What follows belongs to an exercise in optimizing a design on an open flow for small area; a production flow would make more cautious choices. At most, simulation tests tie the RTL to the original design; equivalence was not proved. Some runs may be left out. An edit can pass the tests and still lose a function that they never use. No functional check of the RTL was part of runs 2 to 4.

Run 1, cell classes on the final placement:
Bar = 50 um.
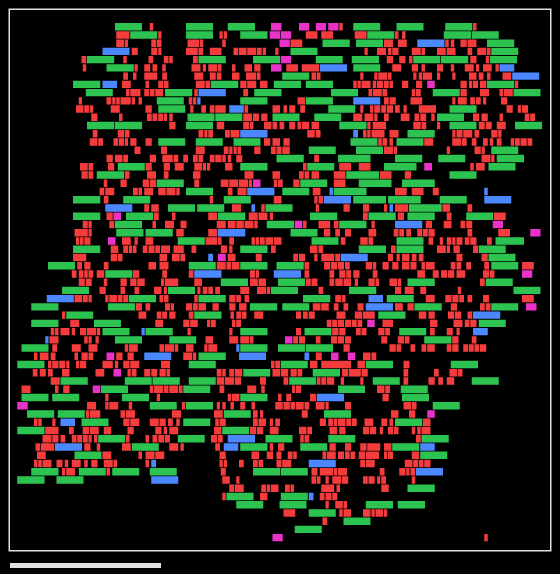
Run 1, sequential cells colored by instance or generate block:
Bar = 50 um. Other sequential cells in the stronger gray, the rest of the logic in the fainter gray.
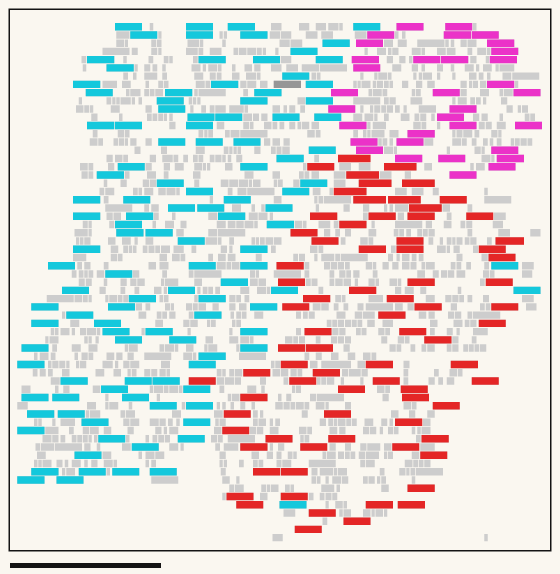
Run 1, port wiring:
Bar = 50 um.
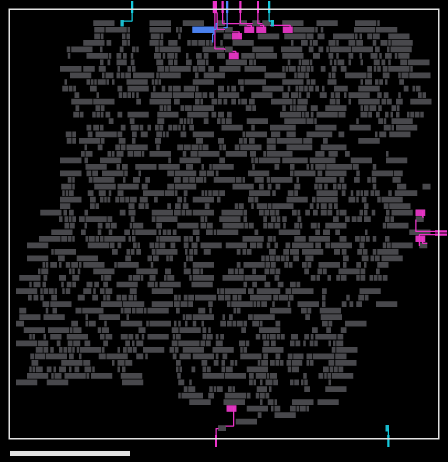
===== flow/config.mk =====
export PLATFORM = sky130hd
export DESIGN_NAME = tx_sys
export DESIGN_NICKNAME = tx_sys
export VERILOG_FILES = /design/flow/design.v
export SDC_FILE = /design/flow/constraint.sdc
export NUM_CORES = 4
export LEC_CHECK = 0
export CAP_MARGIN = 20
export CORE_MARGIN = 2
export CORE_UTILIZATION = 40
export SLEW_MARGIN = 20

===== flow/constraint.sdc =====
create_clock -name core_clock -period 20.0 [get_ports {clock}]
set_input_delay 4.0000 -clock core_clock [delete_from_list [all_inputs] [get_ports {clock}]]
set_output_delay 4.0000 -clock core_clock [all_outputs]
set_load 0.01 [all_outputs]

===== flow/design.v =====
module freqADC(reset, clock, adc_clock, adc_tick);
 input reset, clock;
 output adc_clock;
 output adc_tick;
 reg adc_clock;
 integer count;
 assign adc_tick = (count>=50) & ~adc_clock;
 always @(negedge reset or posedge clock)
  begin
   if (reset == 0)
	begin
    adc_clock<=0;
	 count<=0;
   end else
   begin
	 if (count>=50) 
	 begin
	  count<=0;
	  adc_clock<=~adc_clock;
	 end else
	  count<=count+1;
	 end
	end
endmodule
module genStart(reset, clock, ce, adc_start);
 input reset, clock, ce;
 output adc_start;
 reg adc_start;
 integer count;
 always @(negedge reset or posedge clock)
 begin
  if (reset == 0) begin
	adc_start <= 0;
   count<=0;
  end else if (ce) begin 
   if (count >= 16400) begin
    count<=0;
	 adc_start<=1;
	end else begin
    adc_start <= 0;
	 count<=count+1;
	end
  end
 end
endmodule
module adcFSM(reset, ce, adc_start, eoc, adc_data, clock, oe, ale, start, out_data);
 input reset, clock, ce, adc_start, eoc;
 input [7:0] adc_data;
 output oe, ale, start;
 output [7:0] out_data;
 reg oe, ale, start;
 reg [7:0] out_data;
 parameter idle=3'h0, starting=3'h1, waiting=3'h2;
 parameter converting=3'h3, done=3'h4, reading=3'h5;
 reg [2:0] p_state, n_state;
 reg readData;
 integer dly;
 always @(negedge reset or posedge clock)
 begin : ChangeState
  if (reset == 0) begin
   p_state <= idle;
  end else if (ce)
   p_state <= n_state;
 end
 always @(negedge reset or posedge clock)
 begin
  if (reset == 0) begin
   dly<=0;
  end else if (ce) begin
   if (p_state == n_state) dly<=dly+1;
	else dly<=0;
  end
 end
 always @(negedge reset or posedge clock)
 begin : Gen_NextState
  if (reset == 0) begin
   n_state <= idle;
  end else if (ce) begin
  case (p_state)
   idle :
	 if (adc_start == 1) n_state<=starting;
	starting :
	 if (dly>10) n_state<=waiting;
	waiting :
	 if (eoc == 0) n_state<=converting;
	converting :
	 if (eoc == 1) n_state<=done;
	done :
	 if (dly>10) n_state<=reading; 
	reading :
	 n_state <= idle;
	default :
	 n_state <= idle;
	endcase
  end
 end
 always @(negedge reset or posedge clock)
 begin : Gen_ADCSignal
  if (reset == 0) begin
   ale<=0; start<=0; oe<=0; readData<=0;
  end else if (ce) begin
   case(p_state)
	 idle : begin
	  ale<=0; start<=0; oe<=0; readData<=0;
	 end
	 starting : begin
	  ale<=1; start<=1; oe<=0; readData<=0;
	 end
	 waiting : begin
	  ale<=0; start<=0; oe<=0; readData<=0;
	 end
	 converting : begin
	  ale<=0; start<=0; oe<=0; readData<=0;
	 end
	 done : begin
	  ale<=0; start<=0; oe<=1; readData<=0;
	 end
	 reading : begin
	  ale<=0; start<=0; oe<=1; readData<=1;
	 end
	 default : begin
	  ale<=0; start<=0; oe<=0; readData<=0;
	 end
	endcase
  end
 end
 always @(negedge reset or posedge clock)
 begin : Gen_OutputData
  if (reset == 0)
   out_data <= 8'b00000000;
  else if (ce && (p_state == reading) && !readData)
   out_data <= adc_data;
  end
 endmodule 
module adc_Controller(reset, clock, adc_clock, selectInput, eoc, adc_data, start, ale, oe, address, out_data);
 input reset, clock, eoc;
 input [2:0] selectInput;
 input [7:0] adc_data;
 output adc_clock, start, ale, oe;
 output [2:0] address;
 output [7:0] out_data;
 wire rst, adc_start, adc_tick;
 assign rst=~reset;
 assign address=selectInput;
 freqADC U1(rst, clock, adc_clock, adc_tick);
 genStart U2(rst, clock, adc_tick, adc_start);
 adcFSM U3(rst, adc_tick, adc_start, eoc, adc_data, clock, oe, ale, start, out_data);
endmodule
module freq38K(reset,clock,thirtyEightKHz,tick38);
input reset,clock;
output thirtyEightKHz;
output tick38;
reg thirtyEightKHz;
integer count;
assign tick38 = (count>=650) & ~thirtyEightKHz;
always @(negedge reset or posedge clock)
begin
 if (reset == 0)
begin
 thirtyEightKHz <=0;
count <= 0;
end else
begin
 if (count>= 650) begin
count <= 0;
thirtyEightKHz <= ~thirtyEightKHz;
end else
count<= count +1;
end
end
endmodule
module uart_tx(reset, clock, ce, sendCmd, data, txPin, ready);
input reset, clock, ce, sendCmd;
input [7:0] data;
output txPin, ready;
reg txPin, ready;
parameter waiting=1'b0, sending=1'b1;
reg state;
integer cntClock;
integer cntBit;
reg [8:0] txBuffer;
reg beginSending;
reg sendCmd_d;
always @(negedge reset or posedge clock)
begin : Gen_BaudRateClock
 if (reset == 0) cntClock<=0;
 else if (ce) begin
  if (cntClock<15) cntClock<=cntClock+1;
  else cntClock<=0;
 end
end
always @(negedge reset or posedge clock)
begin : Gen_writeSignal
 if (reset == 0) begin
  sendCmd_d<=0;
  beginSending<=0;
 end else begin
  sendCmd_d<=sendCmd;
  if (state == sending)
       beginSending<=0;
  else if (sendCmd && !sendCmd_d)
       beginSending<=1;
 end
end
always @(negedge reset or posedge clock)
begin : State_Transition
 if (reset == 0) begin
  state <= waiting;
  txPin <= 1;
  cntBit <= 0;
 end else if (ce) begin
 case (state)
  waiting : begin
  txPin <= 1;
  cntBit <= 0;
  if (beginSending == 1 ) begin
   state <=sending;
   ready<=0;
   txBuffer<={data, 1'b0};
  end else ready <= 1;
 end
 sending : begin
  if (cntClock == 0)
  begin
   if (cntBit < 10) begin
	 cntBit<=cntBit+1;
	 txPin<=txBuffer[0];
	 txBuffer<={1'b1, txBuffer[8:1]};
	end else state <= waiting;
  end
 end
 default : state <= waiting;
endcase
end
end
endmodule
module tx_sys(eoc, adc_data, adc_clock, start, ale, oe, address, reset, clock, txPin);
 input eoc;
 wire [2:0] selectInput=3'b000;
 input [7:0] adc_data;
 output adc_clock, start, ale, oe;
 output [2:0] address;
 wire [7:0] out_data;
 adc_Controller U6(reset, clock, adc_clock, selectInput, eoc, adc_data, start, ale, oe, address, out_data);
 input reset, clock;
 output txPin;
 wire [7:0] data;
 wire rst, thirtyEightKHz, tick38, ready; 
 reg swSend;
 assign rst=~reset;
 assign data=out_data;
always @(negedge rst or posedge clock) 
 begin
  if (rst == 0) swSend <= 0;
  else swSend <= eoc;
 end
 freq38K U4(rst, clock, thirtyEightKHz, tick38);
 uart_tx U5(rst, clock, tick38, swSend, data, txPin, ready);
 endmodule

===== flow/run.sh =====
#!/bin/bash
# synth_recipe.tcl (not shown) runs the flow's synth.tcl, then flattens the netlist and writes it again
# the make line also repeats each setting of config.mk as NAME=value (left out here)
make -C /OpenROAD-flow-scripts/flow DESIGN_CONFIG=/design/flow/config.mk WORK_HOME=/design/flow/orfs CLKGATE_MAP_FILE= SYNTH_SCRIPT=/design/flow/synth_recipe.tcl finish

==> flow_summary_export.csv, run 1 <==
group,metric,value,unit
status,status,"no timing/DRC/antenna violations",
finish,clkbuf_count,43,
min_path,hold_class,"reg -> reg",
finish,n_antenna_cell,0,
clocking,htreeDepth,1,
finish,multi_input_gates,1000,
finish,final_common_cell,"dfrtp_1",
finish,final_area,13470,um2
logic_synthesis,async_flop_share,96.02,%
clocking,cts_hold_buf,0,
logic_synthesis,netlist_area,12140,um2
clocking,path_clk_slew,60,ps
logic_synthesis,ys_warn_count,6,
logic_synthesis,synth.distinct_cells,62,
logic_synthesis,synth_cells,1325,
finish,postLayoutCoreUtil,45.22,%
logic_synthesis,synth_flop_cell,"dfrtp_1",
logic_synthesis,yosys.area_share.simple,26.59,%
finish,layout_common_cells,"216 x dfrtp_1, 128 x nor2_1, 103 x o21ai_0",
finish,buf_share,1.950,%
floorplan,start_util,40.75,%
logic_synthesis,synthMuxAreaShare,1.937,%
setup_path,path_cells,"clkdlybuf4s50_1 -> inv_8 -> buf_4 -> buf_4",
logic_synthesis,synth_top_family_by_area,"simple AND/OR/NAND/NOR gates",
detailed_routing,via_per_inst,5.775,
job,cap_violations,0,
finish,nFillCells,2871,
setup_path,start_kind,"primary input",
grt,grt_overflow,0,
timing,drv_slew,0,
detailed_routing,drt-initial-drc-count,750,
placed_design,hpwl,17.61,mm
floorplan,nWellTaps,390,
finish,dominant_cells,"multi-input gates",
clocking,clock_path_buffers,3,
floorplan,die_w,178.2,um
finish,final-seq-area,5702,um2
logic_synthesis,synth_compound_gate_area_share,14.72,%
finish,syn_to_final_growth,10.98,%
timing,fin_crit,6100,ps
clocking,cts.sinks,226,
timing,finalSetupViolations,0,
floorplan,die-height,178.2,um
floorplan,core-area,29800,um2
detailed_routing,ant_nets,0,
setup_path,crit_family,"buffers and inverters",
timing,relSlewSlack,33.28,%
setup_path,cpMostUsedCell,"buf_4",
logic_synthesis,synth_xor_area_share,5.194,%
detailed_routing,drtPass1Iterations,5,
finish,multi_input_area,6068,um2
clocking,tritoncts,"built",
timing,hold_viol_final,0,
timing,worst_slew_pin_slew,993.2,ps
setup_path,crit_buf_inv,4,
clocking,worstSkewPairLatency,530,ps
finish,multi_input_area_share,45.04,%
setup_path,path_class,"in -> async",
finish,fin_nets,1335,
logic_synthesis,ys_seq_area_share,46.96,%
floorplan,io_pins,19,
timing,layout_setup_ws,13900,ps
timing,finalSetupTns,0,ps
logic_synthesis,synthAdderAreaFrac,1.134,%
grt,grt_pass1_vias,9407,
logic_synthesis,syn_area_per_cell,9.164,um2
finish,post_route_cells_drive_above_1_share,7.357,%
grt,grt_pass1_wl,47.77,mm
floorplan,fp.dieArea,31760,um2
finish,inverters,28,
finish,seq_cell_count,226,
timing,skew,11.21,ps
setup_path,setup.worst_path.end_class,"async pin",
clocking,post_cts_resized,0,
timing,fmax,163.9,MHz
logic_synthesis,ys_ff_latch,226,
timing,rsz0062_at_grt,"false",
grt,track_usage,18.00,%
detailed_routing,drc,0,
floorplan,rows,63,
setup_path,path_max_fanout,104,
setup_path,arrival,6670,ps
setup_path,cp_slowest_cell,"buf_4",
clocking,post-cts-setup-buffer-count,0,
timing,fin_crit_sh,30.50,%
setup_path,slowest_delay,740,ps
placed_design,place_area,12630,um2
detailed_routing,wirelength,27.81,mm
finish,nNonClkBuffers,30,
placed_design,gp_congestion,0.7717,
clocking,cts-root-buf,"clkbuf_16",
detailed_routing,via_count,9945,
finish,final-clk-cell-share,6.240,%
grt,grt_max_degree,105,
detailed_routing,wl_per_cell,16.15,um
placed_design,portBuffers,15,
setup_path,cp.required,20570,ps
placed_design,pre_cts_slack,13200,ps
clocking,cts_inserted_buffers,27,
logic_synthesis,synth_edf_count,9,
finish,sh_seq_area,42.32,%
grt,antenna_found_initial,0,
## Picture notes: 'cell classes on the final placement'
| color | class | cells | share of their area |
|---|---|---|---|
| blue | clock drivers and dummy loads | 48 | 6.5% |
| red | all other logic | 1028 | 48% |
| magenta | other buffers and delay cells | 30 | 2.0% |
| green | flip-flops | 226 | 44% |

## Picture notes: 'sequential cells colored by instance or generate block'
| color | scope | placed flops |
|---|---|---|
| magenta | `U4` | 33 |
| cyan | `U6` | 115 |
| red | `U5` | 77 |

## Picture notes: 'port wiring'
| color | port | bits | direction | end cells | wire |
|---|---|---|---|---|---|
| magenta | `adc_data` | 8 | input | 8 | 133 um |
| blue | `ale` | 1 | output | 1 | 17.3 um |
| cyan | `address` | 3 | output | 3 | 17.6 um |

==> run 1: layer usage <==
layer  track usage, %  part of all wire (%)  vias to the layer above
li1                 -                     -                     4873
met1            25.51                    49                     4901
met2            29.36                    46                      142
met3            2.621                   3.7                       29
met4            3.828                   1.6                        0
met5                0                     0                        -
==> run 1: through the flow <==
stage / hold slack (ps) / std cells
2_1_floorplan: 354.0 / 1327
3_3_place_gp: 418.2 / 1674
3_5_place_dp: 434.1 / 1674
4_1_cts: 444.0 / 1722
5_1_grt: 443.4 / 1722
6_report: 430.4 / 1722
==> run 1: Yosys cell counts (all sizes together), types with 11 or more instances <==
library cell  number  area share [%]
nor2b             11            0.57
xor2              39             2.8
nor4              47             2.6
dfrtp            216              45
ha                11             1.1
nand2            103             3.2
nor3              20            0.95
inv               28            0.87
mux2              20             1.9
and3              42             2.2
and2              17            0.88
or4               33             2.0
a21oi             66             2.7
or3               24             1.2
nand4             41             2.1
nor2             128             4.0
o31ai             56             3.5
and4              22             1.6
buf               15            0.78
o21ai            104             4.3
nand3             92             3.8
xnor2             33             2.4
clkbuf            58             1.8
==> run 1: flip-flops by register name (all words and copies together), names as in the netlist, 3 cells and up <==
register / flops
U6.U3.n_state: 3
U6.U2.count: 32
U6.U3.p_state: 3
U5.cntBit: 32
U5.txBuffer: 9
U5.cntClock: 32
U6.U1.count: 32
U6.U3.out_data: 8
U4.count: 32
U6.U3.dly: 32
==> run 1: path summary, 6_finish.rpt <==
check / start / endpoint / slack [ps] / depth (start not counted)
worst max-delay path: reset / U6.U3.readData$_DFFE_PP0N_ / 13900 / 4
worst min-delay path: swSend$_DFF_PP0_ / U5.sendCmd_d$_DFF_PP0_ / 430 / 0
worst max register to register: U5.cntClock[15]$_DFFE_PP0P_ / U5.txBuffer[1]$_DFFE_PP_ / 16720 / 6
worst min register to register: swSend$_DFF_PP0_ / U5.sendCmd_d$_DFF_PP0_ / 430 / 0
max in group core_clock: U5.txPin$_DFFE_PP1P_ / txPin / 14430 / 1
min in group asynchronous: reset / U5.cntBit[16]$_DFFE_PP0P_ / 4100 / 2
Run 1, supply voltage drop heat map:
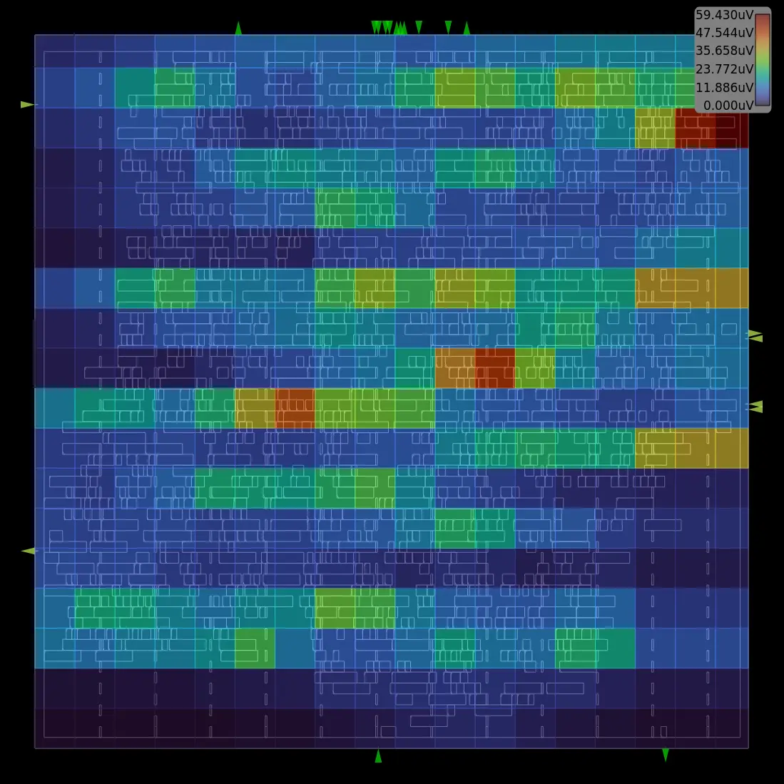

## Run 2: what changed since run 1
==> flow/design.v (replaced) <==
module tx_sys(eoc, adc_data, adc_clock, start, ale, oe, address, reset, clock, txPin);
 input eoc;
 input [7:0] adc_data;
 input reset, clock;
 output adc_clock, start, ale, oe;
 output [2:0] address;
 output txPin;
 assign address = 3'b000;
 reg [5:0] lfA;
 reg adc_clock;
 wire wrapA = (lfA & 6'b010111) == 6'b000111;    
 wire tickA = wrapA & ~adc_clock;
 always @(posedge clock or posedge reset)
  if (reset) begin
   lfA <= 6'b001110; adc_clock <= 1'b0;
  end else begin
   lfA <= {lfA[4:0], ~(lfA[5] ^ lfA[4]) & ~wrapA};
   if (wrapA) adc_clock <= ~adc_clock;
  end
 reg [14:0] cntS;
 wire adc_start = cntS[14] & cntS[4] & cntS[0];  
 always @(posedge clock or posedge reset)
  if (reset) cntS <= 15'd0;
  else if (tickA) begin
   if (adc_start) cntS <= 15'd1;
   else cntS <= cntS + 15'd1;
  end
 reg [5:0] s;
 assign start = (s >= 6'd3) && (s <= 6'd15);
 assign ale = start;
 assign oe = (s >= 6'd21) && (s <= 6'd35);
 always @(posedge clock or posedge reset)
  if (reset) s <= 6'd0;
  else if (tickA) begin
   case (s)
    6'd0, 6'd35: s <= adc_start ? 6'd1 : 6'd0;
    6'd15, 6'd16: s <= eoc ? 6'd16 : 6'd17;
    6'd18: s <= eoc ? 6'd19 : 6'd18;
    default: s <= s + 6'd1;
   endcase
  end
 reg [7:0] out_data;
 always @(posedge clock or posedge reset)
  if (reset) out_data <= 8'd0;
  else if (tickA && s == 6'd33) out_data <= adc_data;
 reg [9:0] lfU;
 reg clk38;
 wire wrapU = (lfU & 10'b1001110111) == 10'b0001000110;  
 wire tickU = wrapU & ~clk38;
 always @(posedge clock or posedge reset)
  if (reset) begin
   lfU <= 10'b0110011100; clk38 <= 1'b0;
  end else begin
   lfU <= {lfU[8:4], lfU[3] | wrapU, lfU[2:0], ~(lfU[9] ^ lfU[6])};
   if (wrapU) clk38 <= ~clk38;
  end
 reg [3:0] cntClock;
 always @(posedge clock or posedge reset)
  if (reset) cntClock <= 4'd0;
  else if (tickU) cntClock <= cntClock + 4'd1;
 reg swSend, sendCmd_d, beginSending;
 reg [10:0] R;             
 reg txPin;
 wire sending = |R;
 always @(posedge clock or posedge reset)
  if (reset) begin
   swSend <= 1'b0; sendCmd_d <= 1'b0; beginSending <= 1'b0;
  end else begin
   swSend <= eoc;
   sendCmd_d <= swSend;
   if (sending) beginSending <= 1'b0;
   else if (swSend && !sendCmd_d) beginSending <= 1'b1;
  end
 always @(posedge clock or posedge reset)
  if (reset) begin
   R <= 11'd0; txPin <= 1'b1;
  end else if (tickU) begin
   if (!sending) begin
    if (beginSending) R <= {2'b11, out_data, 1'b0};
   end else if (cntClock == 4'd0) begin
    txPin <= R[0];
    R <= {1'b0, R[10:1]};
   end
  end
endmodule
--- a/flow/config.mk
+++ b/flow/config.mk
@@ -8,4 +8,6 @@
 export CAP_MARGIN = 20
 export CORE_MARGIN = 2
-export CORE_UTILIZATION = 40
+export CORE_UTILIZATION = 70
+export CTS_BUF_LIST = sky130_fd_sc_hd__clkbuf_4 sky130_fd_sc_hd__clkbuf_2
+export CTS_CLUSTER_SIZE = 30
 export SLEW_MARGIN = 20
Run 2, supply voltage drop heat map:
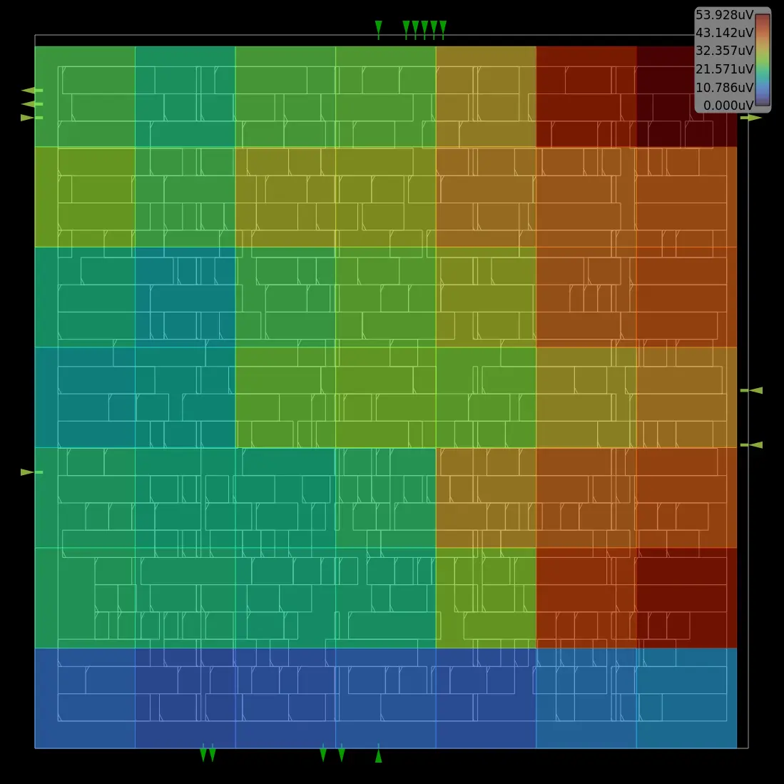

Run 2, routed clock nets over the placement:
Bar = 20 um.
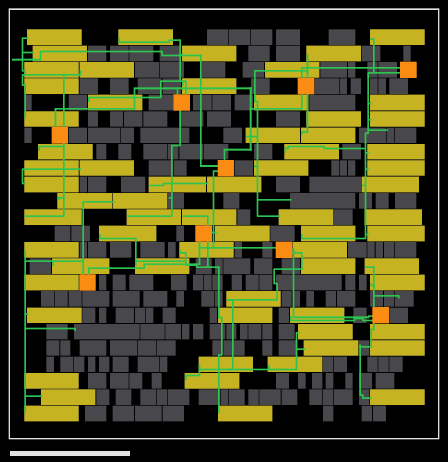
[yellow] flip-flops | count: 66
[orange] cells driving clock nets | count: 9
[green] clock wires | length: 771 um
flops lie: all over the die

Run 2, gate families picked out:
Bar = 20 um.
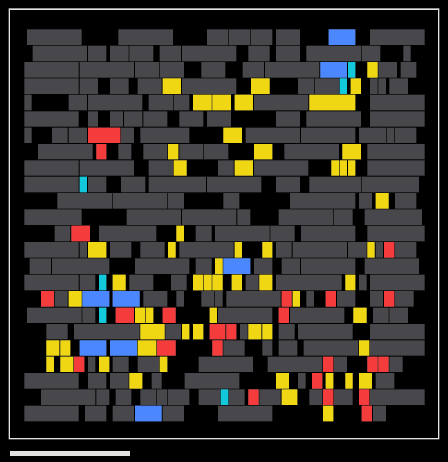
| color | family | cells | most used |
|---|---|---|---|
| yellow | NAND gates | 58 | nand2_1 |
| blue | adder and majority cells | 8 | ha_1 |
| cyan | inverters | 6 | inv_1 |
| red | inverting AOI/OAI gates | 24 | o21ai_0 |

Run 2, cell classes on the final placement:
Bar = 20 um.
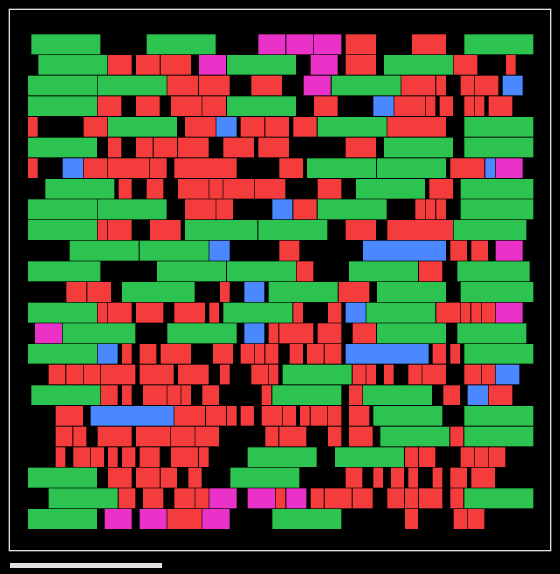
Row Count: 24
fin util: 79.86%
fin area: 3477 um2
Core Box Area: 4354 um2

==> run 2 against run 1 <==
  * Highest routed layer unchanged
  * Clock skew barely moved
  * First-iteration DRC count is 80% lower
  * Still clean on timing, DRC and antenna
  * Worst hold slack worse by 65 ps
  * Critical path type is now reg -> out
  * Sequential cell count down 160
  * Die area down 84%
  * Final cell count decreased by 80%
  * Synthesized cell count fell by 80%
  * Wire length shrank 79%
==> flow_summary_export.csv, run 2 <==
group,metric,value,unit
placed_design,gp_congestion,0.8823,
finish,layout_common_cells,"57 x dfrtp_1, 17 x nand2_1, 15 x nand3_1, 15 x clkdlybuf4s50_1",
setup_path,setup.worst_path.end_class,"output port",
setup_path,slowest_delay,480,ps
logic_synthesis,synth.distinct_cells,51,
timing,fin_crit,6147,ps
setup_path,path_class,"reg -> out",
timing,fmax,162.7,MHz
logic_synthesis,ys_warn_count,1,
finish,biggestRegsByFlops,"cntS: 15 flops, R: 11 flops, lfU: 10 flops",
logic_synthesis,synth_top_cell_area_share,45.18,%
status,status,"no timing/DRC/antenna violations",
setup_path,path_cells,"inv_1 -> ha_1 -> nand2b_1 -> a21o_1 -> a22o_1 -> clkdlybuf4s50_1",
clocking,clock_path_buffers,2,
timing,finalSetupViolations,0,
finish,fin_nets,302,
clocking,cts-root-buf,"clkbuf_4",
detailed_routing,via_per_inst,6.209,
clocking,post-cts-setup-buffer-count,0,
detailed_routing,ant_nets,0,
floorplan,start_util,72.50,%
detailed_routing,wirelength,5.741,mm
grt,track_usage,25.52,%
setup_path,cp.required,16000,ps
timing,finalSetupTns,0,ps
clocking,tritoncts,"built",
detailed_routing,wl_met2,2.625,mm
timing,worst_slew_pin_slew,802.5,ps
logic_synthesis,ys_seq_area_share,52.68,%
timing,skew,11.08,ps
min_path,hold_class,"reg -> reg",
logic_synthesis,yosysTopAreaCell,"dfrtp_1",
job,cap_violations,0,
finish,post_route_cells_drive_above_1_share,15.63,%
timing,drv_slew,0,
clocking,htreeDepth,3,
setup_path,cp_slowest_cell,"clkdlybuf4s50_1",
logic_synthesis,synth_edf_count,0,
setup_path,path_max_fanout,5,
logic_synthesis,synth_flop_cell,"dfrtp_1",
logic_synthesis,netlist_area,3157,um2
grt,antenna_found_initial,0,
setup_path,start_kind,"flop",
detailed_routing,drt-initial-drc-count,147,
floorplan,io_pins,19,
clocking,path_clk_slew,110,ps
logic_synthesis,syn_area_per_cell,11.74,um2
detailed_routing,wl_per_cell,16.89,um
timing,hold_viol_final,0,
floorplan,die_w,71.16,um
clocking,cts.sinks,66,
timing,rsz0062_at_grt,"false",
clocking,worstSkewPairLatency,420,ps
detailed_routing,via_count,2111,
finish,final_common_cell,"dfrtp_1",
grt,grt_max_degree,67,
placed_design,hpwl,3.799,mm
clocking,cts_inserted_buffers,9,
finish,regMostFlops,"cntS",
grt,grt_overflow,0,
detailed_routing,drc,0,
logic_synthesis,yosys-top-cells-area,"dfrtp_1 45%, dfstp_2 7.5%, mux2_1 3.9%, mux2_2 3.6%, ha_1 3.2%",
setup_path,arrival,2150,ps
placed_design,place_area,3292,um2
grt,grt_pass1_vias,2134,
detailed_routing,wl_met1,2.839,mm
clocking,cts_hold_buf,0,
detailed_routing,top_layer_used,"met4",
timing,fin_crit_sh,30.73,%
floorplan,die-height,71.16,um
logic_synthesis,async_flop_share,100.0,%
logic_synthesis,synth_cells,269,
logic_synthesis,yosysMostFrequentCell,"dfrtp_1",
placed_design,portBuffers,15,
grt,grt_pass1_wl,9.880,mm
logic_synthesis,ys_ff_latch,66,
setup_path,crit_family,"buffers and inverters",
clocking,post_cts_resized,0,
logic_synthesis,synth_common_cells,"57 x dfrtp_1, 17 x nand2_1, 15 x nand3_1",
setup_path,crit_buf_inv,2,
finish,n_antenna_cell,0,
finish,syn_to_final_growth,10.15,%
detailed_routing,drtPass1Iterations,5,
detailed_routing,wl_met3,237,um
finish,largest_register_ffs,15,
floorplan,fp.dieArea,5063,um2
timing,relSlewSlack,46.28,%
-- run 2: changes by cell type after synthesis, moves of 29 or more --
cell / previous run / this run
o21ai_0: 103 / 9
nand3_1: 92 / 15
clkbuf_1: 58 / 4
xnor2_1: 33 / 4
xor2_1: 39 / 5
o31ai_1: 56 / 1
or4_1: 33 / 2
a21oi_1: 66 / 8
dfrtp_1: 216 / 57
nand2_1: 102 / 17
and3_1: 42 / 4
nor4_1: 44 / 3
nor2_1: 128 / 11
nand4_1: 41 / 9
-- run 2: per-layer routing --
metal / track usage, % / vias up
li1: - / 1018
met1: 36.03 / 1039
met2: 37.14 / 47
met3: 9.829 / 7
met4: 7.338 / 0
met5: 0 / -
-- run 2: final timing paths --
path	from	to	slack (ps)	cells past startpoint
max	s[1]$_DFFE_PP0P_	oe	13850	6
min	lfU[7]$_DFF_PP1_	lfU[8]$_DFF_PP1_	370	0
max reg2reg	lfA[1]$_DFF_PP1_	cntS[8]$_DFFE_PP0P_	17740	4
min reg2reg	lfU[7]$_DFF_PP1_	lfU[8]$_DFF_PP1_	370	0
max in group asynchronous	reset	cntClock[1]$_DFFE_PP0P_	15380	3
min in group asynchronous	reset	cntS[13]$_DFFE_PP0P_	4110	3
-- run 2: kinds of logic after synthesis --
kind of cell             synth area share, %
buffers and inverters                  3.726
AND/OR/NAND/NOR                        20.33
multiplexers                           8.839
XOR/XNOR                               2.497
other                                 0.1188
flip-flops                             52.68
adder cells (fa/ha/maj)                3.171
AO/OA/AOI/OAI                          8.640
-- run 2: area by class of cell --
| type | instances | area [um2] |
|---|---|---|
| clock buffer | 9 | 67.56 |
| sequential | 66 | 1663 |
| fill | 266 | 877.1 |
| clock inverter | 7 | 117.6 |
| inverter | 6 | 22.52 |
| tap | 52 | 65.06 |
| timing repair buffer | 16 | 157.7 |
| multi-input combinational | 184 | 1384 |
-- run 2: per-stage QoR --
step,instances,util (%),hold WS (ps),setup slack [ps]
final,340,79.86,365.8,13850
after global routing,340,79.86,376.2,13740
after CTS,340,79.86,367.5,13840
after detailed placement,324,75.60,347.5,14340
after global placement,324,75.60,346.0,14360
after floorplan,271,-,345.2,14360
Run 2, port wiring:
Bar = 20 um.
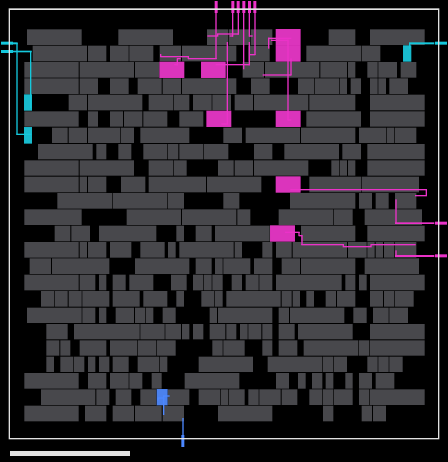

## Run 3: what changed since run 2
--- a/flow/config.mk
+++ b/flow/config.mk
@@ -8,6 +8,4 @@
 export CAP_MARGIN = 20
 export CORE_MARGIN = 2
-export CORE_UTILIZATION = 70
-export CTS_BUF_LIST = sky130_fd_sc_hd__clkbuf_4 sky130_fd_sc_hd__clkbuf_2
-export CTS_CLUSTER_SIZE = 30
+export CORE_UTILIZATION = 40
 export SLEW_MARGIN = 20
Run 3, port wiring:
Bar = 20 um.
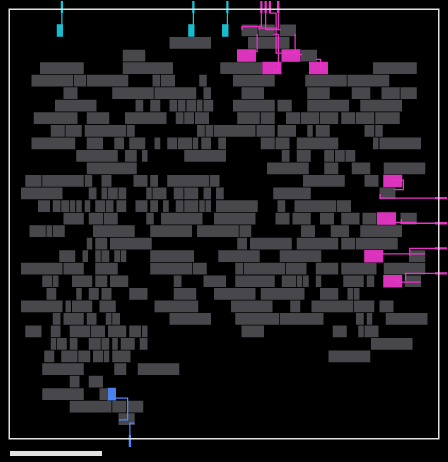
| color | port | bits | direction | end cells | wire |
|---|---|---|---|---|---|
| blue | `ale` | 1 | output | 1 | 14.6 um |
| magenta | `adc_data` | 8 | input | 8 | 127 um |
| cyan | `address` | 3 | output | 3 | 12.1 um |

Run 3, supply voltage drop heat map:
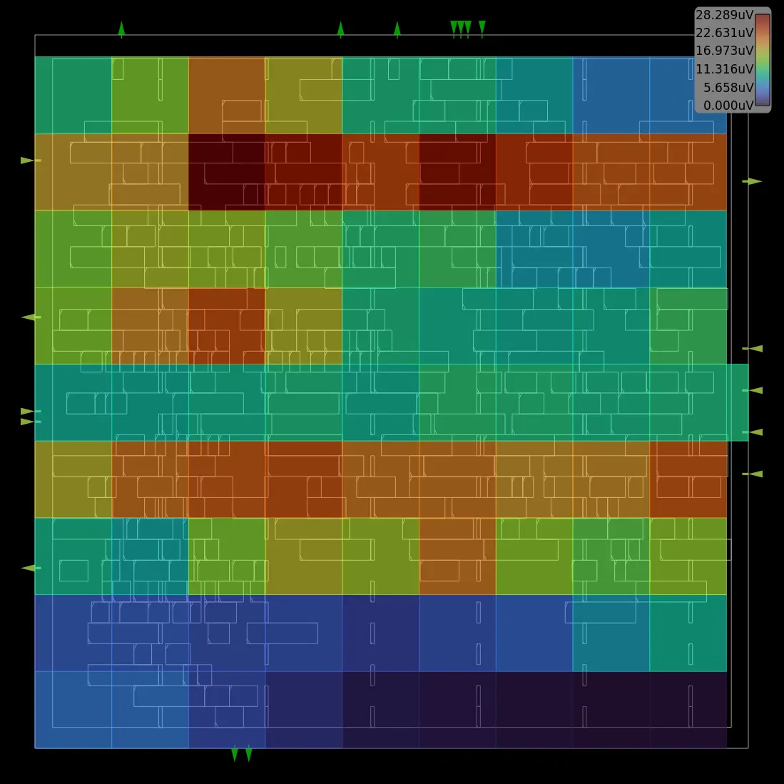

==> run 3 against run 2 <==
  * Core utilization down 33 points
  * Synthesized cell count is the same
  * Synthesized area unchanged
  * Sequential share of layout area down 1.3 points
  * Clock-buffer cell count increased by 2
  * Non-clock buffer count unchanged
  * Fmax increased by 1.7%
  * Critical endpoint unchanged
==> flow_summary_export.csv, run 3 <==
group,metric,value,unit
floorplan,start_util,41.06,%
clocking,htreeDepth,3,
logic_synthesis,synth_edf_count,0,
grt,grt_overflow,0,
setup_path,slowest_delay,470,ps
clocking,cts_inserted_buffers,9,
floorplan,core-area,7687,um2
finish,post_route_cells_drive_above_1_share,15.63,%
timing,skew,9.085,ps
setup_path,worstRegToRegCells,4,
logic_synthesis,synth_flop_cell,"dfrtp_1",
logic_synthesis,synth.distinct_cells,51,
finish,nFillCells,735,
placed_design,gp_congestion,0.8408,
timing,relSlewSlack,43.84,%
floorplan,die_w,92.84,um
placed_design,dp.cells,374,
timing,drv_slew,0,
clocking,cts.sinks,66,
timing,fin_crit_sh,30.22,%
finish,final_common_cell,"dfrtp_1",
job,cap_violations,0,
logic_synthesis,synth_cells,269,
logic_synthesis,synth_common_cells,"57 x dfrtp_1, 17 x nand2_1, 15 x nand3_1",
min_path,hold_class,"reg -> reg",
setup_path,path_cells,"inv_1 -> ha_1 -> nand2b_1 -> a21o_1 -> a22o_1 -> clkdlybuf4s50_1",
grt,grt_pass1_vias,2092,
timing,worst_slew_pin_slew,838.9,ps
detailed_routing,ant_nets,0,
setup_path,rr_startpoint,"lfA[1]$_DFF_PP1_",
logic_synthesis,netlist_area,3157,um2
setup_path,cp_slowest_cell,"clkdlybuf4s50_1",
setup_path,arrival,2040,ps
finish,final-seq-area,1663,um2
grt,track_usage,14.85,%
finish,n_antenna_cell,0,
finish,fin_nets,302,
clocking,post-cts-setup-buffer-count,0,
finish,final_cells,390,
floorplan,die-height,92.84,um
status,status,"no timing/DRC/antenna violations",
detailed_routing,drc,0,
timing,rsz0062_at_grt,"false",
logic_synthesis,yosysMostFrequentCell,"dfrtp_1",
grt,antenna_found_initial,0,
setup_path,r2r_slack,17790,ps
grt,grt_pass1_wl,9.880,mm
setup_path,cp.required,16000,ps
clocking,clock_path_buffers,2,
timing,fmax,165.5,MHz
logic_synthesis,yosys-top-cells-area,"dfrtp_1 45%, dfstp_2 7.5%, mux2_1 3.9%, mux2_2 3.6%, ha_1 3.2%",
finish,regMostFlops,"cntS",
setup_path,path_max_fanout,5,
timing,fin_crit,6044,ps
detailed_routing,drt-initial-drc-count,100,
detailed_routing,via_per_inst,5.374,
grt,grt_max_degree,67,
detailed_routing,drtPass1Iterations,4,
clocking,worstSkewPairLatency,350,ps
placed_design,portBuffers,15,
logic_synthesis,ys_seq_area_share,52.68,%
min_path,holdCritStartpoint,"lfU[7]$_DFF_PP1_",
logic_synthesis,ys_ff_latch,66,
detailed_routing,via_count,2096,
setup_path,rr_endpoint,"cntS[3]$_DFFE_PP0P_",
setup_path,path_class,"reg -> out",
placed_design,hpwl,3.668,mm
logic_synthesis,synth_top_cell_area_share,45.18,%
clocking,tritoncts,"built",
floorplan,rows,32,
finish,biggestRegsByFlops,"cntS: 15 flops, R: 11 flops, lfU: 10 flops",
finish,largest_register_ffs,15,
timing,finalSetupViolations,0,
timing,finalSetupTns,0,ps
logic_synthesis,syn_area_per_cell,11.74,um2
clocking,cts_hold_buf,0,
logic_synthesis,ys_warn_count,1,
finish,layout_common_cells,"57 x dfrtp_1, 17 x nand2_1, 15 x nand3_1, 15 x clkdlybuf4s50_1",
setup_path,start_kind,"flop",
setup_path,setup.worst_path.end_class,"output port",
detailed_routing,wirelength,5.723,mm
timing,hold_viol_final,0,
detailed_routing,wl_per_cell,14.67,um
logic_synthesis,yosysTopAreaCell,"dfrtp_1",
floorplan,io_pins,19,
min_path,min_to,"lfU[8]$_DFF_PP1_",
min_path,holdPathStages,0,
clocking,path_clk_slew,70,ps
clocking,cts-root-buf,"clkbuf_8",
logic_synthesis,async_flop_share,100.0,%
clocking,post_cts_resized,0,
finish,syn_to_final_growth,13.20,%
finish,multi_input_area,1384,um2
floorplan,fp.dieArea,8618,um2
Run 3, routed clock nets over the placement:
Bar = 20 um.
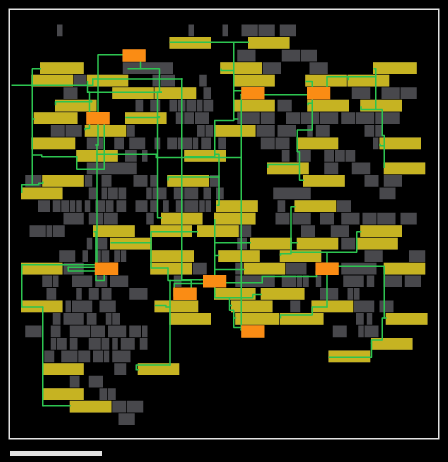
[yellow] flip-flops | count: 66
[green] clock wires | length: 918 um
[orange] cells driving clock nets | count: 9
routed clock nets: 10

Run 3, gate families picked out:
Bar = 20 um.
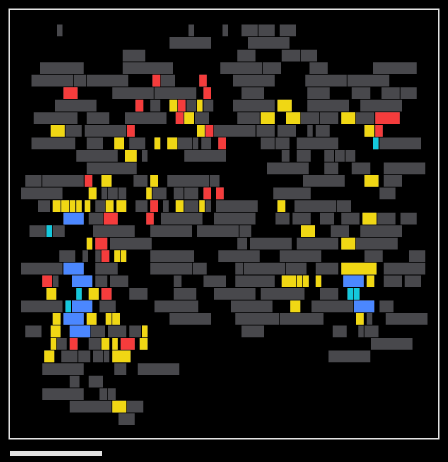
| color | family | cells | most used |
|---|---|---|---|
| blue | adder and majority cells | 8 | ha_1 |
| yellow | NAND gates | 58 | nand2_1 |
| red | inverting AOI/OAI gates | 24 | o21ai_0 |
| cyan | inverters | 6 | inv_1 |

run 3: metal layers:
metal  routed length, um  GRT usage [%]  vias to the layer above
li1                    -              -                     1013
met1                2712          17.73                     1039
met2                2668          23.79                       33
met3                 203          4.475                       11
met4                 140          8.456                        0
met5                   0              0                        -
run 3: worst max path at each step:
stage	from	endpoint	slack, ps	depth (start not counted)
after CTS	s[1]$_DFFE_PP0P_	oe	13930	6
after global routing	s[1]$_DFFE_PP0P_	oe	13850	6
after detailed placement	s[1]$_DFFE_PP0P_	oe	14320	6
after floorplan	reset	R[0]$_DFFE_PP0P_	14360	1
after global placement	s[1]$_DFFE_PP0P_	oe	14350	6
final	s[1]$_DFFE_PP0P_	oe	13960	6
run 3: cell type report:
class                           instances  share of cell area (%)
Clock buffer                           11                   3.957
Clock inverter                          5                   2.171
Inverter                                6                  0.6303
Multi-Input combinational cell        184                   38.73
Sequential cell                        66                   46.53
Tap cell                              102                   3.571
Timing Repair Buffer                   16                   4.412
run 3: kinds of logic (layout without fill, tap and decap cells):
logic type | after synthesis | after routing | synth area share, %
xor+xnor | 9 | 9 | 2.497
other cells | 1 | 3 | 0.1188
flops | 66 | 66 | 52.68
mux | 24 | 24 | 8.839
fa+ha+maj | 8 | 8 | 3.171
buf+inv | 21 | 38 | 3.726
compound gates | 39 | 39 | 8.640
simple gates | 101 | 101 | 20.33
run 3: metrics by stage:
stage	utilization [%]	hold slack, ps	worst slack (ps)	area, um2
finish	46.48	365.3	13960	3573
global placement	43.64	347.7	14350	3354
CTS	46.48	366.4	13930	3573
detailed placement	43.64	349.2	14320	3354
floorplan	-	345.2	14360	3164
global route	46.48	368.2	13850	3573
run 3: worst max-delay path, delay by kind of cell (launching register included):
family / cells / cell delay [ps]
compound gates: 2 / 370
fa+ha+maj: 1 / 200
buf+inv: 2 / 570
flops: 1 / 420
simple gates: 1 / 140
Run 3, cell classes on the final placement:
Bar = 20 um.
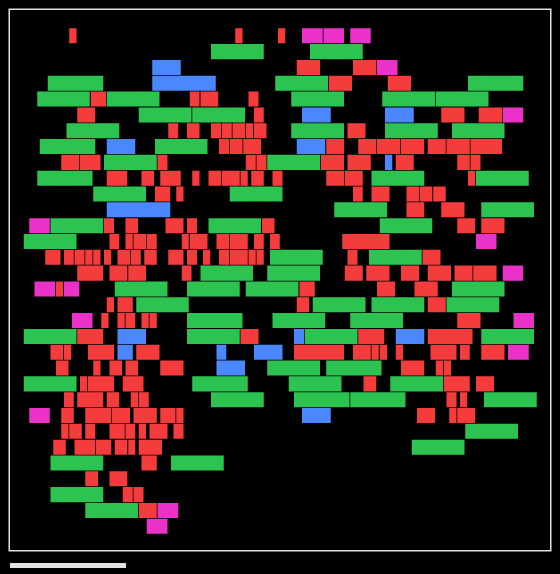

## Run 4: what changed since run 3
==> flow/flow/run.sh (new file) <==
#!/bin/bash
# Own layout flow: the standard ORFS flow with smaller port buffers and
# no CTS dummy loads. Each tool's output goes to a log file in this folder.
set -euo pipefail
cat >> config.mk <<'CFG'
export BUFFER_PORTS_ARGS = -buffer_cell sky130_fd_sc_hd__buf_1
export CTS_ARGS = -sink_clustering_enable -repair_clock_nets -dont_use_dummy_load
CFG
bash standard.sh finish > standard_flow.log 2>&1
==> flow/standard.sh (new file) <==
#!/bin/bash
# synth_recipe.tcl (not shown) runs the flow's synth.tcl, then flattens the netlist and writes it again
# the make line also repeats each setting of config.mk as NAME=value (left out here)
make -C /OpenROAD-flow-scripts/flow DESIGN_CONFIG=/design/flow/config.mk WORK_HOME=/design/flow/orfs CLKGATE_MAP_FILE= SYNTH_SCRIPT=/design/flow/synth_recipe.tcl "${@:-finish}"
--- a/flow/config.mk
+++ b/flow/config.mk
@@ -10,2 +10,4 @@
 export CORE_UTILIZATION = 40
 export SLEW_MARGIN = 20
+export BUFFER_PORTS_ARGS = -buffer_cell sky130_fd_sc_hd__buf_1
+export CTS_ARGS = -sink_clustering_enable -repair_clock_nets -dont_use_dummy_load
removed: flow/run.sh
Run 4, cell classes on the final placement:
Bar = 20 um.
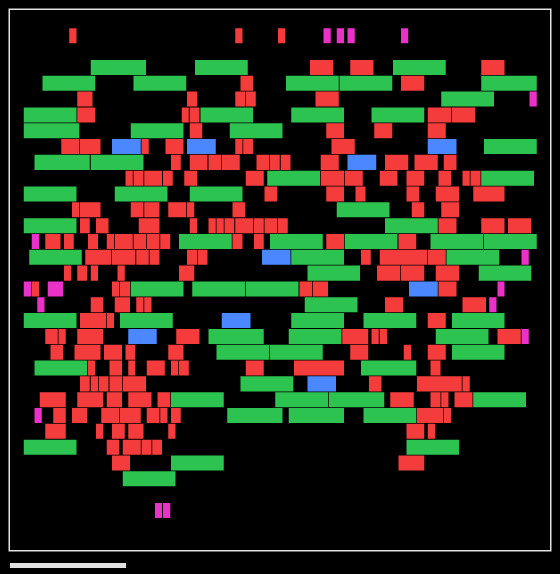
| color | class | cells | share of their area |
|---|---|---|---|
| blue | cells driving clock nets | 9 | 3.8% |
| red | all other logic | 190 | 43% |
| green | flip-flops | 66 | 51% |
| magenta | other buffers and delay cells | 16 | 2.0% |

Run 4, gate families picked out:
Bar = 20 um.
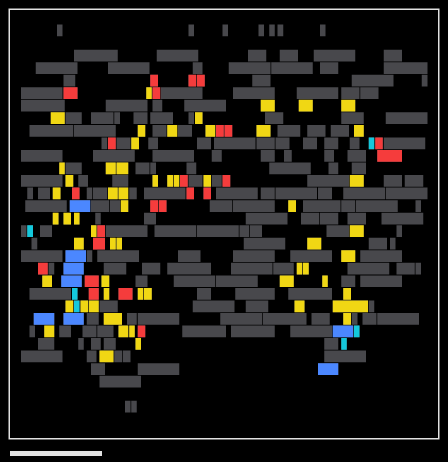
| color | family | cells | most used |
|---|---|---|---|
| cyan | inverters | 6 | inv_1 |
| yellow | NAND gates | 58 | nand2_1 |
| blue | adder and majority cells | 8 | ha_1 |
| red | inverting AOI/OAI gates | 24 | o21ai_0 |

Run 4, supply voltage drop heat map:
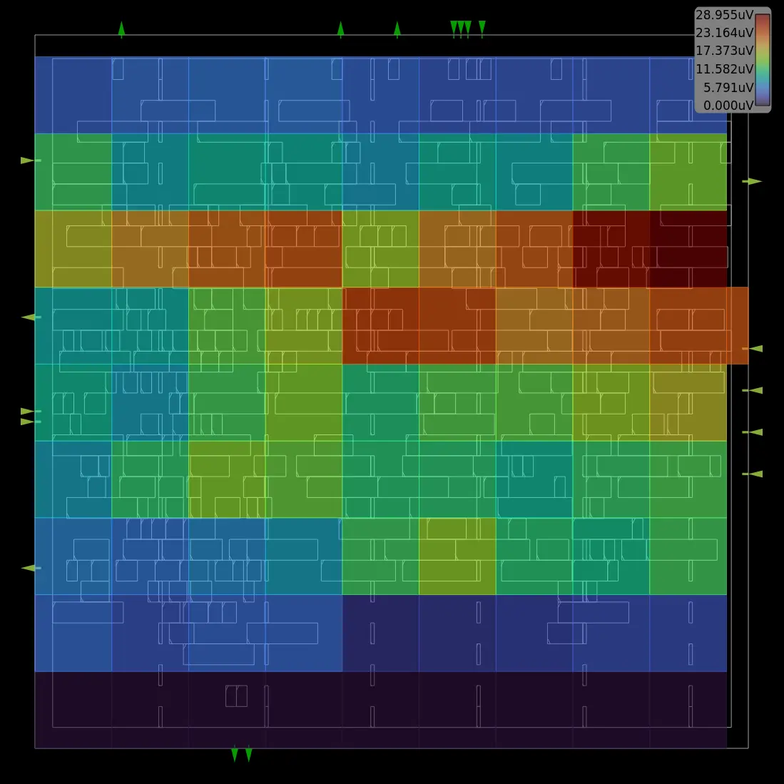

Run 4, port wiring:
Bar = 20 um.
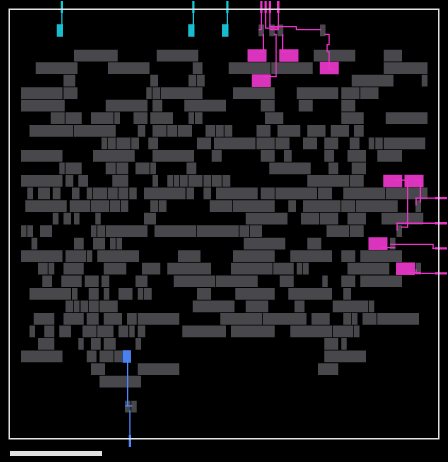
| color | port | bits | direction | end cells | wire |
|---|---|---|---|---|---|
| blue | `ale` | 1 | output | 1 | 16.9 um |
| magenta | `adc_data` | 8 | input | 8 | 123 um |
| cyan | `address` | 3 | output | 3 | 12.1 um |

==> run 4 against run 3 <==
  * First-iteration DRC count fell by 12%
  * Highest routed layer unchanged
  * Global-route usage fell by 0.27 points
  * Sequential cell count did not move
  * Clock-buffer cell count fell by 2
  * Wire length rose by 1.1%
  * Core utilization fell by 2.5 points
  * Critical endpoint unchanged
  * Via count fell by 1.4%
  * Synthesized cell count did not move
==> flow_summary_export.csv, run 4 <==
group,metric,value,unit
status,status,"no timing/DRC/antenna violations",
min_path,hold_class,"reg -> reg",
timing,hold-worst-slack,362.7,ps
min_path,min_to,"lfU[8]$_DFF_PP1_",
logic_synthesis,syn_area_per_cell,11.74,um2
setup_path,worstRegToRegCells,4,
floorplan,die_w,92.84,um
detailed_routing,via_per_inst,5.397,
setup_path,path_class,"reg -> out",
detailed_routing,wl_met3,188,um
detailed_routing,wl_per_cell,15.11,um
timing,finalSetupTns,0,ps
logic_synthesis,synth_edf_count,0,
detailed_routing,wl_met2,2.754,mm
finish,final_common_cell,"dfrtp_1",
finish,final_cells,383,
floorplan,rows,32,
timing,worst_slew_pin_slew,846.6,ps
placed_design,portBuffers,15,
finish,layout_common_cells,"57 x dfrtp_1, 17 x nand2_1, 15 x nand3_1, 15 x buf_1",
min_path,holdCritStartpoint,"lfU[7]$_DFF_PP1_",
setup_path,arrival,1680,ps
floorplan,die-height,92.84,um
logic_synthesis,synth_compound_gate_area_share,8.641,%
logic_synthesis,synth_flop_cell,"dfrtp_1",
clocking,clock_path_buffers,2,
timing,drv_slew,0,
finish,multi_input_area,1384,um2
floorplan,core-area,7687,um2
logic_synthesis,synthAdderAreaFrac,3.171,%
logic_synthesis,ys_ff_latch,66,
placed_design,pre_cts_slack,14670,ps
clocking,cts.sinks,66,
detailed_routing,drc,0,
finish,final_area,3385,um2
clocking,htreeDepth,3,
floorplan,io_pins,19,
setup_path,r2r_slack,17770,ps
placed_design,gp_congestion,0.8493,
placed_design,place_area,3261,um2
timing,finalSetupViolations,0,
timing,fin_crit_sh,28.41,%
finish,largest_register_ffs,15,
grt,grt_pass1_wl,9.887,mm
finish,nFillCells,740,
detailed_routing,drt-initial-drc-count,88,
logic_synthesis,async_flop_share,100.0,%
finish,n_antenna_cell,0,
finish,regMostFlops,"cntS",
grt,grt_pass1_vias,2067,
logic_synthesis,synth_xor_area_share,2.497,%
clocking,post_cts_resized,0,
logic_synthesis,synth_cells,269,
clocking,cts_inserted_buffers,9,
clocking,worstSkewPairLatency,330,ps
timing,relSlewSlack,43.32,%
logic_synthesis,yosysTopAreaCell,"dfrtp_1",
setup_path,setup.worst_path.end_class,"output port",
logic_synthesis,netlist_area,3157,um2
finish,biggestRegsByFlops,"cntS: 15 flops, R: 11 flops, lfU: 10 flops",
clocking,tritoncts,"built",
setup_path,rr_endpoint,"cntS[4]$_DFFE_PP0P_",
detailed_routing,wl_met1,2.818,mm
clocking,cts-root-buf,"clkbuf_8",
logic_synthesis,synth_common_cells,"57 x dfrtp_1, 17 x nand2_1, 15 x nand3_1",
placed_design,dp.cells,374,
logic_synthesis,synth_top_cell_area_share,45.18,%
finish,fin_nets,302,
floorplan,fp.dieArea,8618,um2
finish,post_route_cells_drive_above_1_share,13.88,%
clocking,cts_hold_buf,0,
grt,track_usage,14.59,%
logic_synthesis,yosys-top-cells-area,"dfrtp_1 45%, dfstp_2 7.5%, mux2_1 3.9%, mux2_2 3.6%, ha_1 3.2%",
detailed_routing,ant_nets,0,
detailed_routing,top_layer_used,"met4",
setup_path,start_kind,"flop",
clocking,path_clk_slew,60,ps
detailed_routing,drtPass1Iterations,4,
timing,layout_setup_ws,14320,ps
placed_design,hpwl,3.731,mm
timing,skew,15.11,ps
grt,antenna_found_initial,0,
finish,final-seq-area,1663,um2
logic_synthesis,synth_top_family_by_area,"simple AND/OR/NAND/NOR gates",
logic_synthesis,yosysMostFrequentCell,"dfrtp_1",
finish,syn_to_final_growth,7.214,%
setup_path,rr_startpoint,"lfA[1]$_DFF_PP1_",
timing,fmax,176.0,MHz
logic_synthesis,ys_warn_count,1,
clocking,post-cts-setup-buffer-count,0,
logic_synthesis,yosys.area_share.simple,20.33,%
grt,grt_max_degree,67,
timing,rsz0062_at_grt,"false",
timing,hold_viol_final,0,
detailed_routing,wirelength,5.787,mm
min_path,holdPathStages,0,
detailed_routing,via_count,2067,
timing,fin_crit,5682,ps
job,cap_violations,0,
grt,grt_overflow,0,
logic_synthesis,synthMuxAreaShare,8.839,%
setup_path,cp.required,16000,ps
setup_path,path_max_fanout,5,
logic_synthesis,ys_seq_area_share,52.68,%
## run 4: kinds of logic after synthesis
kind of cell,count (synthesis)
xor gates and xnor gates,9
AOI/OAI and AO/OA,39
other,1
muxes,24
adders and majority gates,8
DFF,66
and+or+nand+nor,101
buffers and inverters,21
## run 4: area by class of cell
type                       count  share of cell area [%]
multi-input combinational    184                   40.89
clock buffer                   9                   3.660
inverter                       6                  0.6654
sequential                    66                   49.13
tap                          102                   3.771
timing repair buffer          16                   1.885
## run 4: how the worst max path moves through the flow
stage | start | cells after the start | to
after floorplan | reset | 1 | R[0]$_DFFE_PP0P_
after global placement | s[1]$_DFFE_PP0P_ | 6 | oe
after detailed placement | s[1]$_DFFE_PP0P_ | 6 | oe
after CTS | s[1]$_DFFE_PP0P_ | 6 | oe
after global routing | s[1]$_DFFE_PP0P_ | 6 | oe
final | s[1]$_DFFE_PP0P_ | 6 | oe
## run 4: critical path: stages, from the launching register on
cell      delay [ps]
dfrtp_1          410
inv_1            110
ha_1             210
nand2b_1         140
a21o_1           170
a22o_1           200
buf_1            120
## run 4: metrics by stage
stage	utilization, %
floorplan	-
finish	44.03
CTS	44.03
global placement	42.42
global route	44.03
detailed placement	42.42
## run 4: metal layers
| layer | up-vias | track usage [%] |
|---|---|---|
| met1 | 1035 | 19.02 |
| met5 | - | 0 |
| li1 | 1002 | - |
| met4 | 0 | 4.902 |
| met2 | 28 | 22.40 |
| met3 | 2 | 5.452 |
Run 4, routed clock nets over the placement:
Bar = 20 um.
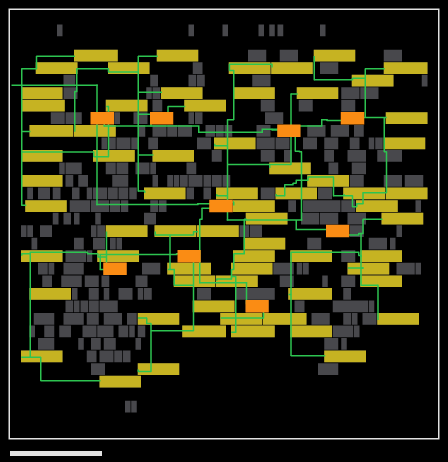

## Run 5: what changed since run 4
--- a/flow/design.v
+++ b/flow/design.v
@@ -7,15 +7,15 @@
  output txPin;
  assign address = 3'b000;
- reg [5:0] lfA;
+ reg [5:0] cntA;
  reg adc_clock;
- wire wrapA = (lfA & 6'b010111) == 6'b000111;    
+ wire wrapA = cntA[5] & cntA[4] & cntA[1];       
  wire tickA = wrapA & ~adc_clock;
  always @(posedge clock or posedge reset)
   if (reset) begin
-   lfA <= 6'b001110; adc_clock <= 1'b0;
-  end else begin
-   lfA <= {lfA[4:0], ~(lfA[5] ^ lfA[4]) & ~wrapA};
-   if (wrapA) adc_clock <= ~adc_clock;
-  end
+   cntA <= 6'd0; adc_clock <= 1'b0;
+  end else if (wrapA) begin
+   cntA <= 6'd0; adc_clock <= ~adc_clock;
+  end else
+   cntA <= cntA + 6'd1;
  reg [14:0] cntS;
  wire adc_start = cntS[14] & cntS[4] & cntS[0];  
@@ -44,15 +44,15 @@
   if (reset) out_data <= 8'd0;
   else if (tickA && s == 6'd33) out_data <= adc_data;
- reg [9:0] lfU;
+ reg [9:0] cntU;
  reg clk38;
- wire wrapU = (lfU & 10'b1001110111) == 10'b0001000110;  
+ wire wrapU = cntU[9] & cntU[7] & cntU[3] & cntU[1];  
  wire tickU = wrapU & ~clk38;
  always @(posedge clock or posedge reset)
   if (reset) begin
-   lfU <= 10'b0110011100; clk38 <= 1'b0;
-  end else begin
-   lfU <= {lfU[8:4], lfU[3] | wrapU, lfU[2:0], ~(lfU[9] ^ lfU[6])};
-   if (wrapU) clk38 <= ~clk38;
-  end
+   cntU <= 10'd0; clk38 <= 1'b0;
+  end else if (wrapU) begin
+   cntU <= 10'd0; clk38 <= ~clk38;
+  end else
+   cntU <= cntU + 10'd1;
  reg [3:0] cntClock;
  always @(posedge clock or posedge reset)
==> flow/run.sh (new file) <==
#!/bin/bash
# synth_recipe.tcl (not shown) runs the flow's synth.tcl, then flattens the netlist and writes it again
# the make line also repeats each setting of config.mk as NAME=value (left out here)
make -C /OpenROAD-flow-scripts/flow DESIGN_CONFIG=/design/flow/config.mk WORK_HOME=/design/flow/orfs CLKGATE_MAP_FILE= SYNTH_SCRIPT=/design/flow/synth_recipe.tcl finish
--- a/flow/config.mk
+++ b/flow/config.mk
@@ -10,4 +10,2 @@
 export CORE_UTILIZATION = 40
 export SLEW_MARGIN = 20
-export BUFFER_PORTS_ARGS = -buffer_cell sky130_fd_sc_hd__buf_1
-export CTS_ARGS = -sink_clustering_enable -repair_clock_nets -dont_use_dummy_load
removed: flow/flow/run.sh
removed: flow/standard.sh
Run 5, routed clock nets over the placement:
Bar = 20 um.
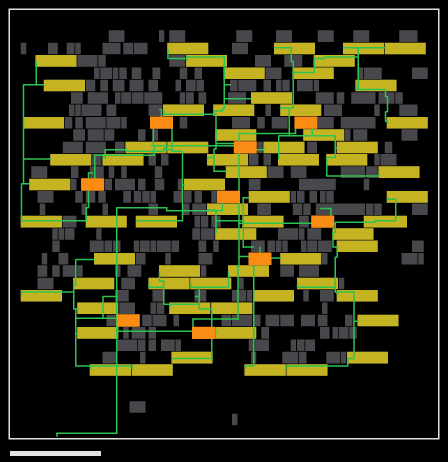
Clock Skews: 13.64 ps
Worst-Skew Late Latency: 340 ps

Run 5, supply voltage drop heat map:
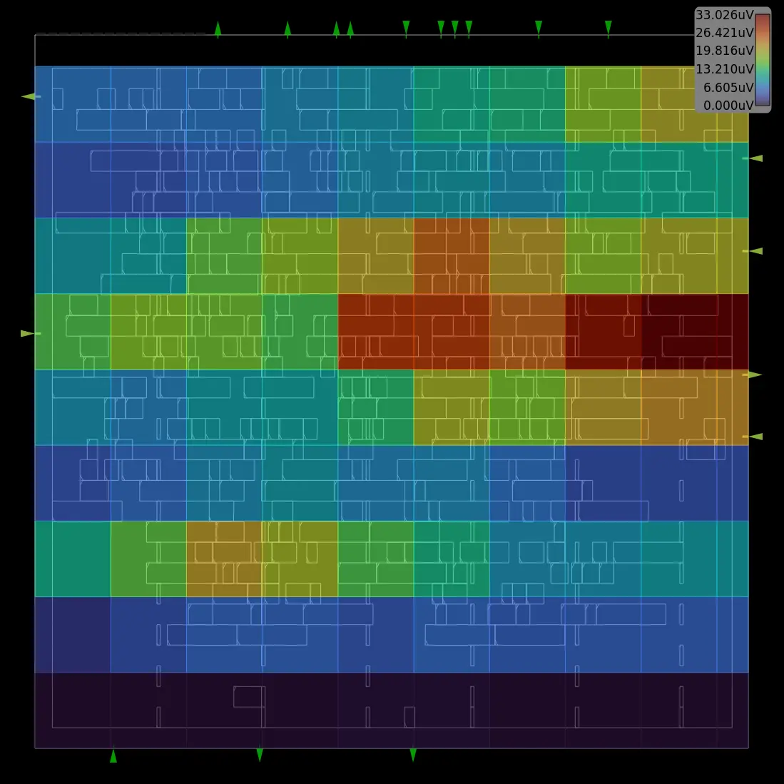

Run 5, gate families picked out:
Bar = 20 um.
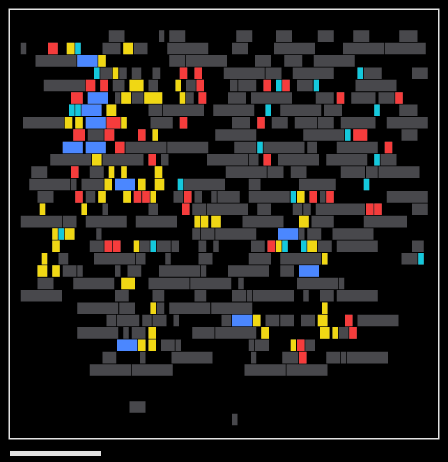
Post-Layout Cell Count: 434
fraction of area in multi-input gates: 39.57%
most common cell after layout, fill and taps aside: dfrtp_1

Run 5, cell classes on the final placement:
Bar = 20 um.
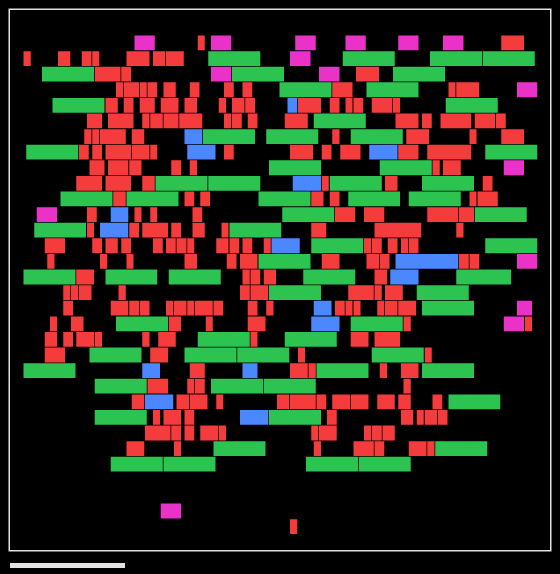
| color | class | cells | share of their area |
|---|---|---|---|
| magenta | other buffers and delay cells | 16 | 4.5% |
| blue | clock drivers and dummy loads | 16 | 5.7% |
| green | flip-flops | 66 | 47% |
| red | all other logic | 234 | 43% |

==> run 5 against run 4 <==
  * Clock skew is 1.5 ps lower
  * Setup slack worse by 420 ps
  * Sequential share of layout area is 4.0 points lower
  * Largest cell class unchanged
==> flow_summary_export.csv, run 5 <==
group,metric,value,unit
detailed_routing,drtPass1Iterations,4,
clocking,cts.sinks,66,
timing,relSlewSlack,35.08,%
logic_synthesis,synth_common_cells,"65 x dfrtp_1, 23 x nor2_1, 20 x inv_1, 20 x nand2_1, 19 x a21oi_1",
grt,grt_pass1_wl,9.894,mm
finish,post_route_cells_drive_above_1_share,10.84,%
logic_synthesis,yosys-top-cells-area,"dfrtp_1 50%, ha_1 4.2%, xnor2_1 3.5%, mux2_2 3.1%, a21oi_1 2.9%",
logic_synthesis,ys_ff_latch,66,
detailed_routing,drt-initial-drc-count,74,
setup_path,path_max_fanout,11,
grt,grt_max_degree,67,
floorplan,die_w,94.15,um
setup_path,path_class,"reg -> out",
logic_synthesis,ys_seq_area_share,50.85,%
finish,n_antenna_cell,0,
status,status,"no timing/DRC/antenna violations",
finish,regMostFlops,"cntS",
timing,hold_viol_final,0,
timing,fin_crit,6104,ps
detailed_routing,wirelength,5.625,mm
placed_design,portBuffers,15,
grt,grt_pass1_vias,2124,
floorplan,start_util,41.63,%
setup_path,crit_family,"simple AND/OR/NAND/NOR gates",
detailed_routing,via_count,2221,
clocking,tritoncts,"built",
timing,finalSetupTns,0,ps
logic_synthesis,ys_warn_count,1,
placed_design,hpwl,3.803,mm
logic_synthesis,netlist_area,3251,um2
finish,biggestRegsByFlops,"cntS: 15 flops, R: 11 flops, cntU: 10 flops",
grt,track_usage,14.27,%
logic_synthesis,yosysTopAreaCell,"dfrtp_1",
clocking,post_cts_resized,0,
logic_synthesis,synth_top_cell_area_share,50.04,%
logic_synthesis,synth_cells,313,
timing,finalSetupViolations,0,
clocking,cts_inserted_buffers,9,
clocking,path_clk_slew,70,ps
timing,fmax,163.8,MHz
clocking,post-cts-setup-buffer-count,0,
finish,fin_nets,349,
grt,grt_overflow,0,
setup_path,cp_slowest_cell,"clkdlybuf4s50_1",
detailed_routing,ant_nets,0,
setup_path,path_cells,"nor3_1 -> nand2_1 -> a21oi_1 -> a21o_1 -> clkdlybuf4s50_1",
setup_path,setup.worst_path.end_class,"output port",
placed_design,gp_congestion,0.8023,
finish,syn_to_final_growth,12.74,%
logic_synthesis,async_flop_share,100.0,%
clocking,clock_path_buffers,2,
logic_synthesis,yosysMostFrequentCell,"dfrtp_1",
setup_path,cp.required,16000,ps
clocking,cts-root-buf,"clkbuf_8",
detailed_routing,wl_per_cell,12.96,um
grt,antenna_found_initial,0,
timing,fin_crit_sh,30.52,%
timing,rsz0062_at_grt,"false",
detailed_routing,drc,0,
logic_synthesis,syn_area_per_cell,10.39,um2
floorplan,fp.dieArea,8863,um2
detailed_routing,via_per_inst,5.118,
logic_synthesis,synth_flop_cell,"dfrtp_1",
setup_path,arrival,2100,ps
clocking,htreeDepth,3,
floorplan,rows,32,
logic_synthesis,synth.distinct_cells,48,
floorplan,die-height,94.15,um
timing,worst_slew_pin_slew,968.6,ps
setup_path,start_kind,"flop",
floorplan,io_pins,19,
placed_design,place_area,3463,um2
finish,final_area,3665,um2
floorplan,core-area,7807,um2
clocking,cts_hold_buf,0,
finish,layout_common_cells,"65 x dfrtp_1, 23 x nor2_1, 20 x nand2_1",
min_path,hold_class,"reg -> reg",
setup_path,crit_buf_inv,1,
job,cap_violations,0,
finish,largest_register_ffs,15,
timing,drv_slew,0,
setup_path,slowest_delay,520,ps
logic_synthesis,synth_edf_count,0,
[run 5: changes by cell type in the layout (fill, tap and decap cells not counted), sizes merged, moves of 5 or more]
cell           change
buf               -15
clkdlybuf4s50     +15
inv               +15
a21oi             +11
mux2              -10
nor2              +10
nand4b             -9
xnor2              +9
dfrtp              +8
dfstp              -8
o22a               -8
mux2i              +7
nor3               +5
[run 5: layer usage]
metal / global-route usage [%] / part of all wire [%] / routed length [um] / vias to the layer above
li1: - / - / - / 1120
met1: 20.00 / 52 / 2898 / 1071
met2: 20.89 / 44 / 2503 / 26
met3: 4.334 / 2.9 / 162 / 4
met4: 5.072 / 1.1 / 61 / 0
met5: 0 / 0 / 0 / -
[run 5: kinds of logic (layout without fill, tap and decap cells)]
group                      count (synthesis)  after routing  synth area share (%)
and+or+nand+nor                          109            109                 17.82
DFF                                       66             66                 50.85
AOI/OAI and AO/OA                         50             50                 9.315
buffers and inverters                     35             52                 4.773
muxes                                     21             21                 7.506
xor gates and xnor gates                  20             20                 5.389
adders and majority gates                 11             11                 4.234
other                                      1              3                0.1154
[run 5: stage by stage]
step                hold slack [ps]  std cells  utilization (%)  setup slack [ps]
global placement              358.5        418            44.36             14290
CTS                           371.8        434            46.94             13880
finish                        371.4        434            46.94             13900
global route                  386.7        434            46.94             13730
detailed placement            363.4        418            44.36             14270
floorplan                     346.5        315                -             14350
[run 5: final timing paths]
kind | startpoint | end | slack [ps] | cells after the start
hold reg to reg | swSend$_DFF_PP0_ | sendCmd_d$_DFF_PP0_ | 370 | 0
hold / removal | swSend$_DFF_PP0_ | sendCmd_d$_DFF_PP0_ | 370 | 0
min in group asynchronous | reset | R[1]$_DFFE_PP0P_ | 4210 | 3
setup reg to reg | R[3]$_DFFE_PP0P_ | R[0]$_DFFE_PP0P_ | 17310 | 4
max in group asynchronous | reset | cntS[2]$_DFFE_PP0P_ | 15250 | 3
setup / recovery | s[3]$_DFFE_PP0P_ | oe | 13900 | 5
[run 5: layout make-up]
cell class	instances	area, um2
well taps	102	127.6
clock inverters	7	77.57
clock buffers	9	123.9
inverters	20	75.07
fillers	742	4143
flip-flops and latches	66	1653
repair buffers	16	157.7
multi-input cells	214	1450

==> separate check: timing with driven ports <==
No port has a modelled driver above. Below, the same layouts with a new extraction and two added sets of constraints. Step 1 assumes that a clkbuf_16 drives the clock port and a buf_2 every other input. Step 2, shift: input delay + t, output delay - t, t = (earliest + latest rising clock arrival at the registers) / 2. This alone moves slack from input paths to output paths. Three values: ideal ports, drivers, drivers and shift; two values: the first two.
run | t, ns | slack for setup (ns) | latest minus earliest clock arrival (ns) | slew at the worst register clock pin (ns)
run 1 | 0.575 | 13.900 / 13.921 / 13.346 | 0.011 / 0.012 | 0.06 / 0.06
run 2 | 0.435 | 13.853 / 13.828 / 14.264 | 0.011 / 0.011 | 0.11 / 0.11
run 3 | 0.374 | 13.956 / 13.926 / 14.300 | 0.010 / 0.009 | 0.08 / 0.08
run 4 | 0.354 | 14.318 / 14.289 / 14.643 | 0.016 / 0.016 | 0.07 / 0.07
run 5 | 0.367 | 13.896 / 13.864 / 14.231 | 0.014 / 0.014 | 0.08 / 0.08
After both steps every run listed still meets setup and hold. For run 1, which loses most, drivers alone change the setup slack by +0.021 ns; drivers and shift together by -0.554 ns. The worst setup slack also covers recovery checks on asynchronous resets.
